Source: an optimization exercise on an open RTL-to-GDS flow (aim: small area, a short achievable clock period and few clock cycles). Production flows keep margins and buffers that such runs may drop. Function was checked by simulation only, so behaviour that the tests miss may differ from the original. Some runs may be left out. An edit can pass the tests and still lose a function that they never use.

<file path="design.v">
  localparam R_TYPE = 7'b0110011;
  localparam I_TYPE = 7'b0010011;
  localparam LOAD   = 7'b0000011;
  localparam STORE  = 7'b0100011;
module instruction_memory #(parameter NumEntries = 64) (
  input  logic                               clk_100MHz,
  input  logic                               writeEn   ,
  input  logic                               readEn    ,
  input  logic                               reset     ,
  input  logic [($clog2(NumEntries<<2))-1:0] writeAddr ,
  input  logic [                     32-1:0] writeData ,
  input  logic [($clog2(NumEntries<<2))-1:0] readAddr  ,
  output logic [                     32-1:0] readData  ,
  input  logic                               readEn_2  ,
  input  logic [($clog2(NumEntries<<2))-1:0] readAddr_2,
  output logic [                     32-1:0] readData_2
);
  logic [NumEntries-1:0][32-1:0] mem;
  always_ff @(posedge clk_100MHz) begin
    if (writeEn) begin
      mem[writeAddr>>2] <= writeData;
    end
  end
  assign readData   = readEn   ? mem[readAddr>>2]   : 32'd0;
  assign readData_2 = readEn_2 ? mem[readAddr_2>>2] : 32'd0;
endmodule
module system_memory #(parameter NumEntries = 32) (
  input  logic                               clk_100MHz,
  input  logic                               reset     ,
  input  logic [($clog2(NumEntries<<2))-1:0] writeAddr ,
  input  logic [                     32-1:0] writeData ,
  input  logic                               writeEn   ,
  input  logic [($clog2(NumEntries<<2))-1:0] readAddr  ,
  output logic [                     32-1:0] readData  ,
  input  logic                               readEn    ,
  output logic [NumEntries-1:0][32-1:0]      mem
);
  always_ff @(posedge clk_100MHz) begin
    if (reset) begin
      mem <= '0;
    end
    else if (writeEn) begin
      mem[writeAddr>>2] <= writeData;
    end
  end
  assign readData = readEn ? mem[readAddr>>2] : 32'd0;
endmodule
module r_file_memory #(parameter  NumEntries = 32) (
  input  logic                                       clk_100MHz,
  input  logic                                       writeEn   ,
  input  logic                                       readEn    ,
  input  logic                                       reset     ,
  input  logic [($clog2(NumEntries<<2))-1:0]         writeAddr ,
  input  logic [                     32-1:0]         writeData ,
  input  logic [($clog2(NumEntries<<2))-1:0]         readAddr  ,
  input  logic                                       readEn_2  ,
  input  logic [($clog2(NumEntries<<2))-1:0]         readAddr_2,
  output logic [                     32-1:0]         readData_2,
  output logic [                     32-1:0]         readData  
);
  logic [NumEntries-1:0][32-1:0] mem;
  always_ff @(posedge clk_100MHz) begin
    if (reset) begin
      mem <= '0;  
    end
    else begin
      if (writeAddr==0) begin
        mem[0] <= 0;  
      end
      else if(writeEn) begin
        mem[writeAddr>>2] <= writeData;  
      end
    end
  end
  assign readData   = readEn ? mem[readAddr] : 0; 
  assign readData_2 = readEn_2 ? mem[readAddr_2] : 0; 
endmodule
module fetch #(parameter IM_DEPTH = 64) (
  input  logic                             clk_100MHz           ,
  input  logic                             reset                ,
  input  logic [($clog2(IM_DEPTH<<2))-1:0] writeAddr_IM         ,
  input  logic [                     31:0] writeData_IM         ,
  input  logic                             writeEn_IM           ,
  input                                    Memory_Initialization,
  input  logic                             stall                ,
  output logic [                     31:0] instruction_fetched
);
  localparam R_TYPE = 7'b0110011;
  localparam I_TYPE = 7'b0010011;
  localparam LOAD   = 7'b0000011;
  localparam STORE  = 7'b0100011;
  logic [($clog2(IM_DEPTH<<2))-1:0] Program_Counter,Program_Counter_Next;
  logic [                     31:0] readData_IM;
  logic                             PC_en          ;
  always_ff @(posedge clk_100MHz) begin
    if (reset | Memory_Initialization) begin
      instruction_fetched <= 0;
      Program_Counter     <= 0;
    end
    else if (PC_en) begin
      instruction_fetched <= readData_IM;
      if (Program_Counter_Next == (IM_DEPTH<<2)) begin  
        Program_Counter <= 0;
      end
      else begin
        Program_Counter <= Program_Counter_Next;
      end
    end
  end
  always_comb begin
    if (reset| Memory_Initialization) begin
      Program_Counter_Next = 0;
    end
    else if(PC_en) begin
      Program_Counter_Next = Program_Counter + 4;
    end
    else begin
      Program_Counter_Next = Program_Counter;
    end
  end
  assign PC_en = ~stall;
  instruction_memory #(.NumEntries(IM_DEPTH)) Instruction_Memory (
    .clk_100MHz(clk_100MHz     ),
    .writeEn   (writeEn_IM     ),
    .readEn    (1'b1           ),
    .reset     (reset          ),
    .writeAddr (writeAddr_IM   ),
    .writeData (writeData_IM   ),
    .readAddr  (Program_Counter),
    .readData  (readData_IM    ),
    .readEn_2  (1'b0           ),
    .readAddr_2('0             ),
    .readData_2(               )
  );
endmodule
module decode #(parameter RF_DEPTH = 32) (
  input  logic                             clk_100MHz            ,
  input  logic                             reset                 ,
  input  logic [                     31:0] instruction_fetched   ,
  input  logic [                     31:0] readData_RF           ,
  input  logic [                     31:0] readData_RF_2         ,
  output logic [($clog2(RF_DEPTH<<2))-1:0] readAddr_RF           ,
  output logic [($clog2(RF_DEPTH<<2))-1:0] readAddr_RF_2         ,
  output logic [                     31:0] data_rs1              ,
  output logic [                     31:0] data_rs2              ,
  output logic [                      4:0] rd_0                  ,
  output logic [                     11:0] I_imm                 ,
  output logic [                     31:0] instruction_fetched_R0,
  output       [                      2:0] funct3                ,
  output       [                      6:0] funct7                ,
  output       [                      4:0] shamt                 ,
  input  logic                             stall
);
  localparam R_TYPE = 7'b0110011;
  localparam I_TYPE = 7'b0010011;
  localparam LOAD   = 7'b0000011;
  localparam STORE  = 7'b0100011;
  logic [6:0] OPCODE;
  logic [4:0] rd,rs1,rs2;
  assign OPCODE = instruction_fetched[06:00];
  assign rs1    = instruction_fetched[19:15];  
  assign rs2    = instruction_fetched[24:20];  
  assign rd     = instruction_fetched[11:07];  
  assign funct3        = instruction_fetched_R0[14:12];
  assign funct7        = instruction_fetched_R0[31:25];
  assign shamt         = instruction_fetched_R0[24:20];
  assign readAddr_RF   = rs1;
  assign readAddr_RF_2 = rs2;
  always_ff @(posedge clk_100MHz) begin
    if (reset | stall) begin  
      data_rs1               <= 0;
      data_rs2               <= 0;
      rd_0                   <= 0;
      instruction_fetched_R0 <= 0;
      I_imm                  <= 0;
    end
    else begin
      data_rs1               <= readData_RF;
      data_rs2               <= readData_RF_2;
      rd_0                   <= rd;
      instruction_fetched_R0 <= instruction_fetched;
      if (OPCODE == STORE) begin
        I_imm <= {instruction_fetched[31:25],instruction_fetched[11:7]};  
      end
      else begin
        I_imm <= instruction_fetched[31:20];  
      end
    end
  end
endmodule
module execute (
  input  logic        clk_100MHz            ,
  input  logic        reset                 ,
  input  logic [31:0] instruction_fetched   ,
  input  logic [31:0] data_rs1              ,
  input  logic [31:0] data_rs2              ,
  input  logic [ 4:0] rd_0                  ,
  input  logic [11:0] I_imm                 ,
  input        [ 2:0] funct3                ,
  input        [ 6:0] funct7                ,
  input        [ 4:0] shamt                 ,
  output logic [31:0] data_out_exe          ,
  output logic [31:0] instruction_fetched_R1,
  output logic [ 4:0] rd_1                  ,
  output logic [31:0] data_rs2_R1
);
  localparam R_TYPE = 7'b0110011;
  localparam I_TYPE = 7'b0010011;
  localparam LOAD   = 7'b0000011;
  localparam STORE  = 7'b0100011;
  parameter OutputWidth = 32;  
  parameter InputWidth  = 12;  
  logic [31:0] SLTU,SLT,ADD,XOR,OR,AND,SRL,SLL,SUB,SRA;
  logic [31:0] I_imm_Sign_extended;
  logic [31:0] Second_Operand;
  logic [ 3:0] MUX_SELECT         ;
  logic [ 4:0] Second_Operand_2;
  logic [ 6:0] OPCODE             ;
  assign OPCODE = instruction_fetched[6:0];
  always_comb begin
    if (OPCODE == R_TYPE) begin
      MUX_SELECT = {funct7[5],funct3};
    end
    else if (OPCODE == I_TYPE) begin
      if (funct3 == 3'b001 || funct3 == 3'b101) begin
        MUX_SELECT = {funct7[5],funct3};
      end
      else begin
        MUX_SELECT = {1'b0,funct3};
      end
    end
    else if ( (OPCODE == LOAD) || (OPCODE == STORE)) begin
      MUX_SELECT = 0;
    end
    else begin
      MUX_SELECT = 15;
    end
  end
  always_ff @(posedge clk_100MHz) begin
    if (reset) begin
      instruction_fetched_R1 <= 0;
      rd_1                   <= 0;
      data_rs2_R1            <= 0;
      data_out_exe           <= 0;
    end
    else
      begin
        instruction_fetched_R1 <= instruction_fetched;
        rd_1                   <= rd_0;
        data_rs2_R1            <= data_rs2;
        case (MUX_SELECT)  
          4'd0 : begin   
            data_out_exe <= ADD;
          end
          4'd1 : begin   
            data_out_exe <= SLL;
          end
          4'd2 : begin    
            data_out_exe <= SLT;
          end
          4'd3 : begin    
            data_out_exe <= SLTU;
          end
          4'd4 : begin    
            data_out_exe <= XOR;
          end
          4'd5 : begin    
            data_out_exe <= SRL;
          end
          4'd6 : begin    
            data_out_exe <= OR;
          end
          4'd7 : begin    
            data_out_exe <= AND;
          end
          4'd8 : begin    
            data_out_exe <= SUB;
          end
          4'd13 : begin    
            data_out_exe <= SRA;
          end
          4'd15 : begin    
            data_out_exe <= 0;
          end
          default : begin
            data_out_exe <= 32'd0;
          end
        endcase
      end
  end
  assign I_imm_Sign_extended = { {OutputWidth-InputWidth{I_imm[InputWidth-1]}}, I_imm };  
  assign Second_Operand      = (OPCODE == R_TYPE) ? data_rs2 : I_imm_Sign_extended;
  assign Second_Operand_2    = (OPCODE == R_TYPE) ? data_rs2[4:0] : shamt;
  assign ADD                 = data_rs1 + Second_Operand ;  
  assign SLL                 = (data_rs1 << Second_Operand_2)  ;  
  assign SLT                 = {31'd0 , ($signed(data_rs1) < $signed(Second_Operand))} ;  
  assign SLTU                = {31'd0 , (data_rs1 < Second_Operand )};  
  assign XOR                 = data_rs1 ^ Second_Operand ;  
  assign SRL                 = (data_rs1 >> Second_Operand_2) ;  
  assign OR                  = data_rs1 | Second_Operand ;  
  assign AND                 = data_rs1 & Second_Operand ;  
  assign SUB                 = data_rs1 - data_rs2 ;  
  assign SRA                 = ($signed(data_rs1) >>> Second_Operand_2)  ;  
endmodule
module memory #(parameter SM_DEPTH = 32) (
  input  logic                             clk_100MHz            ,
  input  logic                             reset                 ,
  input  logic [                     31:0] data_out_exe          ,
  input  logic [                      4:0] rd_1                  ,
  input  logic [                     31:0] data_rs2_R1           ,
  input  logic [                     31:0] instruction_fetched_R1,
  input  logic                             Memory_Initialization ,
  input  logic [($clog2(SM_DEPTH<<2))-1:0] writeAddr_SM_TB       ,
  input  logic [                     31:0] writeData_SM_TB       ,
  input  logic                             writeEn_SM_TB         ,
  output logic [                     31:0] instruction_fetched_R2,
  output logic [                      4:0] rd_2                  ,
  output logic [                     31:0] data_out_exe_R2       ,
  output logic                             writeEn_SM_pipe       ,
  output logic [($clog2(SM_DEPTH<<2))-1:0] writeAddr_SM_pipe     
);
  localparam R_TYPE = 7'b0110011;
  localparam I_TYPE = 7'b0010011;
  localparam LOAD   = 7'b0000011;
  localparam STORE  = 7'b0100011;
  logic [             SM_DEPTH-1:0][32-1:0] system_mem  ;
  logic [($clog2(SM_DEPTH<<2))-1:0]         writeAddr_SM;
  logic[31:0] writeData_SM ;
  logic       writeEn_SM;
  logic [6:0] OPCODE    ;
  assign OPCODE = instruction_fetched_R1 [ 6:0];
  always_ff @(posedge clk_100MHz ) begin
    if(reset) begin
      instruction_fetched_R2 <= 0;
      rd_2                   <= 0;
    end else begin
      instruction_fetched_R2 <= instruction_fetched_R1;
      rd_2                   <= rd_1;
      case (OPCODE)
        R_TYPE : begin
          data_out_exe_R2 <= data_out_exe;
        end
        I_TYPE : begin
          data_out_exe_R2 <= data_out_exe;
        end
        LOAD : begin
          data_out_exe_R2 <= system_mem[data_out_exe[($clog2(SM_DEPTH<<2))-1:2]];  
        end
        STORE : begin
        end
        default : begin
          data_out_exe_R2 <= 0;
        end
      endcase
    end
  end
  assign writeEn_SM_pipe   = (OPCODE==STORE) ? 1 : 0;
  assign writeAddr_SM_pipe = data_out_exe[($clog2(SM_DEPTH<<2))-1:0];
  assign writeAddr_SM = writeEn_SM_TB ? writeAddr_SM_TB : writeAddr_SM_pipe;
  assign writeData_SM = writeEn_SM_TB ? writeData_SM_TB : data_rs2_R1;
  assign writeEn_SM   = writeEn_SM_TB | writeEn_SM_pipe;
  system_memory #(.NumEntries(SM_DEPTH)) System_memory (
    .clk_100MHz(clk_100MHz  ),
    .reset     (reset       ),
    .writeAddr (writeAddr_SM),
    .writeData (writeData_SM),
    .writeEn   (writeEn_SM  ),
    .readAddr  (7'd0        ),
    .readData  (            ),
    .readEn    (1'b0        ),
    .mem       (system_mem  )
  );
endmodule
module write_back #(parameter RF_DEPTH = 32) (
  input  logic                                   clk_100MHz            ,
  input  logic                                   reset                 ,
  input  logic [                     31:0]       data_out_exe_R2       ,
  input  logic [                     31:0]       instruction_fetched_R2,
  input  logic [                      4:0]       rd_2                  ,
  output logic [($clog2(RF_DEPTH<<2))-1:0]       writeAddr_RF_WB       ,
  output logic [                     31:0]       writeData_RF_WB       ,
  output logic                                   writeEn_RF_WB
);
  localparam R_TYPE = 7'b0110011;
  localparam I_TYPE = 7'b0010011;
  localparam LOAD   = 7'b0000011;
  localparam STORE  = 7'b0100011;
  logic [6:0] OPCODE;
  assign OPCODE = instruction_fetched_R2[6:0];
  always_ff @(posedge clk_100MHz) begin
    writeAddr_RF_WB <= 0;
    writeData_RF_WB <= 0;
    writeEn_RF_WB   <= 0;
    if ((OPCODE == R_TYPE) || (OPCODE == I_TYPE) || (OPCODE == LOAD)) begin
      writeAddr_RF_WB <= (rd_2<<2) ;
      writeData_RF_WB <= data_out_exe_R2;
      writeEn_RF_WB   <= 1;
    end
    else begin
      writeAddr_RF_WB <= 0;
      writeData_RF_WB <= 0;
      writeEn_RF_WB   <= 0;
    end
  end
endmodule : write_back
module riscv_top #(
    parameter IM_DEPTH = 64,
    parameter RF_DEPTH = 32,
    parameter SM_DEPTH = 32
) (
    input  logic clk_100MHz,
    input  logic reset,
    input  logic Memory_Initialization,
    input  logic [($clog2(IM_DEPTH<<2))-1:0] writeAddr_IM,
    input  logic [31:0] writeData_IM,
    input  logic writeEn_IM,
    input  logic [($clog2(SM_DEPTH<<2))-1:0] writeAddr_SM_TB,
    input  logic [31:0] writeData_SM_TB,
    input  logic writeEn_SM_TB,
    output logic        rf_we,
    output logic [4:0]  rf_waddr,
    output logic [31:0] rf_wdata,
    output logic        sm_we,
    output logic [4:0]  sm_waddr,
    output logic [31:0] sm_wdata
);
  localparam R_TYPE = 7'b0110011;
  localparam I_TYPE = 7'b0010011;
  localparam LOAD   = 7'b0000011;
  localparam STORE  = 7'b0100011;
    logic [31:0] instruction_fetched;
    logic [31:0] readData_RF, readData_RF_2;
    logic [($clog2(RF_DEPTH<<2))-1:0] readAddr_RF, readAddr_RF_2;
    logic [31:0] data_rs1, data_rs2;
    logic [4:0] rd_0, rd_1, rd_2;
    logic [11:0] I_imm;
    logic [4:0] shamt;
    logic [2:0] funct3;
    logic [6:0] funct7;
    logic [31:0] instruction_fetched_R0, instruction_fetched_R1, instruction_fetched_R2;
    logic [31:0] data_out_exe, data_out_exe_R2, data_rs2_R1;
    logic [$clog2(RF_DEPTH<<2)-1:0] writeAddr_RF_WB;
    logic [31:0] writeData_RF_WB;
    logic writeEn_RF_WB;
    logic stall;
    logic writeEn_SM_pipe;
    logic [($clog2(SM_DEPTH<<2))-1:0] writeAddr_SM_pipe;
    logic [6:0] op_D, op_E, op_M, op_W;
    logic [4:0] rs1_D, rs2_D;
    logic       use_rs1, use_rs2;
    logic       wr_E, wr_M, wr_W, wr_WB;
    logic       hit_rs1, hit_rs2;
    assign op_D    = instruction_fetched[6:0];
    assign rs1_D   = instruction_fetched[19:15];
    assign rs2_D   = instruction_fetched[24:20];
    assign use_rs1 = (op_D == R_TYPE) || (op_D == I_TYPE) || (op_D == LOAD) || (op_D == STORE);
    assign use_rs2 = (op_D == R_TYPE) || (op_D == STORE);
    assign op_E    = instruction_fetched_R0[6:0];
    assign op_M    = instruction_fetched_R1[6:0];
    assign op_W    = instruction_fetched_R2[6:0];
    assign wr_E    = ((op_E == R_TYPE) || (op_E == I_TYPE) || (op_E == LOAD)) && (rd_0 != 0);
    assign wr_M    = ((op_M == R_TYPE) || (op_M == I_TYPE) || (op_M == LOAD)) && (rd_1 != 0);
    assign wr_W    = ((op_W == R_TYPE) || (op_W == I_TYPE) || (op_W == LOAD)) && (rd_2 != 0);
    assign wr_WB   = writeEn_RF_WB && (writeAddr_RF_WB[6:2] != 0);
    assign hit_rs1 = (wr_E && (rd_0 == rs1_D)) || (wr_M && (rd_1 == rs1_D)) ||
                     (wr_W && (rd_2 == rs1_D)) || (wr_WB && (writeAddr_RF_WB[6:2] == rs1_D));
    assign hit_rs2 = (wr_E && (rd_0 == rs2_D)) || (wr_M && (rd_1 == rs2_D)) ||
                     (wr_W && (rd_2 == rs2_D)) || (wr_WB && (writeAddr_RF_WB[6:2] == rs2_D));
    assign stall   = (use_rs1 && hit_rs1) || (use_rs2 && hit_rs2);
    assign rf_we    = writeEn_RF_WB;
    assign rf_waddr = writeAddr_RF_WB[6:2];
    assign rf_wdata = writeData_RF_WB;
    assign sm_we    = writeEn_SM_pipe;
    assign sm_waddr = writeAddr_SM_pipe[6:2];
    assign sm_wdata = data_rs2_R1;
    fetch #(.IM_DEPTH(IM_DEPTH)) u_fetch (
        .clk_100MHz(clk_100MHz),
        .reset(reset),
        .writeAddr_IM(writeAddr_IM),
        .writeData_IM(writeData_IM),
        .writeEn_IM(writeEn_IM),
        .Memory_Initialization(Memory_Initialization),
        .stall(stall),
        .instruction_fetched(instruction_fetched)
    );
    decode #(.RF_DEPTH(RF_DEPTH)) u_decode (
        .clk_100MHz(clk_100MHz),
        .reset(reset),
        .instruction_fetched(instruction_fetched),
        .readData_RF(readData_RF),
        .readData_RF_2(readData_RF_2),
        .readAddr_RF(readAddr_RF),
        .readAddr_RF_2(readAddr_RF_2),
        .data_rs1(data_rs1),
        .data_rs2(data_rs2),
        .rd_0(rd_0),
        .I_imm(I_imm),
        .instruction_fetched_R0(instruction_fetched_R0),
        .funct3(funct3),
        .funct7(funct7),
        .shamt(shamt),
        .stall(stall)
    );
    execute u_execute (
        .clk_100MHz(clk_100MHz),
        .reset(reset),
        .instruction_fetched(instruction_fetched_R0),
        .data_rs1(data_rs1),
        .data_rs2(data_rs2),
        .rd_0(rd_0),
        .I_imm(I_imm),
        .funct3(funct3),
        .funct7(funct7),
        .shamt(shamt),
        .data_out_exe(data_out_exe),
        .instruction_fetched_R1(instruction_fetched_R1),
        .rd_1(rd_1),
        .data_rs2_R1(data_rs2_R1)
    );
    memory #(.SM_DEPTH(SM_DEPTH)) u_memory (
        .clk_100MHz(clk_100MHz),
        .reset(reset),
        .data_out_exe(data_out_exe),
        .rd_1(rd_1),
        .data_rs2_R1(data_rs2_R1),
        .instruction_fetched_R1(instruction_fetched_R1),
        .Memory_Initialization(Memory_Initialization),
        .writeAddr_SM_TB(writeAddr_SM_TB),
        .writeData_SM_TB(writeData_SM_TB),
        .writeEn_SM_TB(writeEn_SM_TB),
        .instruction_fetched_R2(instruction_fetched_R2),
        .rd_2(rd_2),
        .data_out_exe_R2(data_out_exe_R2),
        .writeEn_SM_pipe(writeEn_SM_pipe),
        .writeAddr_SM_pipe(writeAddr_SM_pipe)
    );
    write_back #(.RF_DEPTH(RF_DEPTH)) u_write_back (
        .clk_100MHz(clk_100MHz),
        .reset(reset),
        .data_out_exe_R2(data_out_exe_R2),
        .instruction_fetched_R2(instruction_fetched_R2),
        .rd_2(rd_2),
        .writeAddr_RF_WB(writeAddr_RF_WB),
        .writeData_RF_WB(writeData_RF_WB),
        .writeEn_RF_WB(writeEn_RF_WB)
    );
    r_file_memory #(.NumEntries(RF_DEPTH)) u_r_file_memory (
        .clk_100MHz(clk_100MHz),
        .writeEn(writeEn_RF_WB),
        .readEn(1'b1),
        .reset(reset),
        .writeAddr(writeAddr_RF_WB),
        .writeData(writeData_RF_WB),
        .readAddr(readAddr_RF),
        .readEn_2(1'b1),
        .readAddr_2(readAddr_RF_2),
        .readData_2(readData_RF_2),
        .readData(readData_RF)
    );
endmodule
</file>
<file path="run.sh">
#!/bin/bash
# synth_recipe.tcl (not shown) runs the flow's synth.tcl, then flattens the netlist and writes it again
# the make line also repeats each setting of config.mk as NAME=value (left out here)
make -C /OpenROAD-flow-scripts/flow DESIGN_CONFIG=/design/flow/config.mk WORK_HOME=/design/flow/orfs CLKGATE_MAP_FILE= SYNTH_SCRIPT=/design/flow/synth_recipe.tcl finish
</file>
<file path="config.mk">
export PLATFORM = sky130hd
export DESIGN_NAME = riscv_top
export DESIGN_NICKNAME = riscv_top
export VERILOG_FILES = /design/flow/design.v
export SDC_FILE = /design/flow/constraint.sdc
export NUM_CORES = 4
export LEC_CHECK = 0
export CAP_MARGIN = 20
export CORE_MARGIN = 2
export CORE_UTILIZATION = 45
export SLEW_MARGIN = 20
</file>
<file path="constraint.sdc">
create_clock -name core_clock -period 10.0 [get_ports {clk_100MHz}]
set_input_delay 2.0000 -clock core_clock [delete_from_list [all_inputs] [get_ports {clk_100MHz}]]
set_output_delay 2.0000 -clock core_clock [all_outputs]
set_load 0.01 [all_outputs]
</file>
==> summary.md, run 1 <==
The worst-case headroom to the max-slew limit was 0.181. Capturing instance or port of the critical path: u_execute.data_out_exe[25]. The register clock-pin slew on the reported worst setup and hold paths came out at 0.06 ns. The number of non-clock inverters in the layout is 103. Summed over all nets, wire length on met2 after detailed routing comes to 312,000 um. Sequential share of cell area: 0.459.

The H-tree depth came out at 5. Setup slack closes at 2.60 ns. In the routed layout, each cell is associated on average with a via count of 6.43. The largest net degree at the start of global routing came out at 202.

The number of gates resized after CTS was 0. The clock-cell share of area is 0.0640, and the fraction of post-synthesis cell area in the top cell type by area is 0.291. Counting every sink on the clock net gives 4,388.

The global-route wire length before repair is 978,000 um.

The met3 usage came out at 0.0485. The startpoint identified for the worst hold timing path is u_fetch.instruction_fetched[26]. The largest family of logic cells by synthesized area was multiplexers. The area fraction in and, or, nand and nor cells after synthesis is 0.0629, and the worst slack after detailed placement is 3.06 ns. The layout has 40,959 filler cells. Non-clock buffering overhead in the final layout: 0.0218. STA classifies the critical path endpoint as a flop. The required time at the worst-slack endpoint is 10.84 ns. The register with the most flip-flops in the layout has 2,048 of them.

The area share of xor/xnor cells in the synthesized design was 0.00367. In this run the critical register-to-register path is captured at u_execute.data_out_exe[25]. The largest single stage delay on the critical path is 0.87 ns.

At the end of routability-driven placement, the weighted congestion stood at 0.970. The number of detailed-route iterations in the first pass is 7, and the average wire per cell in the routed design is 30.2 um. The tools report the hold violation count in the final report as 0.

Cell occurring most often along the worst timing path: sky130_fd_sc_hd__o21ai_0. The biggest slice of the area belongs to sequential cells. Detailed routing inserted a total of 143,850 vias.

Once detail routing completed, the nets flagged for antenna violations numbered 0. The run gives 160 as the number of top-level pins. The first routing iteration left 16,732 violations. Setup repair after global routing left no endpoint under its margin. When the netlist entered floorplanning its net count stood at 16,739.

The met1 routed wirelength after detailed routing came out at 277,000 um. Yosys attributes the largest share of cell area to sky130_fd_sc_hd__edfxtp_1 (29%), sky130_fd_sc_hd__dfxtp_1 (22%), sky130_fd_sc_hd__mux4_2 (17%). Uppermost layer routed: met5. The tools report the netlist area before placement as 215,000 sq um.

The plain and repair buffers instantiated in the layout total 573. Counting buffers and inverters, the worst setup path is 22 cells deep. Library cell with the highest instance count after synthesis: sky130_fd_sc_hd__dfxtp_1.

The run gives 55,100 um as the met3 routed wirelength. Synthesized-area fraction occupied by adder cells: 0.00902. The signal on the critical path passes through and4bb_1 > nand2_1 > buf_4 > a21oi_1 > ha_1 > nand2_1 > nor3_1 > o21ai_0 > buf_4 > o21ai_0 > nand2_1 > o21ai_0 > ha_1 > a211oi_1 > nor2_1 > o311ai_0 > nand4_1 > o22ai_1 > o21bai_1 > xor2_1 > a211oi_1 > o21ai_0.

Hold is met by 0.412 ns. Critical path startpoint category: a flop. Critical path's slowest cell: sky130_fd_sc_hd__o22ai_1.

The count of buffers added on input and output ports is 155. The number of maximum-capacitance constraint violations is 0. The die is 694 um wide. The most used flip-flop cell after synthesis is sky130_fd_sc_hd__dfxtp_1. The highest net fanout along the worst path is 30, and the number of cells after detailed placement is 21,491.

Summed over all failing endpoints, the final setup total negative slack is 0 ns. After clock tree synthesis, the setup repair step added 0 buffers. The share of async-settable or async-resettable flops after synthesis is 0.

The multi-input gate share of total cell area is 0.421, and the complex-gate fraction of the synthesized area is 0.0907. From synthesis to final layout, the design area changed by 10.5%. The run gives 237,000 sq um as the post-route cell area.

Height of the die: 694 um. The startpoint identified for the worst register-to-register timing path is u_decode.instruction_fetched_R0[4]. Summed over all nets, the half-perimeter wirelength after detailed placement is 383,000 um.

The tools report the count of mapped cells out of synthesis as 16,501. The largest registers in the layout are u_fetch.Instruction_Memory.mem x2048, u_memory.System_memory.mem x1024, u_r_file_memory.mem x1024. The number of global-route vias before repair was 138,884; the part of the cycle the worst path needs was 0.740. The met2 usage was 0.431; the proportion of synthesized area in mux cells was 0.293.

The multi-input combinational cells in the finished layout cover a total of 99,800 sq um. The shortest clock period the worst path allows after layout came out at 7.40 ns. The routing usage on met1 came out at 0.369.

TritonCTS built the clock tree. The run gives 85 as the distinct cell type count after synthesis. Measured in cells, the most critical reg-to-reg path has a length of 22. The logs give 0.272 for the global-route usage over all layers and 482,000 sq um for the die outline area. The total overflow left after global routing is 0. The cell sitting at the root of the clock tree is a sky130_fd_sc_hd__clkbuf_16. The path type of the worst min-delay path was reg -> reg.

The register with the most flip-flops was u_fetch.Instruction_Memory.mem. The routed design has 676,000 um of wire. Registers take 109,000 sq um.

The tools report the share of the yosys chip area belonging to registers as 0.506. Initial antenna violation count: 35. STA puts the critical path data arrival time at 8.24 ns. The worst setup path is of the reg -> reg kind.

The tools report the number of tapcells as 6,247. The commonest cells after synthesis are sky130_fd_sc_hd__dfxtp_1 (2,308), sky130_fd_sc_hd__nor2_1 (2,083), sky130_fd_sc_hd__edfxtp_1 (2,080). The number of slew-limit violations in the final report was 0; the clock network latency to the later pin of the worst-skew pair was 1.08 ns. Yosys mapped a number of flops with a built-in enable equal to 2,080. The worst hold path terminates at u_decode.instruction_fetched_R0[26]. sky130_fd_sc_hd__edfxtp_1 takes more of the synthesized area than any other cell. met2 is the most crowded layer. The fraction of final layout cells sized beyond drive strength 1 is 0.318, and the buffers plus inverters on the worst setup path is 2. The run finished with no timing, DRC or antenna violations.

The effective utilization at floorplan is 0.452. After synthesis, the mean cell area works out to 13.0 sq um. Based on the critical path, the design can be clocked at up to 135 MHz.

The placement-stage cell area came out at 222,000 sq um. The count of unresolved DRC violations after routing is 0, and the number of CTS-inserted buffers is 461. Transition at the pin with the smallest max-transition slack: 1.19 ns. 10,189 cells are multi-input combinational gates.

The cts-stage hold buffer count is 0. The logs give 0.499 for the core utilization of the finished layout and 15,954 for the final net count.

The logs give 253 for the row count and 0 for the number of endpoints failing setup at the final stage. The buffer depth of the longest clock path was 4; the count of sequential standard cells was 4,388. Category of cells accounting for the largest share of critical-path delay: compound AO/OA/AOI/OAI gates. The number of antenna diodes in the final layout is 13. The count of synthesis-stage warnings from yosys is 8, and the count of clock buffers in the final design is 632.

The region available for standard cell placement spans 475,000 sq um. Counting flops and latches in the post-synthesis netlist gives 4,388. The depth of the worst hold-timing path works out to 1. For the clock tree skew after final layout, the log shows 0.0968 ns. The tools report the critical path startpoint as u_decode.instruction_fetched_R0[4]. The finished layout holds 22,363 standard cells, fillers aside.

The setup check on the worst reg-to-reg path leaves a slack of 2.60 ns.
Testbench counts for the RTL of run 1, summed over its fixed seeds: cycles 16,397.
run 1: placed cells by master (no fill, tap or decap), types with 153 or more instances in the layout:
cell type                   instances
sky130_fd_sc_hd__dfxtp_1         2286
sky130_fd_sc_hd__edfxtp_1        2080
sky130_fd_sc_hd__mux2_2          2062
sky130_fd_sc_hd__nor2_1          2028
sky130_fd_sc_hd__mux4_2          1657
sky130_fd_sc_hd__a211oi_1        1068
sky130_fd_sc_hd__nand2_1          667
sky130_fd_sc_hd__a22oi_1          530
sky130_fd_sc_hd__clkbuf_16        471
sky130_fd_sc_hd__buf_4            391
sky130_fd_sc_hd__a21oi_1          373
sky130_fd_sc_hd__a32oi_1          267
sky130_fd_sc_hd__mux2i_1          202
sky130_fd_sc_hd__o21ai_0          164
sky130_fd_sc_hd__ha_1             153
run 1: kinds of logic (layout without fill, tap and decap cells):
| logic type | Yosys count | in the layout |
|---|---|---|
| flops | 4388 | 4388 |
| mux | 3953 | 3953 |
| simple gates | 3277 | 3277 |
| compound gates | 2715 | 2715 |
| buf+inv | 1924 | 1526 |
| fa+ha+maj | 154 | 154 |
| xor+xnor | 90 | 90 |
| other cells | 0 | 13 |
==> run_1/wires.png <==
Only two layers are drawn.
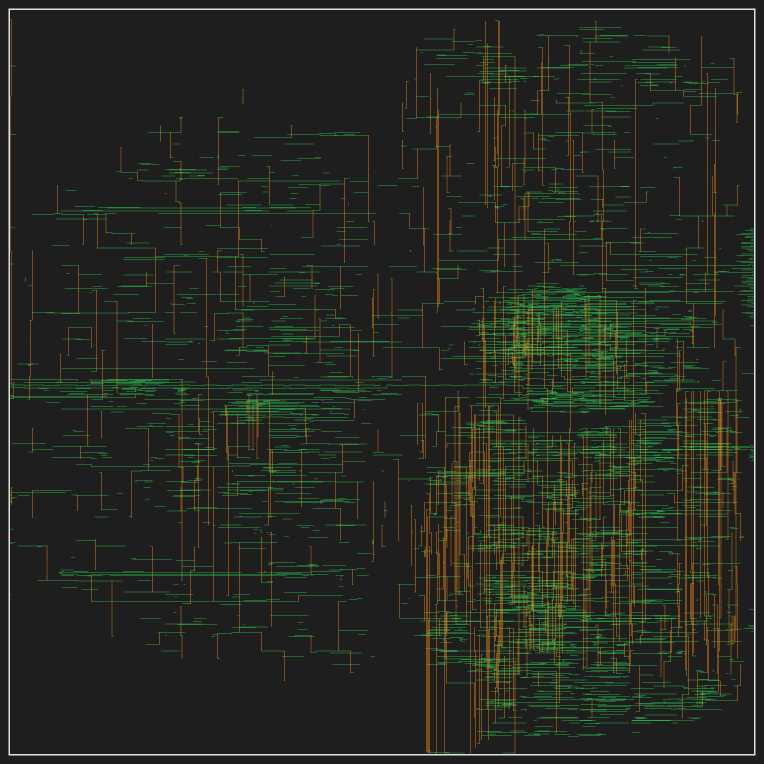
metal 4: in orange, wire length 32.0 mm. metal 3: in green, wire length 55.1 mm.

==> run_1/placement_by_type.png <==
Bar = 200 um.
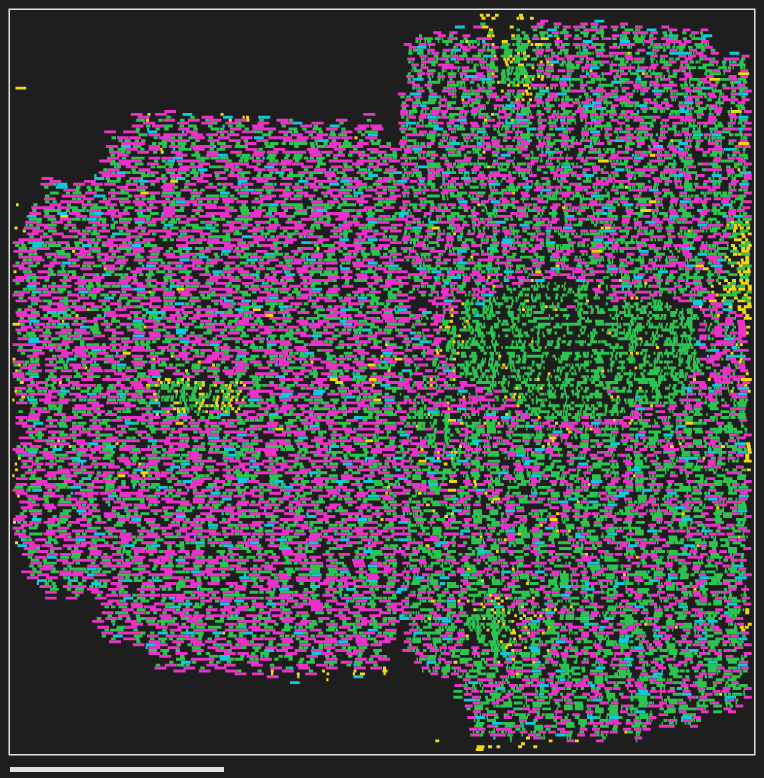
clock drivers and dummy loads: in cyan, cells 850. combinational and other logic: in green, cells 10,292. flops: in magenta, cells 4,388. other buffers and delay cells: in yellow, cells 573.

==> run_1/power_grid.png <==
Pins as bars on the die edge.
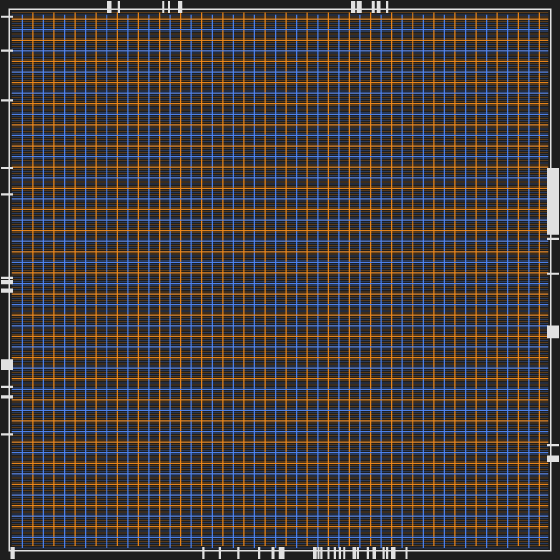
VSS: in blue. VDD: in orange.
The core has 253 rows. 160 signal pins sit on the boundary. 50 straps on met4.

## Run 2: files that changed since run 1, shown whole
==> design.v <==
  localparam R_TYPE = 7'b0110011;
  localparam I_TYPE = 7'b0010011;
  localparam LOAD   = 7'b0000011;
  localparam STORE  = 7'b0100011;
module riscv_top #(
    parameter IM_DEPTH = 64,
    parameter RF_DEPTH = 32,
    parameter SM_DEPTH = 32
) (
    input  logic clk_100MHz,
    input  logic reset,
    input  logic Memory_Initialization,
    input  logic [($clog2(IM_DEPTH<<2))-1:0] writeAddr_IM,
    input  logic [31:0] writeData_IM,
    input  logic writeEn_IM,
    input  logic [($clog2(SM_DEPTH<<2))-1:0] writeAddr_SM_TB,
    input  logic [31:0] writeData_SM_TB,
    input  logic writeEn_SM_TB,
    output logic        rf_we,
    output logic [4:0]  rf_waddr,
    output logic [31:0] rf_wdata,
    output logic        sm_we,
    output logic [4:0]  sm_waddr,
    output logic [31:0] sm_wdata
);
  localparam R_TYPE = 7'b0110011;
  localparam I_TYPE = 7'b0010011;
  localparam LOAD   = 7'b0000011;
  localparam STORE  = 7'b0100011;
    logic        rst_q, mi_q;
    logic        im_we_q;
    logic [5:0]  im_wa_q;
    logic [26:0] im_wd_q;
    logic        sm_we_q;
    logic [4:0]  sm_wa_q;
    logic [31:0] sm_wd_q;
    logic [6:0]  in_op;
    logic [1:0]  in_cls;
    logic        in_nop;
    assign in_op  = writeData_IM[6:0];
    assign in_nop = (in_op != R_TYPE) && (in_op != I_TYPE) && (in_op != LOAD) && (in_op != STORE);
    assign in_cls = (in_op == I_TYPE) ? 2'd1 :
                    (in_op == LOAD)   ? 2'd2 :
                    (in_op == STORE)  ? 2'd3 : 2'd0;
    always_ff @(posedge clk_100MHz) begin
        rst_q   <= reset;
        mi_q    <= Memory_Initialization;
        im_we_q <= writeEn_IM;
        im_wa_q <= writeAddr_IM[7:2];
        im_wd_q <= {writeData_IM[31:12], in_nop ? 5'd0 : writeData_IM[11:7], in_cls};
        sm_we_q <= writeEn_SM_TB;
        sm_wa_q <= writeAddr_SM_TB[6:2];
        sm_wd_q <= writeData_SM_TB;
    end
    logic run;
    assign run = ~rst_q & ~mi_q;
    logic [26:0] imem [0:63];
    always_ff @(posedge clk_100MHz) begin
        if (im_we_q) imem[im_wa_q] <= im_wd_q;
    end
    logic [5:0]  pc;
    logic [26:0] ir;
    logic        vD;
    logic [31:0] a_x, b_x;
    logic        fwda_x, fwdb_x;
    logic [4:0]  rd_x, addr_x;
    logic        we_x, st_x, ld_x;
    logic        k_add, k_inv, k_sll, k_sr, k_sra, k_slt, k_sltu, k_xor, k_or, k_and;
    logic [31:0] r_w;
    logic [4:0]  rd_w;
    logic        we_w, st_w;
    logic [31:0] rf [1:31];
    logic [31:0] rfr [0:31];        
    logic [31:0] rvalid;
    logic [31:0] dmem [0:31];
    logic [31:0] dvalid;
    always_ff @(posedge clk_100MHz) begin
        if (rst_q)     rvalid <= '0;
        else if (we_w) rvalid[rd_w] <= 1'b1;
    end
    genvar gi;
    generate
        for (gi = 1; gi < 32; gi++) begin : g_rf
            always_ff @(posedge clk_100MHz) begin
                if (we_w && rd_w == gi) rf[gi] <= r_w;
            end
            assign rfr[gi] = rf[gi];
        end
    endgenerate
    assign rfr[0] = '0;
    logic [31:0] b_fx;             
    logic        dm_we;
    logic [4:0]  dm_wa;
    logic [31:0] dm_wd;
    assign dm_we = sm_we_q | st_x;
    assign dm_wa = sm_we_q ? sm_wa_q : addr_x;
    assign dm_wd = sm_we_q ? sm_wd_q : b_fx;
    always_ff @(posedge clk_100MHz) begin
        if (rst_q)      dvalid <= '0;
        else if (dm_we) dvalid[dm_wa] <= 1'b1;
    end
    always_ff @(posedge clk_100MHz) begin
        if (dm_we) dmem[dm_wa] <= dm_wd;
    end
    logic [1:0]  cls;
    logic [4:0]  rd, rs1, rs2;
    logic [2:0]  f3;
    logic        b30;
    logic [11:0] imm_i, imm_s;
    logic        is_r, is_i, is_l, is_s;
    logic        stall;
    assign cls   = ir[1:0];
    assign rd    = ir[6:2];
    assign f3    = ir[9:7];
    assign rs1   = ir[14:10];
    assign rs2   = ir[19:15];
    assign b30   = ir[25];
    assign imm_i = ir[26:15];
    assign imm_s = {ir[26:20], ir[6:2]};
    assign is_r  = (cls == 2'd0);
    assign is_i  = (cls == 2'd1);
    assign is_l  = (cls == 2'd2);
    assign is_s  = (cls == 2'd3);
    assign stall = vD & (is_l | is_s) & we_x & (rd_x == rs1);
    logic [31:0] rf1, rf2, a_d, b_d;
    assign rf1 = rvalid[rs1] ? rfr[rs1] : 32'd0;
    assign rf2 = rvalid[rs2] ? rfr[rs2] : 32'd0;
    assign a_d = (we_w && rd_w == rs1) ? r_w : rf1;
    assign b_d = (we_w && rd_w == rs2) ? r_w : rf2;
    logic [3:0]  sel;
    logic [6:0]  addr_sum;
    logic        go;
    assign sel      = is_r ? {b30, f3} : ((f3 == 3'd1 || f3 == 3'd5) ? {b30, f3} : {1'b0, f3});
    assign addr_sum = a_d[6:0] + (is_s ? imm_s[6:0] : imm_i[6:0]);
    assign go       = vD & ~stall;
    always_ff @(posedge clk_100MHz) begin
        if (!run) begin
            pc <= '0;
            vD <= 1'b0;
        end else if (!stall) begin
            pc <= pc + 6'd1;
            vD <= 1'b1;
        end
        if (!stall) ir <= imem[pc];
    end
    always_ff @(posedge clk_100MHz) begin
        a_x    <= a_d;
        b_x    <= (is_i | is_l) ? {{20{imm_i[11]}}, imm_i} : b_d;
        fwda_x <= we_x && (rd_x == rs1);
        fwdb_x <= we_x && (rd_x == rs2) && (is_r | is_s);
        rd_x   <= rd;
        addr_x <= addr_sum[6:2];
        if (!run || !go) begin
            we_x <= 1'b0; st_x <= 1'b0; ld_x <= 1'b0;
            k_add <= 1'b0; k_inv <= 1'b0; k_sll <= 1'b0; k_sr <= 1'b0; k_sra <= 1'b0;
            k_slt <= 1'b0; k_sltu <= 1'b0; k_xor <= 1'b0; k_or <= 1'b0; k_and <= 1'b0;
        end else begin
            we_x   <= (is_r | is_i | is_l) && (rd != 5'd0);
            st_x   <= is_s;
            ld_x   <= is_l;
            k_add  <= (is_r | is_i) && (sel == 4'd0 || sel == 4'd8);
            k_inv  <= (is_r | is_i) && (sel == 4'd8 || sel == 4'd2 || sel == 4'd3);
            k_sll  <= (is_r | is_i) && (sel == 4'd1);
            k_sr   <= (is_r | is_i) && (sel == 4'd5 || sel == 4'd13);
            k_sra  <= (is_r | is_i) && (sel == 4'd13);
            k_slt  <= (is_r | is_i) && (sel == 4'd2);
            k_sltu <= (is_r | is_i) && (sel == 4'd3);
            k_xor  <= (is_r | is_i) && (sel == 4'd4);
            k_or   <= (is_r | is_i) && (sel == 4'd6);
            k_and  <= (is_r | is_i) && (sel == 4'd7);
        end
    end
    logic [31:0] a_fx, b_inv, sum;
    logic        cout, lt_u, lt_s;
    logic [31:0] sll_r, sr_r, ld_data, res;
    logic [4:0]  sh;
    assign a_fx  = fwda_x ? r_w : a_x;
    assign b_fx  = fwdb_x ? r_w : b_x;
    assign b_inv = b_fx ^ {32{k_inv}};
    assign {cout, sum} = {1'b0, a_fx} + {1'b0, b_inv} + {32'd0, k_inv};
    assign lt_u  = ~cout;
    assign lt_s  = (a_fx[31] ^ b_fx[31]) ? a_fx[31] : sum[31];
    assign sh    = b_fx[4:0];
    assign sll_r = a_fx << sh;
    logic signed [32:0] sr_in, sr_out;
    assign sr_in  = {k_sra & a_fx[31], a_fx};
    assign sr_out = sr_in >>> sh;
    assign sr_r   = sr_out[31:0];
    assign ld_data = dvalid[addr_x] ? dmem[addr_x] : 32'd0;
    assign res = ({32{k_add}}  & sum)
               | ({32{k_sll}}  & sll_r)
               | ({32{k_sr}}   & sr_r)
               | ({32{k_slt}}  & {31'd0, lt_s})
               | ({32{k_sltu}} & {31'd0, lt_u})
               | ({32{k_xor}}  & (a_fx ^ b_fx))
               | ({32{k_or}}   & (a_fx | b_fx))
               | ({32{k_and}}  & (a_fx & b_fx))
               | ({32{ld_x}}   & ld_data)
               | ({32{st_x}}   & b_fx);
    always_ff @(posedge clk_100MHz) begin
        r_w  <= res;
        rd_w <= st_x ? addr_x : rd_x;
        if (!run) begin
            we_w <= 1'b0;
            st_w <= 1'b0;
        end else begin
            we_w <= we_x;
            st_w <= st_x;
        end
    end
    assign rf_we    = we_w;
    assign rf_waddr = rd_w;
    assign rf_wdata = r_w;
    assign sm_we    = st_w;
    assign sm_waddr = rd_w;
    assign sm_wdata = r_w;
endmodule
==> run_2/placement_by_type.png <==
Bar = 200 um.
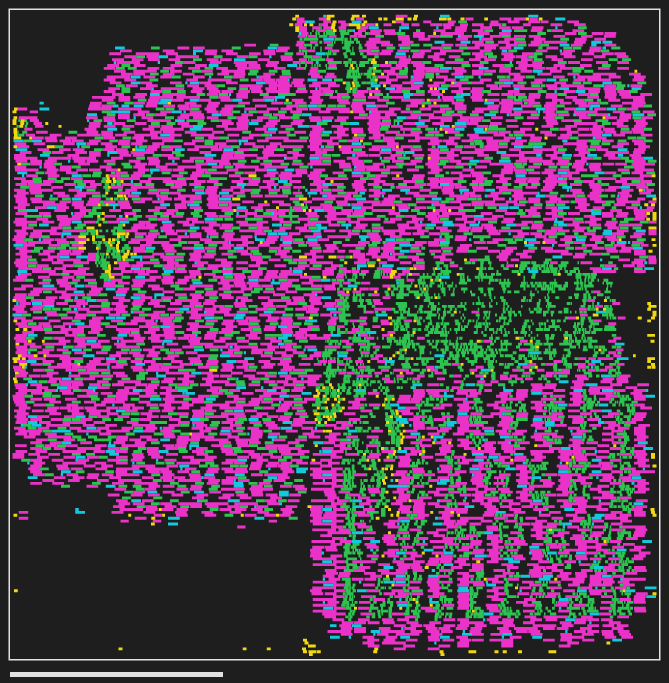
final core utilization: 0.514
placeable core region: 363,000 sq um

==> run_2/layout.png <==
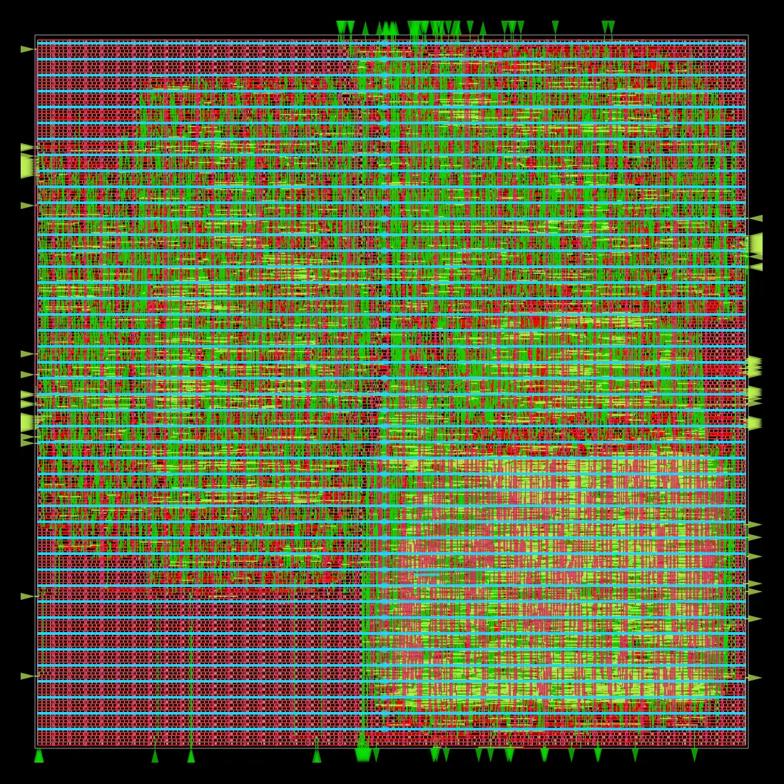
Post-Route WL: 541,000 um
post-route cell area: 187,000 sq um
non-filler instance count after layout: 14,298
Chip Height: 608 um
Ports: 160

==> run_2/power_grid.png <==
Pins as bars on the die edge.
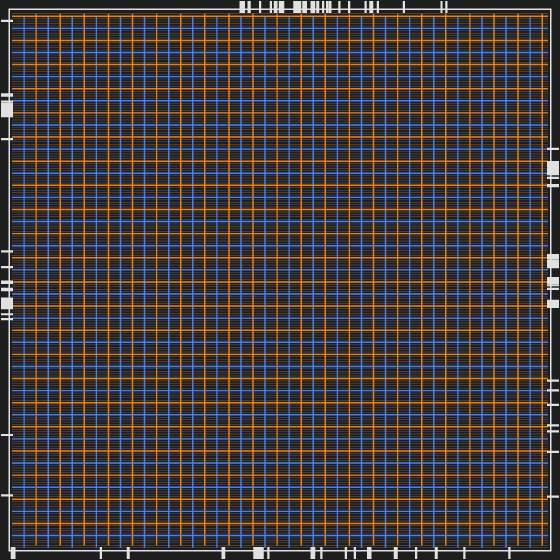
VDD: in orange. VSS: in blue.
The core has 221 rows. 44 straps on met5.

==> summary.md, run 2 <==
Data on the critical path is required at its endpoint by 10.82 ns. Summing all flip-flop and latch instances after layout gives 119,000 sq um. Setup repair after global routing left no endpoint under its margin. The least setup slack across all paths after layout is 4.27 ns, and the fraction of final layout cells sized beyond drive strength 1 is 0.230. For this design, the CTS-stage hold fixing added 0 buffers. The clock-cell share of area works out to 0.0710. The layout contains a multi-input combinational cell count of 4,119. Clock tree synthesis inserted a total of 413 buffers. Among all flip-flop cells after synthesis, the most frequent one is sky130_fd_sc_hd__edfxtp_1. Area added between synthesis and finish: 13.6%. Yosys attributes the largest share of cell area to sky130_fd_sc_hd__edfxtp_1 (69%), sky130_fd_sc_hd__mux4_2 (13%), sky130_fd_sc_hd__dfxtp_1 (3.3%). In the final layout, the registers with the most flip-flops are imem x1728, dmem x1024, rf x992.

The mean cell area of the mapped netlist was 18.5 sq um; the buffer depth of the longest clock path was 4. The most crowded layer after global routing is met2. Library cell with the highest instance count after synthesis: sky130_fd_sc_hd__edfxtp_1. Across all layers, the routed design uses 96,715 vias.

The largest family of logic cells by synthesized area was multiplexers. The run gives 0 as the number of endpoints failing setup at the final stage. The area share of xor/xnor cells in the synthesized design came out at 0.00501. The repair_antennas step left the layout with diodes totalling 13. The number of global-route vias before repair was 94,679; the fraction of post-synthesis cell area in the top cell type by area was 0.689.

The cell taking the most area after synthesis was sky130_fd_sc_hd__edfxtp_1. The worst-case headroom to the max-slew limit is 0.0784. For hold timing, the worst endpoint is rd_x[0].

Complex-gate fraction of the synthesized area: 0.0712. Counting every sink on the clock net gives 4,044. Dividing the detail-routed via count by the number of cells gives 6.76. Buffers added to address setup during post-CTS repair amount to 0. The count of flip-flops with a built-in enable after synthesis was 3,771. For the weighted congestion reported at the end of routability-driven placement, the log shows 0.951. The number of filler instances in the final layout is 28,872, and the register clock-pin slew on the reported worst setup and hold paths is 0.06 ns. Among all stages on the critical path, the largest delay is contributed by sky130_fd_sc_hd__nor2_4. Following the worst setup path forward leads to its endpoint at addr_x[4]. In this run the core area contains 221 standard-cell rows. The design has 4,044 sequential cells. The proportion of synthesized area in mux cells came out at 0.142. The hold violation count in the final report came out at 0. Sorting the synthesized cells by how often they occur yields sky130_fd_sc_hd__edfxtp_1 (3,771), sky130_fd_sc_hd__mux4_2 (913), sky130_fd_sc_hd__a22oi_1 (503). The sum of overflow across all layers after global routing is 0. The share of the yosys chip area belonging to registers came out at 0.723. The buffers plus inverters on the worst setup path was 1.

The tools report the clock tree root driver cell as sky130_fd_sc_hd__clkbuf_16. The highest net fanout along the worst path came out at 18. The number of non-clock inverters in the layout was 97; the sequential share of cell area was 0.637. The detailed router finished its first iteration with 17,561 violations.

The flow ran to the end and the layout has no timing, DRC or antenna violations. Detailed placement finished with a half-perimeter wire length of 290,000 um. Tap insertion was completed with 4,794 tapcells.

The initial antenna violation count is 23. The average wire per cell in the routed design is 37.8 um. TritonCTS built the clock tree. During synthesis, Yosys emitted a total of 3 warnings. Non-clock buffers in the final layout number 472. The tools report the global-route usage over all layers as 0.286.

The met3 usage was 0.0645; the placement-stage cell area was 173,000 sq um. For this run, design rule violations remaining after detail routing come to 0. The run gives 522 as the count of clock buffers in the final design.

The number of cells after detailed placement is 13,526, and the effective utilization at floorplan is 0.453. The run gives 0 as the number of maximum-capacitance constraint violations. The non-clock buffering overhead in the final layout was 0.0218. The number of synthesized register bits came out at 4,044.
Testbench counts for the RTL of run 2, summed over its fixed seeds: cycles 9,444.
-- run 2: cell count changes in the layout (fill, tap and decap cells not counted), moves of 204 or more --
cell,change
sky130_fd_sc_hd__nand2_1,-287
sky130_fd_sc_hd__a211oi_1,-1053
sky130_fd_sc_hd__a22o_1,+235
sky130_fd_sc_hd__a32oi_1,-267
sky130_fd_sc_hd__dfxtp_1,-2064
sky130_fd_sc_hd__edfxtp_1,+1691
sky130_fd_sc_hd__mux4_2,-744
sky130_fd_sc_hd__mux2_2,-1976
sky130_fd_sc_hd__a221oi_1,+204
sky130_fd_sc_hd__nor2_1,-1790
-- run 2: cells by family after synthesis --
family / count (synthesis)
compound gates: 1562
xor+xnor: 94
fa+ha+maj: 117
buf+inv: 695
flops: 4044
mux: 1174
simple gates: 1172
==> run 3: a larger rewrite; changed files in full <==
==> design.v <==
  localparam R_TYPE = 7'b0110011;
  localparam I_TYPE = 7'b0010011;
  localparam LOAD   = 7'b0000011;
  localparam STORE  = 7'b0100011;
module riscv_top #(
    parameter IM_DEPTH = 64,
    parameter RF_DEPTH = 32,
    parameter SM_DEPTH = 32
) (
    input  logic clk_100MHz,
    input  logic reset,
    input  logic Memory_Initialization,
    input  logic [($clog2(IM_DEPTH<<2))-1:0] writeAddr_IM,
    input  logic [31:0] writeData_IM,
    input  logic writeEn_IM,
    input  logic [($clog2(SM_DEPTH<<2))-1:0] writeAddr_SM_TB,
    input  logic [31:0] writeData_SM_TB,
    input  logic writeEn_SM_TB,
    output logic        rf_we,
    output logic [4:0]  rf_waddr,
    output logic [31:0] rf_wdata,
    output logic        sm_we,
    output logic [4:0]  sm_waddr,
    output logic [31:0] sm_wdata
);
  localparam R_TYPE = 7'b0110011;
  localparam I_TYPE = 7'b0010011;
  localparam LOAD   = 7'b0000011;
  localparam STORE  = 7'b0100011;
    logic        rst_q, mi_q;
    logic        im_we_q;
    logic [5:0]  im_wa_q;
    logic [25:0] im_wd_q;
    logic        sm_we_q;
    logic [4:0]  sm_wa_q;
    logic [31:0] sm_wd_q;
    logic [6:0]  in_op;
    logic [31:0] in_m;
    assign in_op = writeData_IM[6:0];
    always_comb begin
        in_m = writeData_IM;
        if (in_op == LOAD) begin
            in_m[14:12] = 3'd0;
        end else if (in_op == STORE) begin
            in_m[14:12] = 3'd1;
        end else if (in_op != I_TYPE) begin
            in_m[29:27] = writeData_IM[14:12];
            in_m[14:12] = 3'd2;
            if (in_op != R_TYPE) in_m[11:7] = 5'd0;
        end
    end
    always_ff @(posedge clk_100MHz) begin
        rst_q   <= reset;
        mi_q    <= Memory_Initialization;
        im_we_q <= writeEn_IM;
        im_wa_q <= writeAddr_IM[7:2];
        im_wd_q <= {in_m[31:7], in_op == I_TYPE};
        sm_we_q <= writeEn_SM_TB;
        sm_wa_q <= writeAddr_SM_TB[6:2];
        sm_wd_q <= writeData_SM_TB;
    end
    logic run;
    assign run = ~rst_q & ~mi_q;
    logic [25:0] imem [0:63];
    logic [25:0] im_rd;
    logic [5:0]  pc;
    always_comb begin
        im_rd = '0;
        for (int k = 0; k < 64; k++) im_rd = im_rd | (imem[k] & {26{pc == k}});
    end
    always_ff @(posedge clk_100MHz) begin
        if (im_we_q) imem[im_wa_q] <= im_wd_q;
    end
    logic [25:0] ir;
    logic        vD;
    logic [31:0] a_x, b_x;
    logic [4:0]  rd_x, addr_x;
    logic        we_x, st_x, ld_x;
    logic        k_add, k_inv, k_sll, k_sr, k_sra, k_slt, k_sltu, k_xor, k_or, k_and;
    logic [31:0] r_w;
    logic [4:0]  rd_w;           
    logic        we_w, st_w;
    logic [31:0] res;            
    logic [31:0] rf [1:31];
    logic [31:0] rvalid;
    logic [31:0] dmem [0:31];
    logic [31:0] dvalid;
    always_ff @(posedge clk_100MHz) begin
        if (rst_q)     rvalid <= '0;
        else if (we_w) rvalid[rd_w] <= 1'b1;
    end
    genvar gi;
    generate
        for (gi = 1; gi < 32; gi++) begin : g_rf
            always_ff @(posedge clk_100MHz) begin
                if (we_w && rd_w == gi) rf[gi] <= r_w;
            end
        end
    endgenerate
    logic        dm_we;
    logic [4:0]  dm_wa;
    logic [31:0] dm_wd;
    assign dm_we = sm_we_q | st_w;
    assign dm_wa = sm_we_q ? sm_wa_q : rd_w;
    assign dm_wd = sm_we_q ? sm_wd_q : r_w;
    always_ff @(posedge clk_100MHz) begin
        if (rst_q)      dvalid <= '0;
        else if (dm_we) dvalid[dm_wa] <= 1'b1;
    end
    always_ff @(posedge clk_100MHz) begin
        if (dm_we) dmem[dm_wa] <= dm_wd;
    end
    logic [4:0]  rd, rs1, rs2;
    logic [2:0]  f3;
    logic        b30;
    logic [11:0] imm_i, imm_s;
    logic        is_r, is_i, is_l, is_s, is_alu;
    logic        stall;
    assign is_i   = ir[0];
    assign is_s   = ~ir[0] & ir[6];
    assign is_r   = ~ir[0] & ir[7];
    assign is_l   = ~ir[0] & ~ir[6] & ~ir[7];
    assign rd     = ir[5:1];
    assign f3     = ir[0] ? ir[8:6] : ir[23:21];
    assign rs1    = ir[13:9];
    assign rs2    = ir[18:14];
    assign b30    = ir[24];
    assign imm_i  = ir[25:14];
    assign imm_s  = {ir[25:19], ir[5:1]};
    assign is_alu = is_r | is_i;
    assign stall = vD & (is_l | is_s) & we_x & (rd_x == rs1);
    logic [31:0] rf1, rf2, a_d, b_d;
    always_comb begin
        rf1 = '0;
        rf2 = '0;
        for (int k = 1; k < 32; k++) begin
            rf1 = rf1 | (rf[k] & {32{rs1 == k && rvalid[k]}});
            rf2 = rf2 | (rf[k] & {32{rs2 == k && rvalid[k]}});
        end
    end
    assign a_d = (we_w && rd_w == rs1) ? r_w : rf1;
    assign b_d = (we_w && rd_w == rs2) ? r_w : rf2;
    logic [3:0]  sel;
    logic [6:0]  addr_sum;
    logic        go, inv_d, fwda_d, fwdb_d;
    assign sel      = is_r ? {b30, f3} : ((f3 == 3'd1 || f3 == 3'd5) ? {b30, f3} : {1'b0, f3});
    assign addr_sum = a_d[6:0] + (is_s ? imm_s[6:0] : imm_i[6:0]);
    assign go       = run & vD & ~stall;
    assign inv_d    = is_alu && (sel == 4'd8 || sel == 4'd2 || sel == 4'd3);
    assign fwda_d   = we_x && (rd_x == rs1);
    assign fwdb_d   = we_x && (rd_x == rs2);
    always_ff @(posedge clk_100MHz) begin
        if (!run) begin
            pc <= '0;
            vD <= 1'b0;
        end else if (!stall) begin
            pc <= pc + 6'd1;
            vD <= 1'b1;
        end
        if (!stall) ir <= im_rd;
    end
    always_ff @(posedge clk_100MHz) begin
        a_x    <= fwda_d ? res : a_d;
        if (is_i | is_l)
            b_x <= {{20{imm_i[11]}}, imm_i} ^ {32{inv_d}};
        else
            b_x <= (fwdb_d ? res : b_d) ^ {32{inv_d}};
        rd_x   <= rd;
        addr_x <= addr_sum[6:2];
        if (!go) begin
            we_x <= 1'b0; st_x <= 1'b0; ld_x <= 1'b0;
            k_add <= 1'b0; k_inv <= 1'b0; k_sll <= 1'b0; k_sr <= 1'b0; k_sra <= 1'b0;
            k_slt <= 1'b0; k_sltu <= 1'b0; k_xor <= 1'b0; k_or <= 1'b0; k_and <= 1'b0;
        end else begin
            we_x   <= (is_alu | is_l) && (rd != 5'd0);
            st_x   <= is_s;
            ld_x   <= is_l;
            k_add  <= is_alu && (sel == 4'd0 || sel == 4'd8);
            k_inv  <= inv_d;
            k_sll  <= is_alu && (sel == 4'd1);
            k_sr   <= is_alu && (sel == 4'd5 || sel == 4'd13);
            k_sra  <= is_alu && (sel == 4'd13);
            k_slt  <= is_alu && (sel == 4'd2);
            k_sltu <= is_alu && (sel == 4'd3);
            k_xor  <= is_alu && (sel == 4'd4);
            k_or   <= is_alu && (sel == 4'd6);
            k_and  <= is_alu && (sel == 4'd7);
        end
    end
    logic [31:0] sum, sll_r, sr_r, dm_rd, ld_data;
    logic        cout, lt_u, lt_s;
    logic [4:0]  sh;
    assign {cout, sum} = {1'b0, a_x} + {1'b0, b_x} + {32'd0, k_inv};
    assign lt_u  = ~cout;
    assign lt_s  = (a_x[31] == b_x[31]) ? a_x[31] : sum[31];    
    assign sh    = b_x[4:0];
    assign sll_r = a_x << sh;
    logic signed [32:0] sr_in, sr_out;
    assign sr_in  = {k_sra & a_x[31], a_x};
    assign sr_out = sr_in >>> sh;
    assign sr_r   = sr_out[31:0];
    always_comb begin
        dm_rd = '0;
        for (int k = 0; k < 32; k++) dm_rd = dm_rd | (dmem[k] & {32{addr_x == k && dvalid[k]}});
    end
    assign ld_data = (st_w && rd_w == addr_x) ? r_w : dm_rd;
    assign res = ({32{k_add}}  & sum)
               | ({32{k_sll}}  & sll_r)
               | ({32{k_sr}}   & sr_r)
               | ({32{k_slt}}  & {31'd0, lt_s})
               | ({32{k_sltu}} & {31'd0, lt_u})
               | ({32{k_xor}}  & (a_x ^ b_x))
               | ({32{k_or}}   & (a_x | b_x))
               | ({32{k_and}}  & (a_x & b_x))
               | ({32{ld_x}}   & ld_data)
               | ({32{st_x}}   & b_x);
    always_ff @(posedge clk_100MHz) begin
        r_w  <= res;
        rd_w <= st_x ? addr_x : rd_x;
        if (!run) begin
            we_w <= 1'b0;
            st_w <= 1'b0;
        end else begin
            we_w <= we_x;
            st_w <= st_x;
        end
    end
    assign rf_we    = we_w;
    assign rf_waddr = rd_w;
    assign rf_wdata = r_w;
    assign sm_we    = st_w;
    assign sm_waddr = rd_w;
    assign sm_wdata = r_w;
endmodule
==> run_3/congestion.png <==
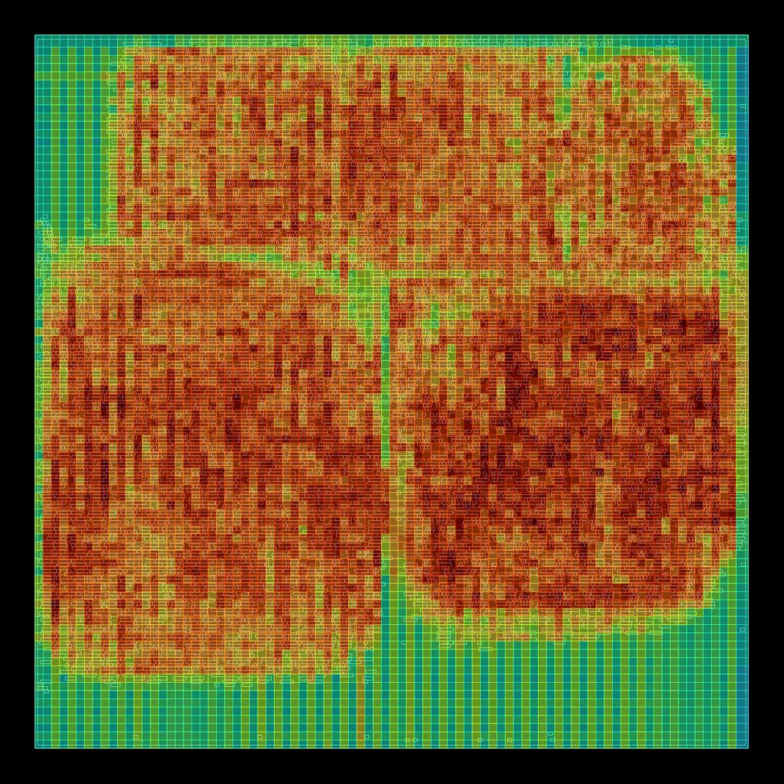
GRT Max-Usage Layer: met2
GRT met3 Usage: 0.152

==> run_3/power_grid.png <==
Pins as bars on the die edge.
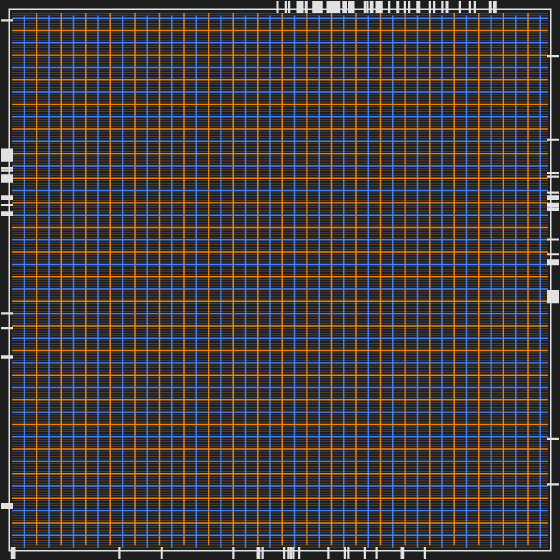
VDD: in orange. VSS: in blue.
43 straps on met4. The core has 217 rows.

==> run_3/placement_by_type.png <==
Bar = 200 um.
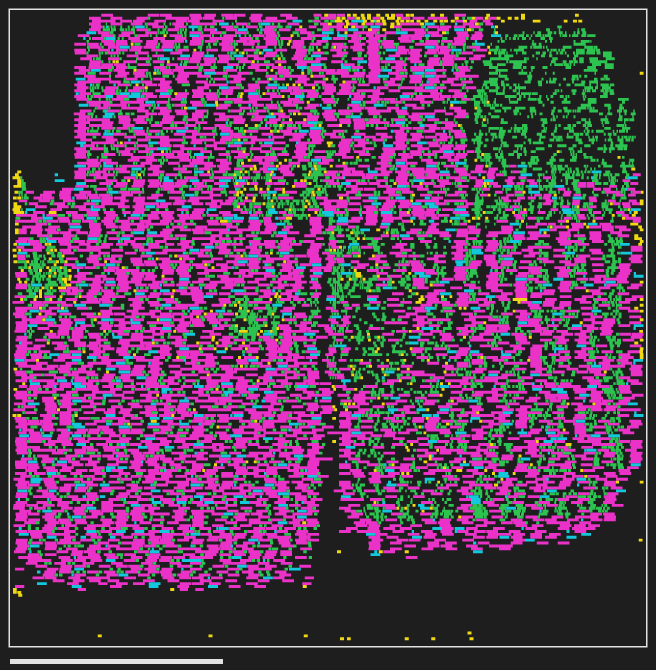
combinational and other logic: in green, cells 5,542. flops: in magenta, cells 3,975. other buffers and delay cells: in yellow, cells 599. clock drivers and dummy loads: in cyan, cells 727.

==> summary.md, run 3 <==
The run gives 0.395 as the global-route usage over all layers. The run gives 4,599 as the number of tapcells. The share of async-settable or async-resettable flops after synthesis is 0. Summed over all instances, the cell type with the most area after synthesis is sky130_fd_sc_hd__edfxtp_1.

The worst slack after detailed placement was 4.58 ns. The layout has 28,388 filler cells. Number of slew-limit violations in the final report: 0.

Die outline area: 356,000 sq um. Mean cell area of the mapped netlist: 15.4 sq um. After clock tree synthesis, the clock-pin slew on the worst setup and hold paths is 0.06 ns. The count of mapped cells out of synthesis was 10,251. The multi-input gate share of total cell area is 0.220.

The count of buffers inserted at the top-level ports came out at 155. The initial antenna violation count is 56, and the total negative setup slack is 0 ns. The highest clock frequency the design can meet came out at 173 MHz.

Area-dominant cell class after layout: sequential cells. The count of cells in the finished layout, fillers not included, comes to 15,481. The path type of the worst setup path is reg -> reg. Clock tree synthesis selected as its root buffer the cell sky130_fd_sc_hd__clkbuf_16. The part of the cycle the worst path needs is 0.579. Among cell families on the critical path, the largest total delay comes from simple AND/OR/NAND/NOR gates. The run gives 0.0487 as the worst-case headroom to the max-slew limit. At the end of routability-driven placement, the weighted congestion stood at 0.947. The number of multi-input combinational cells in the layout is 5,439. The first global-routing pass estimated 953,000 um of wire. The transition at the pin with the smallest max-transition slack came out at 1.41 ns. Subtracting the final worst setup slack from the clock period gives 5.79 ns.

After synthesis the netlist holds a flip-flop and latch count of 3,975. The tools report the met2 usage as 0.568. Yosys mapped a number of flops with a built-in enable equal to 3,706. Data on the critical path arrives at its endpoint at 6.65 ns. The flow ran to the end and the layout has no timing, DRC or antenna violations.

Sorting the synthesized cells by how often they occur yields sky130_fd_sc_hd__edfxtp_1 (3,706), sky130_fd_sc_hd__a22oi_1 (939), sky130_fd_sc_hd__nand3_1 (623). The register with the most flip-flops in the layout has 1,664 of them. The clock-cell share of area is 0.0710, and the number of buffers other than clock buffers in the final layout is 599. Traced cell by cell, the critical path runs through nor3b_2 > buf_4 > buf_4 > and2_1 > buf_4 > a22oi_1 > and3_1 > a31oi_1 > nor3_1 > a41o_1 > a211oi_1 > xnor2_1.

The fraction of post-synthesis cell area in the top cell type by area was 0.704. TritonCTS built the clock tree. The netlist area before placement was 158,000 sq um. The effective utilization at floorplan came out at 0.452. Sum of overflow across all layers after global routing: 0. The worst hold path belongs to the class reg -> reg.

The number of nets handed over by synthesis was 10,420. The required time at the worst-slack endpoint is 10.87 ns, and the via count is 117,391. The highest net fanout along the worst path was 39.

Wire segments on met2 add up to 302,000 um in the final route. For this design, the CTS-stage hold fixing added 0 buffers. In the layout the commonest cells are sky130_fd_sc_hd__edfxtp_1 (3,706), sky130_fd_sc_hd__a22oi_1 (939), sky130_fd_sc_hd__nand3_1 (620).

The fraction of final layout cells sized beyond drive strength 1 is 0.139, and the core utilization of the finished layout is 0.516. The wire length after detailed routing is 724,000 um, and the count of clock buffers in the final design is 519. The sequential share of cell area was 0.647. Storage element area: 117,000 sq um. The worst setup path is captured at a flop. The antenna violation net count after detailed routing was 0; the number of diodes added for antenna fixing was 39. In the final design database the tool counted 10,682 nets. There are 3,975 flip-flops and latches. The detailed router finished its first iteration with 25,848 violations. The critical path's slowest cell is sky130_fd_sc_hd__a31oi_1. The pre-antenna-repair detailed-routing pass consisted of 14 iterations.

Once the clock tree was built, the setup fixing pass inserted 0 buffers. CTS built an H-tree with a depth of 5. For the share of the yosys chip area belonging to registers, the log shows 0.738. Hold timing on the final database bottoms out at a slack of 0.429 ns.

Setup repair after global routing left no endpoint under its margin. Area added between synthesis and finish: 14.1%.

The hold violation count in the final report came out at 0. The die boundary width is 597 um. The most used flip-flop cell after synthesis is sky130_fd_sc_hd__edfxtp_1.

The buffers plus inverters on the worst setup path was 3. The cell occurring most often along the worst timing path is sky130_fd_sc_hd__buf_4. Critical path startpoint category: a flop.

Routed via count divided by cell count: 7.58. After clock tree synthesis, the repair step resized 0 gates. The clock sink count is 3,975. In the final layout, the registers with the most flip-flops are imem x1664, dmem x1024, rf x992. The non-clock buffering overhead in the final layout is 0.0274.

The count of unresolved DRC violations after routing is 0, and the largest net degree at the start of global routing is 70. The floorplan step defined a core boundary enclosing 349,000 sq um. The tools report the number of maximum-capacitance constraint violations as 0. Signal routing reaches up to met5.

The buffer depth of the longest clock path is 4. The library cell with the highest instance count after synthesis was sky130_fd_sc_hd__edfxtp_1. The placed instances occupy a cell area of 167,000 sq um.

The routing usage on met1 was 0.506. After detailed routing, the average wire length per cell comes to 46.7 um. During synthesis, Yosys emitted a total of 2 warnings. The number of CTS-inserted buffers came out at 395. The least setup slack across all paths after layout was 4.21 ns. On the final layout, the worst clock skew is 0.116 ns. Number of top-level pins: 160. Once layout is done, the placed cells without fillers occupy 180,000 sq um. Area of the multi-input gates: 39,600 sq um.

From bottom edge to top edge, the die measures 597 um. The non-clock inverters instantiated in the layout total 103. The clock network latency to the later pin of the worst-skew pair is 1.02 ns. The number of endpoints failing setup at the final stage is 0. Detailed routing placed a total of 125,000 um of wire on met3.

After legalization and detailed placement, the total HPWL measured 400,000 um. The number of global-route vias before repair came out at 108,054. The floorplan has 217 rows. Leaving out fill and tap cells, the most frequent cell in the layout is sky130_fd_sc_hd__edfxtp_1. The register with the most flip-flops in the final layout is imem. Counting tap cells, the placed design contains a total of 14,710 instances.

Yosys mapped the design onto 90 distinct sky130hd cell types. In the post-synthesis netlist, the biggest area contributors are sky130_fd_sc_hd__edfxtp_1 (70%), sky130_fd_sc_hd__a22oi_1 (4.5%), sky130_fd_sc_hd__dfxtp_1 (3.4%). After detailed routing, the wire length on met1 is 241,000 um. The delay of the slowest cell on the worst path was 0.89 ns.
Testbench counts for the RTL of run 3, summed over its fixed seeds: cycles 9,444.
-- run 3: changes by cell type after synthesis, moves of 171 or more --
| cell | previous run | this run |
|---|---|---|
| sky130_fd_sc_hd__mux4_2 | 913 | 56 |
| sky130_fd_sc_hd__and3_1 | 6 | 216 |
| sky130_fd_sc_hd__nand4_1 | 95 | 320 |
| sky130_fd_sc_hd__a221oi_1 | 224 | 487 |
| sky130_fd_sc_hd__nand3_1 | 85 | 623 |
| sky130_fd_sc_hd__clkbuf_1 | 350 | 521 |
| sky130_fd_sc_hd__a22o_1 | 239 | 530 |
| sky130_fd_sc_hd__a22oi_1 | 503 | 939 |
-- run 3: worst paths after layout --
path	start	end	slack [ns]	cells past startpoint
worst min-delay path	ir[2]	rd_x[1]	0.43	0
worst max register to register	addr_x[2]	b_x[30]	4.21	12
worst max-delay path	addr_x[2]	b_x[30]	4.21	12
worst min register to register	ir[2]	rd_x[1]	0.43	0
-- run 3: logic make-up after synthesis --
family / Yosys count / synth area share
buffers and inverters: 837 / 0.0220
and+or+nand+nor: 2436 / 0.0800
AOI/OAI and AO/OA: 2654 / 0.132
xor gates and xnor gates: 73 / 0.00405
adders and majority gates: 86 / 0.00689
muxes: 190 / 0.0170
DFF: 3975 / 0.738
==> run 3 -> run 4 <==
==> flow/run.sh (new file) <==
#!/bin/bash
set -euo pipefail
MARGIN=6
bash standard.sh synth > synth.log 2>&1
bash standard.sh "BUFFER_PORTS_ARGS=-buffer_cell sky130_fd_sc_hd__buf_4" "SETUP_SLACK_MARGIN=$MARGIN" finish > layout.log 2>&1
==> standard.sh (new file) <==
#!/bin/bash
# synth_recipe.tcl (not shown) runs the flow's synth.tcl, then flattens the netlist and writes it again
# the make line also repeats each setting of config.mk as NAME=value (left out here)
make -C /OpenROAD-flow-scripts/flow DESIGN_CONFIG=/design/flow/config.mk WORK_HOME=/design/flow/orfs CLKGATE_MAP_FILE= SYNTH_SCRIPT=/design/flow/synth_recipe.tcl "${@:-finish}"
removed: run.sh
==> run_4/layout.png <==
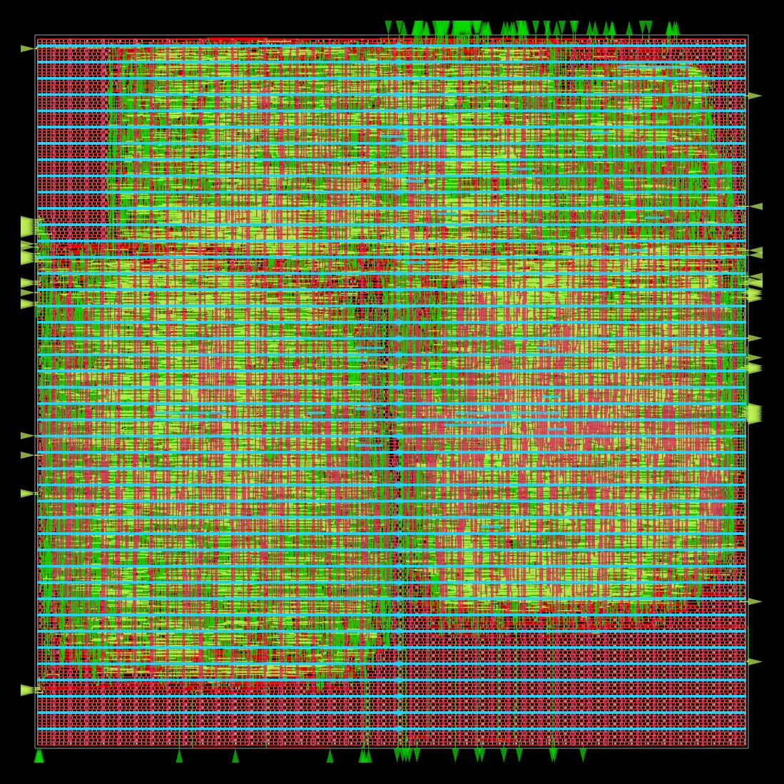
post-route cell area: 182,000 sq um
chip width: 597 um
num rows: 217

==> run_4/wires.png <==
Only two layers are drawn.
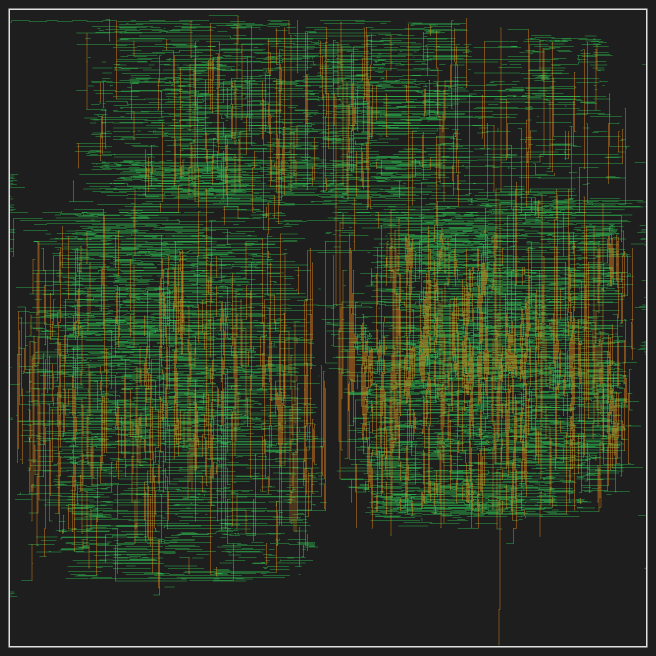
Routed WL per cell: 46.8 um
GRT Overall Usage: 0.397
total number of vias: 117,561
Post-Route WL: 730,000 um

==> run_4/congestion.png <==
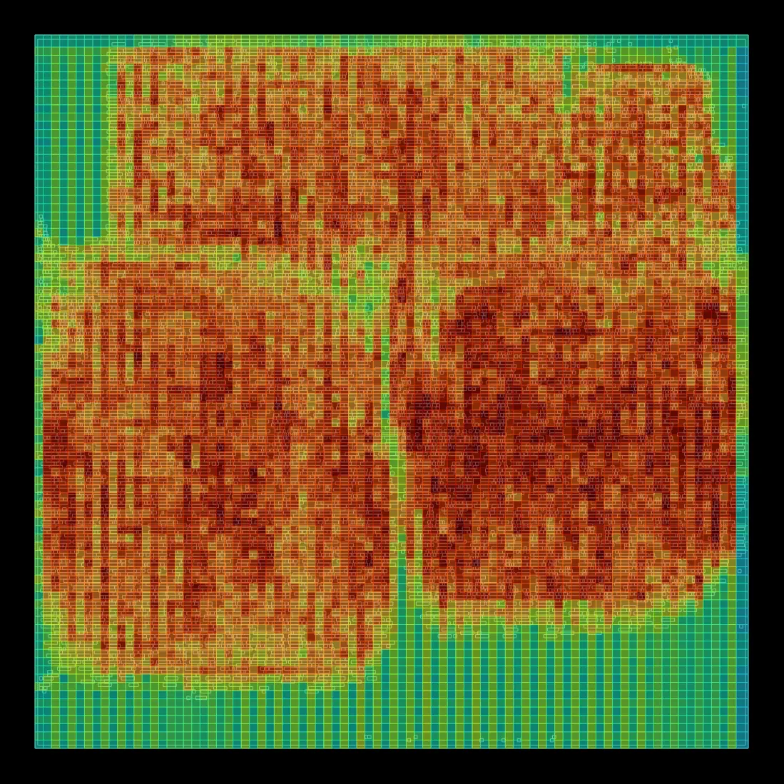
grt met1 use: 0.513
final core utilization: 0.521
grt met2 use: 0.569
GRT met3 Usage: 0.148

==> summary.md, run 4 <==
The flow ran to the end and the layout has no timing, DRC or antenna violations. For this run, design rule violations remaining after detail routing come to 0. Summing all placed instances gives a cell area of 167,000 sq um. The end of the worst register-to-register path is b_x[16]. The fraction of post-synthesis cell area in the top cell type by area was 0.704; the clock-cell share of area was 0.0710.

For this block, the initial DRC count from the detailed router was 25,301. Counting flops with a built-in enable in the synthesized netlist gives 3,706. In the layout the commonest cells are sky130_fd_sc_hd__edfxtp_1 (3,706), sky130_fd_sc_hd__a22oi_1 (939), sky130_fd_sc_hd__nand3_1 (619). The share of async-settable or async-resettable flops after synthesis came out at 0. The post-CTS repair timing setup buffer count was 53; the storage element area was 117,000 sq um. The path with the worst hold slack has its endpoint at rd_x[2]. The register with the most flip-flops is imem.

The logs give 403 for the number of CTS-inserted buffers and 199 for the number of gates resized after cts. STA puts the critical path data required time at 10.87 ns. The worst setup path is captured at a flop.

For the initial antenna violation count, the log shows 49. The largest registers in the layout are imem x1664, dmem x1024, rf x992. The number of tapcells is 4,599, and the weighted congestion reported at the end of routability-driven placement is 0.954. The sum of overflow across all layers after global routing is 0, and the multi-input gate share of total cell area is 0.222.

Setup repair after global routing could not meet its margin everywhere. For the die outline area, the log shows 356,000 sq um. The logs give 398,000 um for the HPWL after detailed placement and 0.0984 for the worst-case headroom to the max-slew limit. The run gives 0.0990 ns as the clock tree skew after final layout. Startpoint of the worst-slack reg-to-reg timing path: ir[14]. The count of buffers inserted at the top-level ports was 155. In this run the remaining antenna-violating nets after routing total 0. The highest clock frequency the design can meet was 235 MHz; the count of synthesis-stage warnings from yosys was 2. The tools report the critical path startpoint category as a flop.

The run gives 3,975 as the clock sink count. Hold violation count in the final report: 0. For the finished layout, the period the worst path requires is 4.26 ns. The category of cells accounting for the largest share of critical-path delay is simple AND/OR/NAND/NOR gates. The count of clock buffers in the final design was 532. The multi-input combinational cell count is 5,444.

The area fraction in and, or, nand and nor cells after synthesis works out to 0.0800. The total area inside the core boundary comes to 349,000 sq um. The later pin in the worst-skew pair is clocked with a latency of 1.02 ns.

At the pin with the least slew margin, the transition time is 1.34 ns. Synthesized-area fraction occupied by adder cells: 0.00689. The first detailed-routing pass took 12 iterations.

Summed over all instances, the cell type with the most area after synthesis is sky130_fd_sc_hd__edfxtp_1. The number of cells after detailed placement was 14,700; the proportion of synthesized area in mux cells was 0.0170. The area share of xor/xnor cells in the synthesized design was 0.00405. The depth of the worst hold-timing path is 0, and the register clock-pin slew on the reported worst setup and hold paths is 0.06 ns.

The number of endpoints failing setup at the final stage came out at 0. Largest family of logic cells by synthesized area: compound AO/OA/AOI/OAI gates. Dividing the detail-routed via count by the number of cells gives 7.54.

The run gives 0.738 as the share of the yosys chip area belonging to registers. The H-tree was split into 5 levels. The count of sequential standard cells is 3,975.

The path type of the worst min-delay path was reg -> reg. The clock tree root driver cell is sky130_fd_sc_hd__clkbuf_16. The signal on the critical path passes through buf_4 > nor2b_1 > and3_2 > a22oi_1 > nand2_1 > nor3_1 > nand3_1 > o211ai_1 > a31oi_1 > xnor2_1.

For the final routed database, the setup TNS stands at 0 ns. The mean cell area of the mapped netlist was 15.4 sq um; the number of maximum-capacitance constraint violations was 0. The effective utilization at floorplan was 0.452; the final net count was 10,779. Counting instances in the post-synthesis netlist gives the leading cell types as sky130_fd_sc_hd__edfxtp_1 (3,706), sky130_fd_sc_hd__a22oi_1 (939), sky130_fd_sc_hd__nand3_1 (623). The fraction of final layout cells sized beyond drive strength 1 works out to 0.171. For the slack of the worst reg-to-reg path, the log shows 5.74 ns.

Least setup slack across all paths after layout: 5.74 ns. For the buffer depth of the longest clock path, the log shows 4. The sequential share of cell area works out to 0.641.

The non-clock buffering overhead in the final layout was 0.0311. The library cell used most frequently in the layout, excluding fill and tap cells, is sky130_fd_sc_hd__edfxtp_1. The number of different library cells used by synthesis comes to 90.
==> run 4: changes by cell type in the layout (fill, tap and decap cells not counted), sizes merged, moves of 2 or more <==
cell,previous run,this run
and3,216,218
buf,443,679
bufbuf,0,2
bufinv,35,30
clkbuf,520,534
clkdlybuf4s50,155,0
clkinv,146,155
clkinvlp,17,15
diode,39,49
==> run 4: layer usage <==
layer	GRT usage	up-vias	routed length [um]
met2	0.569	12540	303000
li1	-	43123	-
met1	0.513	58773	244000
met3	0.148	3078	125000
met4	0.244	47	57000
met5	0.00311	-	529
==> run 4: how the worst max path moves through the flow <==
stage | start | to | slack (ns) | cells past startpoint
3_3_place_gp | rd_w[3] | b_x[20] | 4.52 | 10
6_report | ir[14] | b_x[16] | 5.74 | 10
3_5_place_dp | addr_x[2] | b_x[20] | 4.55 | 10
5_1_grt | ir[10] | addr_x[4] | 5.90 | 17
4_1_cts | addr_x[0] | b_x[20] | 5.83 | 12
2_1_floorplan | b_x[2] | b_x[28] | 6.06 | 15
==> run 4 -> run 5 <==
--- a/design.v
+++ b/design.v
@@ -51,12 +51,10 @@
     end
-    always_ff @(posedge clk_100MHz) begin
-        rst_q   <= reset;
-        mi_q    <= Memory_Initialization;
-        im_we_q <= writeEn_IM;
-        im_wa_q <= writeAddr_IM[7:2];
-        im_wd_q <= {in_m[31:7], in_op == I_TYPE};
-        sm_we_q <= writeEn_SM_TB;
-        sm_wa_q <= writeAddr_SM_TB[6:2];
-        sm_wd_q <= writeData_SM_TB;
-    end
+    assign rst_q   = reset;
+    assign mi_q    = Memory_Initialization;
+    assign im_we_q = writeEn_IM;
+    assign im_wa_q = writeAddr_IM[7:2];
+    assign im_wd_q = {in_m[31:7], in_op == I_TYPE};
+    assign sm_we_q = writeEn_SM_TB;
+    assign sm_wa_q = writeAddr_SM_TB[6:2];
+    assign sm_wd_q = writeData_SM_TB;
     logic run;
@@ -219,16 +217,22 @@
         rd_w <= st_x ? addr_x : rd_x;
-        if (!run) begin
-            we_w <= 1'b0;
-            st_w <= 1'b0;
-        end else begin
-            we_w <= we_x;
-            st_w <= st_x;
-        end
-    end
-    assign rf_we    = we_w;
-    assign rf_waddr = rd_w;
-    assign rf_wdata = r_w;
-    assign sm_we    = st_w;
-    assign sm_waddr = rd_w;
-    assign sm_wdata = r_w;
+        we_w <= we_x;            
+        st_w <= st_x;
+    end
+    logic        o_rfwe, o_smwe;
+    logic [4:0]  o_addr;
+    logic [31:0] o_data;
+    always_ff @(posedge clk_100MHz) begin
+        o_rfwe <= run & we_x;
+        o_smwe <= run & st_x;
+        if (we_x | st_x) begin
+            o_addr <= st_x ? addr_x : rd_x;
+            o_data <= res;
+        end
+    end
+    assign rf_we    = o_rfwe;
+    assign rf_waddr = o_addr;
+    assign rf_wdata = o_data;
+    assign sm_we    = o_smwe;
+    assign sm_waddr = o_addr;
+    assign sm_wdata = o_data;
 endmodule
--- a/flow/run.sh
+++ b/flow/run.sh
@@ -2,3 +2,3 @@
 set -euo pipefail
-MARGIN=6
+MARGIN=6.5
 bash standard.sh synth > synth.log 2>&1
--- a/config.mk
+++ b/config.mk
@@ -10,2 +10,4 @@
 export CORE_UTILIZATION = 45
+export CTS_CLUSTER_DIAMETER = 80
+export CTS_CLUSTER_SIZE = 25
 export SLEW_MARGIN = 20
==> run_5/wires.png <==
Only two layers are drawn.
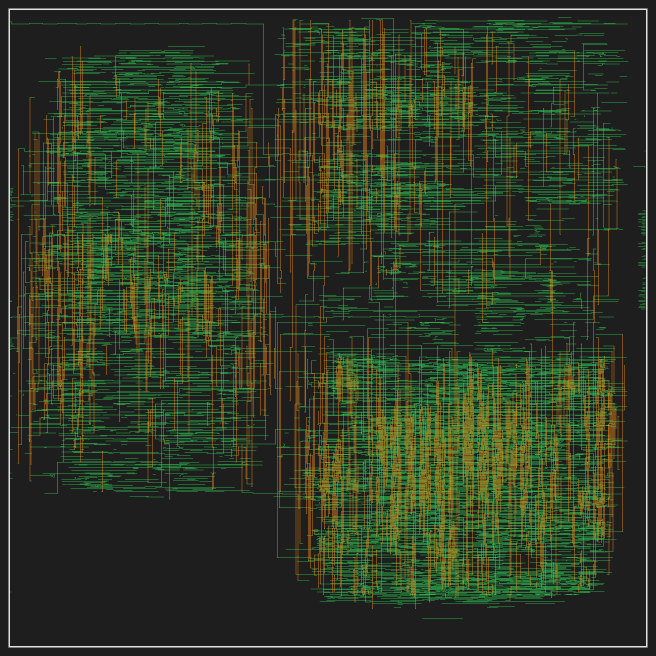
GRT Overall Usage: 0.398
total number of vias: 118,070

==> run_5/layer_met4.png <==
Bar = 200 um. Supply wires on this layer in grey.
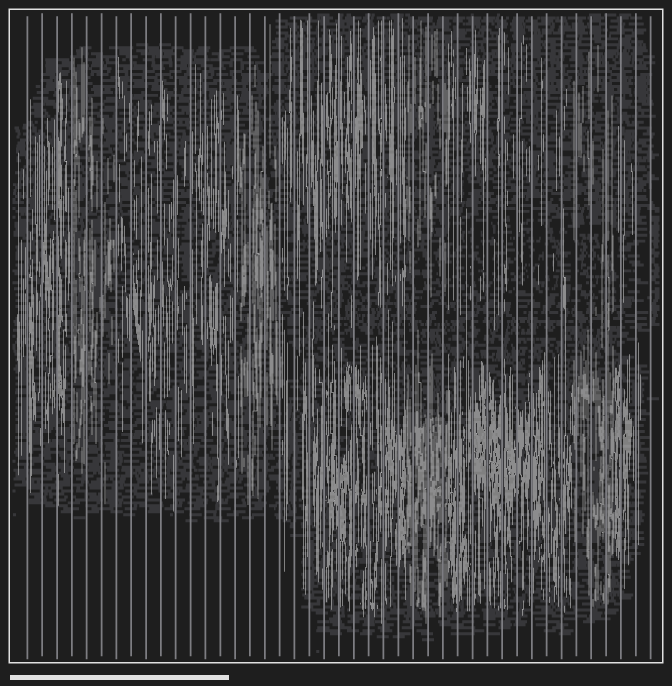
The layer holds 8.5% of the routed length. The longest straight run is 403 um. 651 nets have wire on it.

==> run_5/layout.png <==
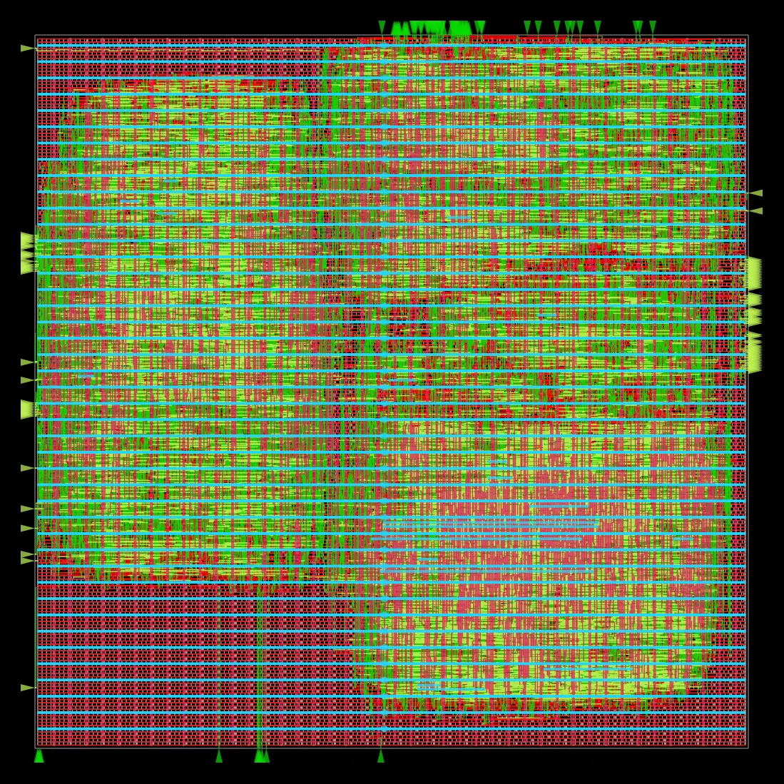
post-route cell area: 180,000 sq um
chip width: 596 um
Post-Route WL: 735,000 um
Chip Height: 596 um
total die area: 356,000 sq um

==> summary.md, run 5 <==
The run finished with no timing, DRC or antenna violations. The library cell with the highest instance count after synthesis was sky130_fd_sc_hd__edfxtp_1. For the routing usage on met1, the log shows 0.513.

The part of the cycle the worst path needs was 0.373. The worst setup path is captured at a flop. In the final timing run, aggregate negative setup slack is 0 ns.

The tightest min-delay check is of the reg -> reg type. The run gives 268 MHz as the highest clock frequency the design can meet. The run gives 10.87 ns as the required time at the worst-slack endpoint.

In this run the cell area measured after placement is 167,000 sq um. The worst setup path is launched from a flop. The first global-routing pass estimated 957,000 um of wire. The number of slew-limit violations in the final report is 0, and the worst-case headroom to the max-slew limit is 0.167. The buffer depth of the longest clock path was 4.

The tools report the startpoint of the worst-slack reg-to-reg timing path as ir[18]. The tools report the slack of the worst reg-to-reg path as 6.27 ns. The initial antenna violation count is 48.

The number of cells after detailed placement is 14,687. The tools report the number of global-route vias before repair as 107,394. The tree is rooted in a sky130_fd_sc_hd__clkbuf_16. The global routing stage identified its most utilized layer as met2. The synthesized-area fraction occupied by adder cells was 0.00683. The most common cell after layout, fill and taps aside was sky130_fd_sc_hd__edfxtp_1. The routed design uses 124,000 um of met3 wire. In the final layout, the registers with the most flip-flops are imem x1664, dmem x1024, rf x992. Transition at the pin with the smallest max-transition slack: 1.24 ns. The clock sink count is 3,941. The share of async-settable or async-resettable flops after synthesis is 0.

In the final design database the tool counted 10,763 nets. The routed via count divided by cell count was 7.69; the count of unresolved DRC violations after routing was 0. Area fraction in and, or, nand and nor cells after synthesis: 0.0800. TritonCTS built the clock tree.

The cell taking the most area after synthesis is sky130_fd_sc_hd__edfxtp_1. For the hold violation count in the final report, the log shows 0.

The core utilization of the finished layout was 0.517. Among all flip-flop cells after synthesis, the most frequent one is sky130_fd_sc_hd__edfxtp_1. For the weighted congestion reported at the end of routability-driven placement, the log shows 0.963. The run gives 0.144 as the met3 usage. The library cells used most frequently in the layout, excluding fill and tap cells, are sky130_fd_sc_hd__edfxtp_1 (3,743), sky130_fd_sc_hd__a22oi_1 (924), sky130_fd_sc_hd__buf_4 (594).

The most critical setup path has its startpoint at ir[18]. From synthesis to final layout, the design area changed by 14.3%. The fraction of post-synthesis cell area in the top cell type by area was 0.712. The placeable core region was 349,000 sq um; the HPWL after detailed placement was 389,000 um.

Setup repair after global routing could not meet its margin everywhere. The shortest clock period the worst path allows after layout came out at 3.73 ns. The complex-gate fraction of the synthesized area works out to 0.134. Row count: 217. Proportion of synthesized area in mux cells: 0.0157.

Fraction of final layout cells sized beyond drive strength 1: 0.185. The tools report the least setup slack across all paths after layout as 6.27 ns. The hold path startpoint is ir[4]. The depth of the worst hold-timing path is 0. The highest net fanout along the worst path is 24, and the H-tree depth is 4.

The synthesized design contains 3,941 register bits. The met2 usage is 0.569. The number of top-level pins is 160, and the met1 routed wirelength after detailed routing is 244,000 um. After detailed routing, the average wire length per cell comes to 47.8 um. The tools report the capturing instance or port of the critical path as b_x[31]. Yosys printed 2 warnings.

Clock skew on the completed layout was measured at 0.0825 ns. The count of flip-flops with a built-in enable after synthesis is 3,743. Buffers inserted to repair hold after CTS numbered 0.

In this run the cell area of the synthesized design comes to 158,000 sq um. The total overflow left after global routing is 0. In the synthesized netlist, the number of instances is 10,228. The share of the yosys chip area belonging to registers was 0.737. In the detailed route, the total length drawn on met2 is 303,000 um. By area, the combinational part of the netlist is dominated by compound AO/OA/AOI/OAI gates. The count of buffers added on input and output ports is 155. The end of the worst register-to-register path is b_x[31].

The number of different library cells used by synthesis comes to 84. Routed signal wires occupy layers up through met5. For this block, the initial DRC count from the detailed router was 25,869. Clock-pin slew was measured on the worst setup and hold paths at 0.10 ns. The largest net degree at the start of global routing is 65, and the number of CTS-inserted buffers is 192. Hold timing on the final database bottoms out at a slack of 0.407 ns. Worst slack after detailed placement: 4.80 ns. The area share of xor/xnor cells in the synthesized design came out at 0.00394. Once layout is complete, the cells apart from fillers number 15,357.

The effective utilization at floorplan is 0.452, and the post-CTS repair timing setup buffer count is 128. Sorting the synthesized cells by area gives the leading types as sky130_fd_sc_hd__edfxtp_1 (71%), sky130_fd_sc_hd__a22oi_1 (4.5%), sky130_fd_sc_hd__a22o_1 (2.9%). The pre-antenna-repair detailed-routing pass consisted of 13 iterations. Sorting the synthesized cells by how often they occur yields sky130_fd_sc_hd__edfxtp_1 (3,743), sky130_fd_sc_hd__a22oi_1 (939), sky130_fd_sc_hd__nand3_1 (591). STA puts the critical path data arrival time at 4.60 ns. Counting flops per register, the top entry is imem. The path type of the worst setup path is reg -> reg. The number of maximum-capacitance constraint violations is 0.

Counting cells, the worst reg-to-reg path comes to 13. Once the clock tree was built, the resizer swapped 678 gates to a different size. The number of endpoints failing setup at the final stage is 0.

Counting every net in the synthesized netlist gives 10,397. The end point of the most critical hold path was rd_x[3]. The tools report the clock network latency to the later pin of the worst-skew pair as 0.99 ns. The mean cell area of the mapped netlist is 15.4 sq um.
Testbench counts for the RTL of run 5, summed over its fixed seeds: cycles 9,420.
[run 5: cell types whose count changed after synthesis, sizes merged, moves of 9 or more]
cell and change:
mux2 -13, and3 +24, nor3 -21, buf +21, nand3 -33, a211o +9, nand4 -18, nand2 +10
mux2i -13, and2 +10, edfxtp +37, dfxtp -71
[run 5: cell type report]
class,instances,area [sq um]
diodes,52,130
inverters,103,419
flip-flops and latches,3941,116000
clock buffers,254,5200
multi-input cells,5443,42200
clock inverters,52,554
fillers,28504,169000
well taps,4599,5750
repair buffers,913,9710
[run 5: worst max-delay path: stages, from the launching register on]
cell and delay [ns]:
sky130_fd_sc_hd__edfxtp_1 0.58, sky130_fd_sc_hd__buf_6 0.20, sky130_fd_sc_hd__buf_4 0.12, sky130_fd_sc_hd__nor3b_2 0.19
sky130_fd_sc_hd__clkbuf_8 0.35, sky130_fd_sc_hd__and2_4 0.37, sky130_fd_sc_hd__buf_6 0.39, sky130_fd_sc_hd__a22oi_1 0.15
sky130_fd_sc_hd__nand4_1 0.11, sky130_fd_sc_hd__or4_4 0.22, sky130_fd_sc_hd__a21oi_4 0.10, sky130_fd_sc_hd__buf_4 0.15
sky130_fd_sc_hd__a311o_1 0.35, sky130_fd_sc_hd__a311oi_2 0.27
==> run 5 -> run 6 <==
--- a/flow/run.sh
+++ b/flow/run.sh
@@ -2,3 +2,3 @@
 set -euo pipefail
-MARGIN=6.5
+MARGIN=7
 bash standard.sh synth > synth.log 2>&1
==> run_6/wires.png <==
Only two layers are drawn.
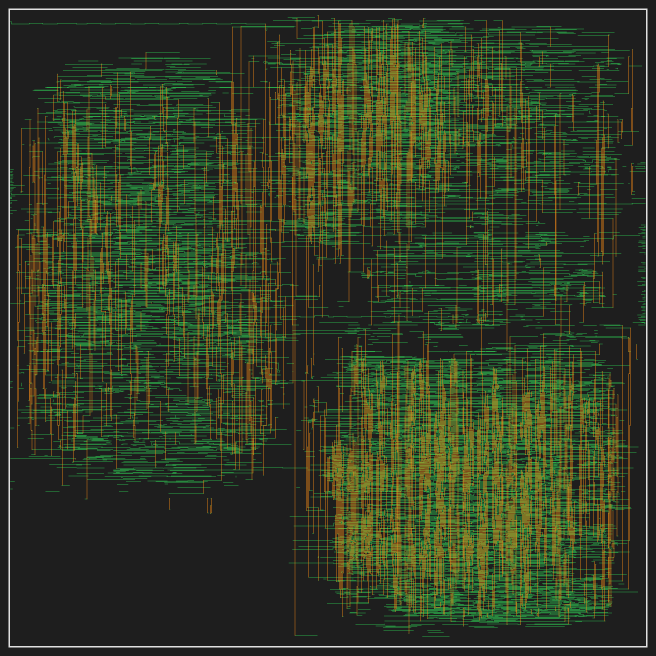
total number of vias: 123,555
Routed WL per cell: 48.4 um

==> run_6/layout.png <==
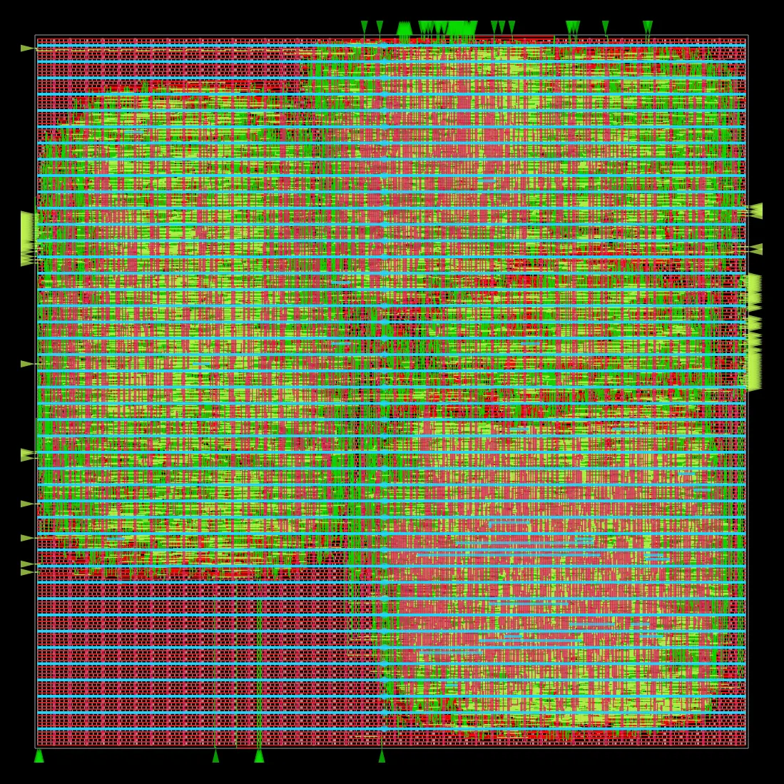
final core utilization: 0.554
non-filler instance count after layout: 16,000
Post-Route WL: 775,000 um
post-route cell area: 193,000 sq um

==> run_6/layer_met4.png <==
Bar = 200 um. Supply wires on this layer in grey.
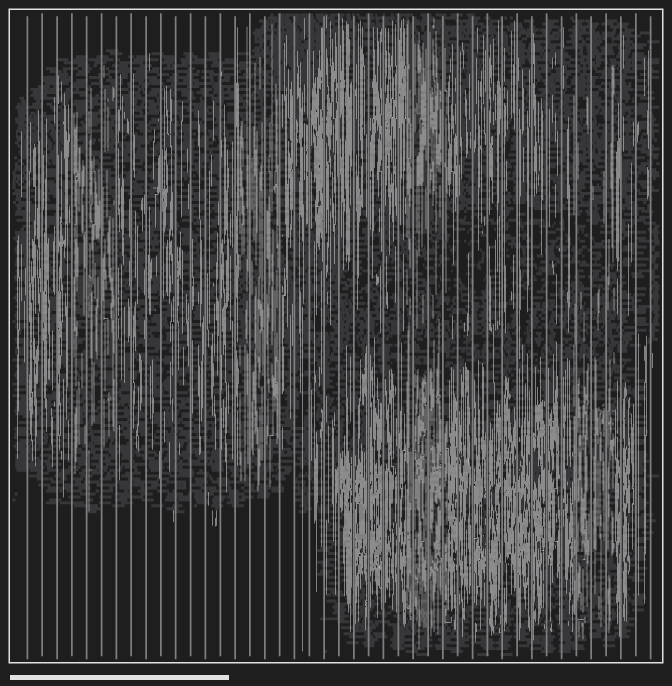
The layer holds 9.7% of the routed length. The layer carries 75.0 mm of wire. The longest straight run is 315 um. 839 nets have wire on it.

==> summary.md, run 6 <==
In this run the critical register-to-register path is launched from ir[9]. The critical path's slowest cell is sky130_fd_sc_hd__edfxtp_1.

The number of synthesized register bits came out at 3,941. By instance count, the cell type seen most on the critical path is sky130_fd_sc_hd__buf_6. The largest registers in the layout are imem x1664, dmem x1024, rf x992.

The library cell with the highest instance count after synthesis was sky130_fd_sc_hd__edfxtp_1. The least setup slack across all paths after layout was 6.32 ns; the critical path arrival was 1.68 ns. Compared with the post-synthesis result, the final layout area differs by 22.5%. By area the synthesized netlist is led by sky130_fd_sc_hd__edfxtp_1 (71%), sky130_fd_sc_hd__a22oi_1 (4.5%), sky130_fd_sc_hd__a22o_1 (2.9%).

After the first detailed-routing iteration, the DRC count stood at 27,358. Worst hold slack across all endpoints: 0.396 ns. The number of global-route vias before repair was 111,045; the worst-case headroom to the max-slew limit was 0.174. For the netlist area before placement, the log shows 158,000 sq um. In this run the number of cells on the critical path is 2. Summed over all layers, the global routing overflow is 0.

The tool flagged a number of max-cap violations equal to 0. Counting every instance in the synthesized netlist gives 10,228. The part of the cycle the worst path needs works out to 0.368. The library cell used most frequently in the layout, excluding fill and tap cells, is sky130_fd_sc_hd__edfxtp_1. The largest net degree at the start of global routing is 65, and the delay of the slowest cell on the worst path is 0.41 ns.

The number of gates resized after CTS was 1,687. The die covers 356,000 sq um. Including well taps, the total number of placed cells is 14,680.

Measured along the y axis, the die boundary spans 596 um. The worst hold path belongs to the class reg -> reg. At the later pin of the worst-skew pair, clock insertion delay measures 1.04 ns. The largest family of logic cells by synthesized area was compound AO/OA/AOI/OAI gates. STA classifies the critical path endpoint as a primary output. After detailed routing, the number of remaining DRC violations is 0.

Buffers added to address setup during post-CTS repair amount to 625. Initial antenna violation count: 60. The proportion of synthesized area in mux cells is 0.0157, and the global-route usage over all layers is 0.416. The die is 596 um wide.

imem holds more flip-flops than any other register. The logs give 4 for the buffer depth of the longest clock path and 0 for the antenna violation net count after detailed routing. The fraction of final layout cells sized beyond drive strength 1 is 0.272, and the row count is 217.

The count of synthesis-stage warnings from yosys was 2; the number of CTS-inserted buffers was 196. The clock sink count was 3,941. Cell taking the most area after synthesis: sky130_fd_sc_hd__edfxtp_1. Subtracting the final worst setup slack from the clock period gives 3.68 ns. The distinct cell type count after synthesis is 84. TritonCTS built the clock tree. The run gives 349,000 sq um as the placeable core region. The area fraction in and, or, nand and nor cells after synthesis came out at 0.0800. The category of cells accounting for the largest share of critical-path delay is flip-flops.

For flop-to-flop paths, the worst setup slack is 6.41 ns. The number of nets in the synthesized netlist is 10,397. In the layout the commonest cells are sky130_fd_sc_hd__edfxtp_1 (3,743), sky130_fd_sc_hd__a22oi_1 (848), sky130_fd_sc_hd__buf_4 (816). Number of slew-limit violations in the final report: 0. The H-tree depth is 4.

The critical path contains buffers and inverters numbering 2 combined. For the effective utilization at floorplan, the log shows 0.452. For the highest clock frequency the design can meet, the log shows 272 MHz. Setup repair after global routing could not meet its margin everywhere. Detailed placement ended at an HPWL of 383,000 um. CTS placed an instance of sky130_fd_sc_hd__clkbuf_16 at the clock tree root. Dividing the synthesized area by the synthesized cell count gives 15.4 sq um.

For the worst setup path, the data required time is 8.00 ns. In the routed layout, each cell is associated on average with a via count of 7.72. After routing, the total negative slack on setup checks comes to 0 ns.

The number of flip-flops under the largest register name works out to 1,664. The share of async-settable or async-resettable flops after synthesis was 0; the placement-stage cell area was 167,000 sq um. The path type of the worst setup path is reg -> out.

The count of buffers inserted at the top-level ports was 155; the number of filler instances in the final layout was 27,119. For the worst flop-to-flop path, the logic depth is 14. The share of the yosys chip area belonging to registers was 0.737.

The area share of xor/xnor cells in the synthesized design works out to 0.00394. The most critical setup path has its startpoint at o_data[9]. Of all nets on the critical path, the largest fanout is 2.

The net count of the finished layout is 11,399. Counting instances in the post-synthesis netlist gives the leading cell types as sky130_fd_sc_hd__edfxtp_1 (3,743), sky130_fd_sc_hd__a22oi_1 (939), sky130_fd_sc_hd__nand3_1 (591). The complex-gate fraction of the synthesized area is 0.134. The flow ran to the end and the layout has no timing, DRC or antenna violations. The first global-routing pass estimated 997,000 um of wire. Critical path startpoint category: a flop. The logs give 17 for the number of detailed-route iterations in the first pass and 0 for the number of endpoints failing setup at the final stage. Routability-driven placement finished with a final weighted congestion of 0.988. The fraction of post-synthesis cell area in the top cell type by area is 0.712. The number of hold buffers added after CTS was 0.

The run gives 0.131 ns as the clock tree skew after final layout. The synthesized design contains 3,743 enable-type register cells. The transition at the pin with the smallest max-transition slack is 1.24 ns, and the synthesized-area fraction occupied by adder cells is 0.00683. The worst register-to-register path ends at addr_x[4]. The hold violation count in the final report was 0. In the synthesized netlist the dominant register cell turns out to be sky130_fd_sc_hd__edfxtp_1. Register clock-pin slew on the reported worst setup and hold paths: 0.10 ns. Before CTS, the worst setup slack after placement is 4.93 ns. The number of top-level pins was 160. The signal on the critical path passes through buf_6 > buf_6. The most critical setup path has its endpoint at sm_wdata[9].
[run 6: how the worst min path moves through the flow]
stage,from,end,cells past startpoint
4_1_cts,ir[1],rd_x[0],0
3_5_place_dp,ir[1],rd_x[0],0
6_report,ir[1],rd_x[0],0
2_1_floorplan,ir[4],rd_x[3],0
3_3_place_gp,ir[2],rd_x[1],0
5_1_grt,ir[2],rd_x[1],0
[run 6: area by class of cell]
class                           count  area (sq um)  area share
Antenna cell                       55           138    0.000712
Clock buffer                      260          5340      0.0276
Clock inverter                     54           651     0.00336
Inverter                          103           430     0.00223
Multi-Input combinational cell   5448         45900       0.237
Sequential cell                  3941        117000       0.603
Tap cell                         4599          5750      0.0298
Timing Repair Buffer             1540         18600      0.0964
[run 6: kinds of logic after synthesis]
group,Yosys count
fa+ha+maj,85
simple gates,2419
xor+xnor,71
mux,167
buf+inv,850
flops,3941
compound gates,2695
[run 6: layer usage]
layer / GRT usage / vias up / part of all wire
met4: 0.288 / 50 / 0.097
met3: 0.161 / 3935 / 0.18
met5: 0.00297 / - / 0.0010
met1: 0.527 / 61452 / 0.32
met2: 0.587 / 13921 / 0.41
li1: - / 44197 / -
==> run 6 -> run 7 <==
--- a/design.v
+++ b/design.v
@@ -63,7 +63,13 @@
     logic [25:0] im_rd;
-    logic [5:0]  pc;
+    logic [7:0]  pc_lo, pc_hi;
     always_comb begin
         im_rd = '0;
-        for (int k = 0; k < 64; k++) im_rd = im_rd | (imem[k] & {26{pc == k}});
-    end
+        for (int k = 0; k < 64; k++) im_rd = im_rd | (imem[k] & {26{pc_hi[k/8] & pc_lo[k%8]}});
+    end
+    function automatic logic [3:0] dec2(input logic [1:0] v);
+        dec2 = 4'd1 << v;
+    endfunction
+    function automatic logic [7:0] dec3(input logic [2:0] v);
+        dec3 = 8'd1 << v;
+    endfunction
     always_ff @(posedge clk_100MHz) begin
@@ -72,2 +78,4 @@
     logic [25:0] ir;
+    logic [3:0]  rs1_lo, rs2_lo;    
+    logic [7:0]  rs1_hi, rs2_hi;
     logic        vD;
@@ -75,2 +83,4 @@
     logic [4:0]  rd_x, addr_x;
+    logic [3:0]  ad_lo;             
+    logic [7:0]  ad_hi;
     logic        we_x, st_x, ld_x;
@@ -134,8 +144,8 @@
         for (int k = 1; k < 32; k++) begin
-            rf1 = rf1 | (rf[k] & {32{rs1 == k && rvalid[k]}});
-            rf2 = rf2 | (rf[k] & {32{rs2 == k && rvalid[k]}});
-        end
-    end
-    assign a_d = (we_w && rd_w == rs1) ? r_w : rf1;
-    assign b_d = (we_w && rd_w == rs2) ? r_w : rf2;
+            rf1 = rf1 | (rf[k] & {32{rs1_hi[k/4] & rs1_lo[k%4]}});
+            rf2 = rf2 | (rf[k] & {32{rs2_hi[k/4] & rs2_lo[k%4]}});
+        end
+    end
+    assign a_d = (we_w && rd_w == rs1) ? r_w : (rvalid[rs1] ? rf1 : 32'd0);
+    assign b_d = (we_w && rd_w == rs2) ? r_w : (rvalid[rs2] ? rf2 : 32'd0);
     logic [3:0]  sel;
@@ -151,9 +161,17 @@
         if (!run) begin
-            pc <= '0;
-            vD <= 1'b0;
+            pc_lo <= 8'd1;
+            pc_hi <= 8'd1;
+            vD    <= 1'b0;
         end else if (!stall) begin
-            pc <= pc + 6'd1;
-            vD <= 1'b1;
-        end
-        if (!stall) ir <= im_rd;
+            pc_lo <= {pc_lo[6:0], pc_lo[7]};
+            if (pc_lo[7]) pc_hi <= {pc_hi[6:0], pc_hi[7]};
+            vD    <= 1'b1;
+        end
+        if (!stall) begin
+            ir     <= im_rd;
+            rs1_lo <= dec2(im_rd[10:9]);
+            rs1_hi <= dec3(im_rd[13:11]);
+            rs2_lo <= dec2(im_rd[15:14]);
+            rs2_hi <= dec3(im_rd[18:16]);
+        end
     end
@@ -167,2 +185,4 @@
         addr_x <= addr_sum[6:2];
+        ad_lo  <= dec2(addr_sum[3:2]);
+        ad_hi  <= dec3(addr_sum[6:4]);
         if (!go) begin
@@ -201,5 +221,5 @@
         dm_rd = '0;
-        for (int k = 0; k < 32; k++) dm_rd = dm_rd | (dmem[k] & {32{addr_x == k && dvalid[k]}});
-    end
-    assign ld_data = (st_w && rd_w == addr_x) ? r_w : dm_rd;
+        for (int k = 0; k < 32; k++) dm_rd = dm_rd | (dmem[k] & {32{ad_hi[k/4] & ad_lo[k%4]}});
+    end
+    assign ld_data = (st_w && rd_w == addr_x) ? r_w : (dvalid[addr_x] ? dm_rd : 32'd0);
     assign res = ({32{k_add}}  & sum)
@@ -215,4 +235,6 @@
     always_ff @(posedge clk_100MHz) begin
-        r_w  <= res;
-        rd_w <= st_x ? addr_x : rd_x;
+        if (we_x | st_x) begin
+            r_w  <= res;
+            rd_w <= st_x ? addr_x : rd_x;
+        end
         we_w <= we_x;            
@@ -226,6 +248,4 @@
         o_smwe <= run & st_x;
-        if (we_x | st_x) begin
-            o_addr <= st_x ? addr_x : rd_x;
-            o_data <= res;
-        end
+        o_addr <= st_x ? addr_x : rd_x;
+        o_data <= res;
     end
--- a/flow/run.sh
+++ b/flow/run.sh
@@ -2,3 +2,3 @@
 set -euo pipefail
-MARGIN=7
+MARGIN=6.5
 bash standard.sh synth > synth.log 2>&1
==> run_7/layout.png <==
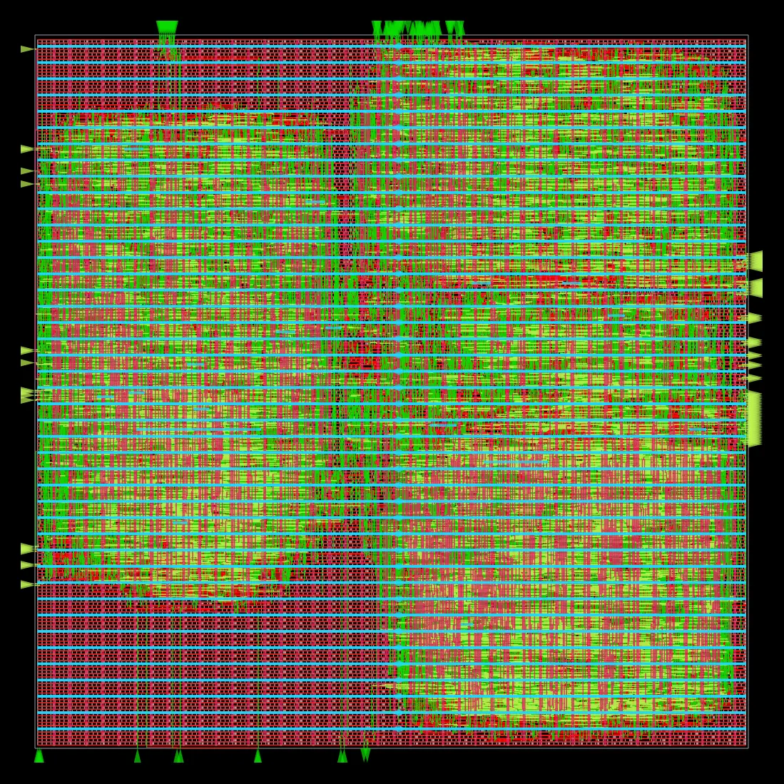
total die area: 356,000 sq um
Chip Height: 597 um
chip width: 597 um

==> run_7/congestion.png <==
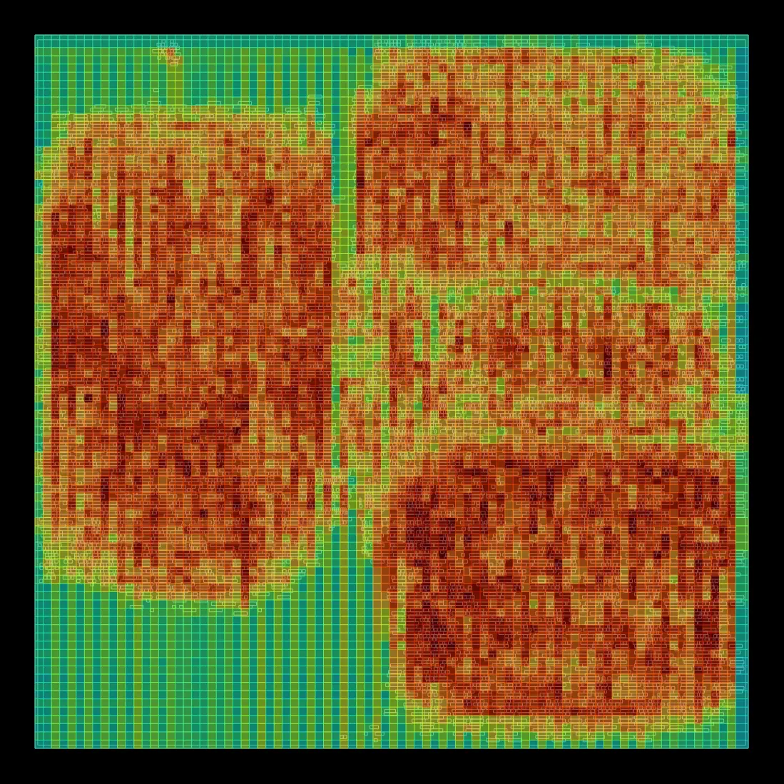
final core utilization: 0.504
Routed WL per cell: 47.1 um
GRT met3 Usage: 0.119
grt met1 use: 0.487

==> run_7/power_grid.png <==
Pins as bars on the die edge.
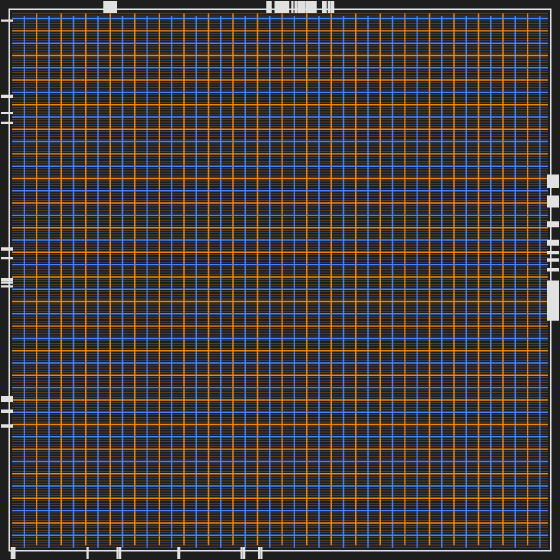
placeable core region: 350,000 sq um

==> summary.md, run 7 <==
The tools report the H-tree depth as 4. The worst register-to-register path has a depth of 12. The tools report the number of endpoints failing setup at the final stage as 0.

The number of different library cells used by synthesis comes to 88. The number of global-route vias before repair was 104,370. Category of cells accounting for the largest share of critical-path delay: simple AND/OR/NAND/NOR gates.

The pre-antenna-repair detailed-routing pass consisted of 14 iterations. The antenna violation net count after detailed routing is 1, and the buffer depth of the longest clock path is 4. Sorting the synthesized cells by area gives the leading types as sky130_fd_sc_hd__edfxtp_1 (71%), sky130_fd_sc_hd__a22o_1 (4.3%), sky130_fd_sc_hd__a221oi_1 (4.1%).

The part of the cycle the worst path needs was 0.389. The sequential share of cell area came out at 0.667. The number of gates resized after cts was 410. The multi-input combinational cell count is 4,920. The run gives 1.03 ns as the clock network latency to the later pin of the worst-skew pair. Subtracting the final worst setup slack from the clock period gives 3.89 ns. The run gives 14,687 as the final cell count without fillers.

TritonCTS built the clock tree. After synthesis, the most frequently instantiated cells are sky130_fd_sc_hd__edfxtp_1 (3,767), sky130_fd_sc_hd__a22o_1 (771), sky130_fd_sc_hd__a221oi_1 (743). For this run the aggregate overflow at the end of global routing stands at 0. In this design, the stage delay of the slowest critical-path cell is 0.54 ns. The filler cells instantiated in the layout total 28,718. Non-clock inverters in the final layout number 129. The non-clock buffering overhead in the final layout was 0.0366.

Hold path startpoint: ir[3]. The number of slew-limit violations in the final report was 0. Derived from the worst setup path, the maximum achievable clock frequency is 257 MHz.

In this run, post-CTS hold repair placed 0 buffers. The run gives 0.378 as the global-route usage over all layers. The depth of the worst hold-timing path was 0. The area growth from synthesis to layout is 11.5%. For the initial antenna violation count, the log shows 36. Traced cell by cell, the critical path runs through buf_6 > and2_2 > buf_8 > a22o_1 > a221oi_1 > nand4_1 > nor2_4 > o31ai_2 > ha_1 > a21o_4 > or4b_1 > nand4_1.

Largest family of logic cells by synthesized area: compound AO/OA/AOI/OAI gates. There are 3,988 flip-flops and latches. Clock tree synthesis selected as its root buffer the cell sky130_fd_sc_hd__clkbuf_16. Entering global routing, the biggest net connects 66 pins. In the synthesized netlist the dominant register cell turns out to be sky130_fd_sc_hd__edfxtp_1.

The hold violation count in the final report is 0, and the share of the yosys chip area belonging to registers is 0.743. The repair_antennas step left the layout with diodes totalling 23. The weighted congestion reported at the end of routability-driven placement is 0.921.

Including well taps, the total number of placed cells is 14,178. Pin placement for this block handled 160 I/O pins. The least setup slack across all paths after layout was 6.11 ns. The layout has 728 buffers outside the clock class.

The layout checks failed on antenna rules. The count of clock buffers in the final design was 253; the final net count was 10,129.

Counting every net in the synthesized netlist gives 9,970. Fraction of final layout cells sized beyond drive strength 1: 0.174. The number of flip-flops under the largest register name is 1,664, and the clock tree skew after final layout is 0.0980 ns.

After the first detailed-routing iteration, the DRC count stood at 23,278. The flow ran to the end, but the layout failed its checks. The register with the most flip-flops was imem. The largest registers in the layout are imem x1664, dmem x1024, rf x992.

Setup total negative slack on the finished layout was measured at 0 ns. The tools report the critical path startpoint category as a flop. The logs give 4.78 ns for the critical path arrival and 2 for the count of synthesis-stage warnings from yosys.

Post-CTS timing repair inserted 136 buffers for setup. In this run the cell area of the synthesized design comes to 158,000 sq um. The area share of xor/xnor cells in the synthesized design is 0.00453. The proportion of synthesized area in mux cells was 0.0220. The register clock-pin slew on the reported worst setup and hold paths was 0.10 ns; the synthesized-area fraction occupied by adder cells was 0.00658. Clock-cell share of area: 0.0334.

Ranked by total area, the top cell class in this layout is sequential cells. Counting both buffers and inverters, the worst setup path holds a total of 2. Path type of the worst min-delay path: reg -> reg.

After detailed placement, the total cell area comes to 167,000 sq um. In the routed design, unresolved DRC markers number 0. The most common cell after layout, fill and taps aside was sky130_fd_sc_hd__edfxtp_1. Setup repair after global routing could not meet its margin everywhere.

For the slack of the worst reg-to-reg path, the log shows 6.11 ns. Yosys instantiated no cell more often than sky130_fd_sc_hd__edfxtp_1. The mean cell area of the mapped netlist was 16.1 sq um.

The run gives 118,000 sq um as the storage element area. Across the run, the number of max-cap violations was 0. The run gives 3,988 as the clock sink count. Port buffering added 155 buffers. The tools report the post-route cell area as 176,000 sq um. The highest net fanout along the worst path came out at 26.

STA classifies the critical path endpoint as a flop. The run gives 196 as the number of CTS-inserted buffers. Of all cell types, the one taking the most synthesized area is sky130_fd_sc_hd__edfxtp_1. The end of the worst register-to-register path is addr_x[4].

The multi-input gate share of total cell area is 0.227, and the count of flip-flops with a built-in enable after synthesis is 3,767. The critical path is of the reg -> reg type. Share of async-settable or async-resettable flops after synthesis: 0. The complex-gate fraction of the synthesized area came out at 0.152.
Testbench counts for the RTL of run 7, summed over its fixed seeds: cycles 9,420.
run 7: per-stage QoR:
stage / util / hold slack [ns]
global placement: 0.476 / 0.420
floorplan: - / 0.362
detailed placement: 0.476 / 0.408
finish: 0.504 / 0.432
global route: 0.504 / 0.428
CTS: 0.502 / 0.429
run 7: logic make-up after synthesis:
group,Yosys count
fa+ha+maj,82
compound gates,2993
simple gates,1529
xor+xnor,81
mux,231
flops,3988
buf+inv,900
run 7: worst max-delay path by stage:
stage          slack [ns]  cells past startpoint          end     startpoint
2_1_floorplan        6.15                      7  dmem[11][0]  writeEn_SM_TB
3_3_place_gp         5.03                      9      b_x[30]      addr_x[2]
3_5_place_dp         5.00                      9      b_x[30]      addr_x[2]
4_1_cts              6.32                     14    addr_x[4]      rs1_lo[1]
5_1_grt              6.10                     15    addr_x[4]      rs1_lo[3]
6_report             6.11                     12    addr_x[4]      rs1_lo[1]
run 7: layer usage:
metal	routed length (um)	GRT usage	vias to the layer above
met4	55900	0.237	34
met2	295000	0.555	11286
met1	231000	0.487	57112
met5	342	0.00325	-
met3	109000	0.119	2667
li1	-	-	41208

==> gallery <==
Metal 4.
Bar = 200 um. Supply wires on this layer in grey.
Plate I
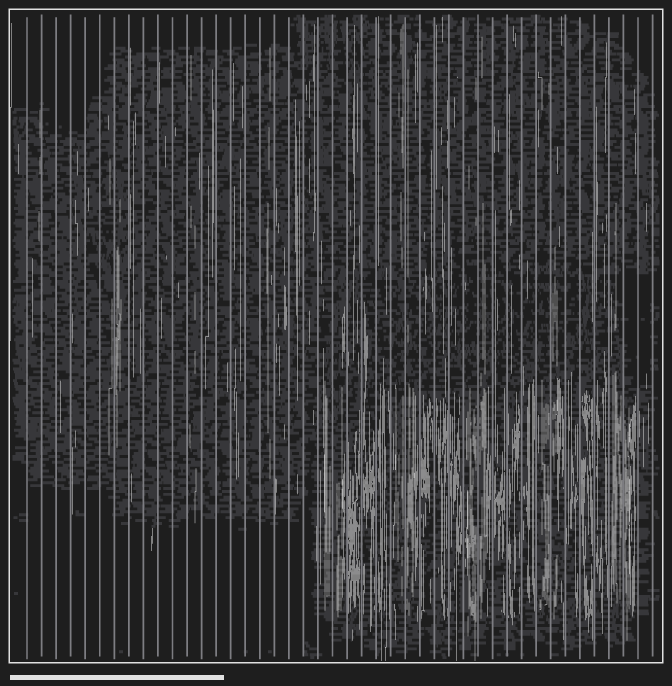
Plate II
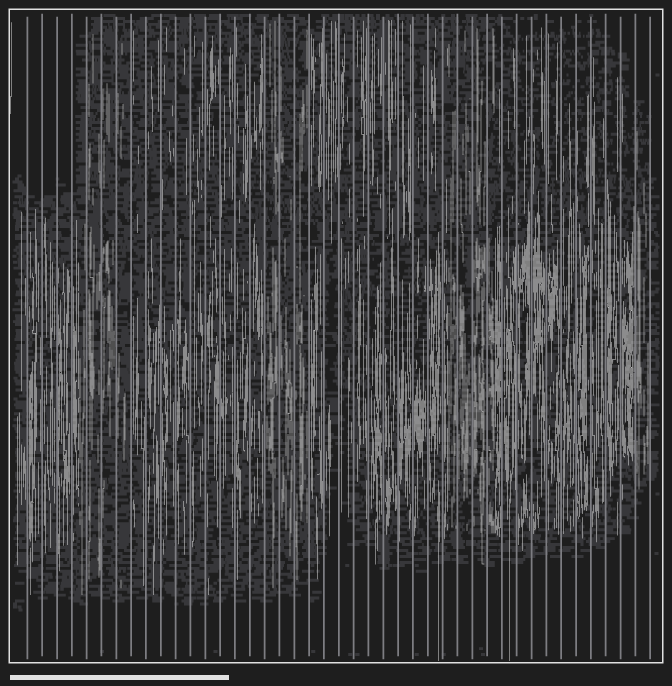
Plate III
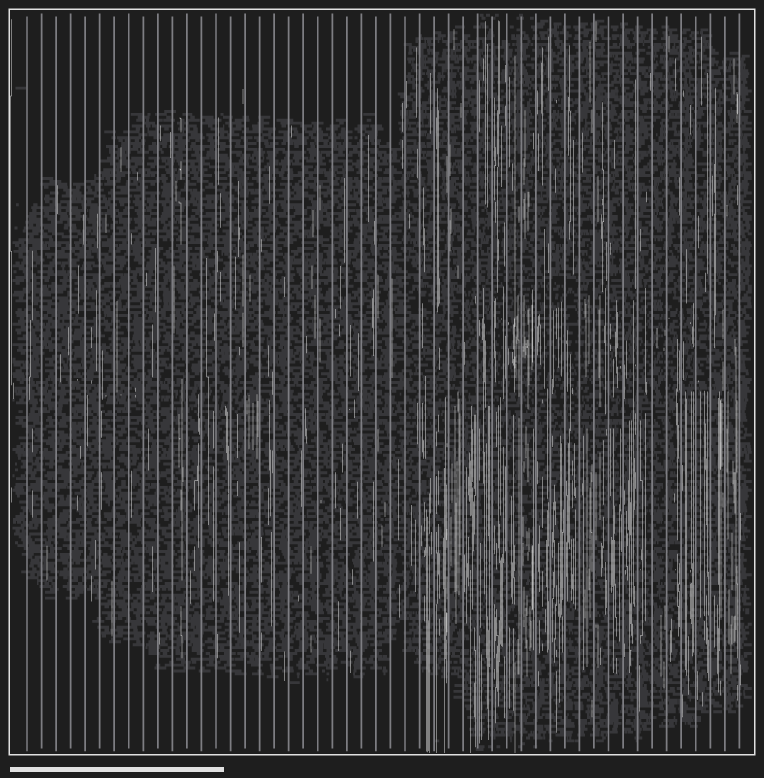
| picture | from |
|---|---|
| Plate II | run 3 |
| Plate III | run 1 |
| Plate I | run 2 |

## static timing again, ports no longer ideal
No port has a modelled driver above. Below, the same layouts with a new extraction and two added sets of constraints. Step 1, drivers: a clkbuf_16 drives clk_100MHz and a buf_2 each remaining input, both assumed. Step 2 adds t to the input delays and takes it off the output delays; t is the mean of the earliest and latest rising clock arrival at the registers after step 1. Input paths then give back, and output paths get back, about the clock's delay inside the block. Slacks: ideal / step 1 / step 2; pairs: ideal / step 1.
run	t (ns)	setup WS [ns]	worst hold slack (ns)
run 1	1.159	2.603 / 2.603 / 2.603	0.412 / 0.412 / 0.412
run 2	1.081	4.266 / 4.266 / 4.266	0.390 / 0.390 / 0.390
run 3	1.083	4.214 / 4.214 / 4.214	0.429 / 0.429 / 0.429
run 4	1.107	5.741 / 5.741 / 5.741	0.397 / 0.397 / 0.397
run 5	1.058	6.273 / 6.229 / 5.476	0.407 / 0.407 / 0.407
run 6	1.091	6.323 / 6.208 / 5.888	0.396 / 0.396 / 0.396
run 7	1.085	6.109 / 6.109 / 5.510	0.432 / 0.432 / 0.432
For run 5, which loses most, drivers alone change the setup slack by -0.044 ns; drivers and shift together by -0.797 ns.
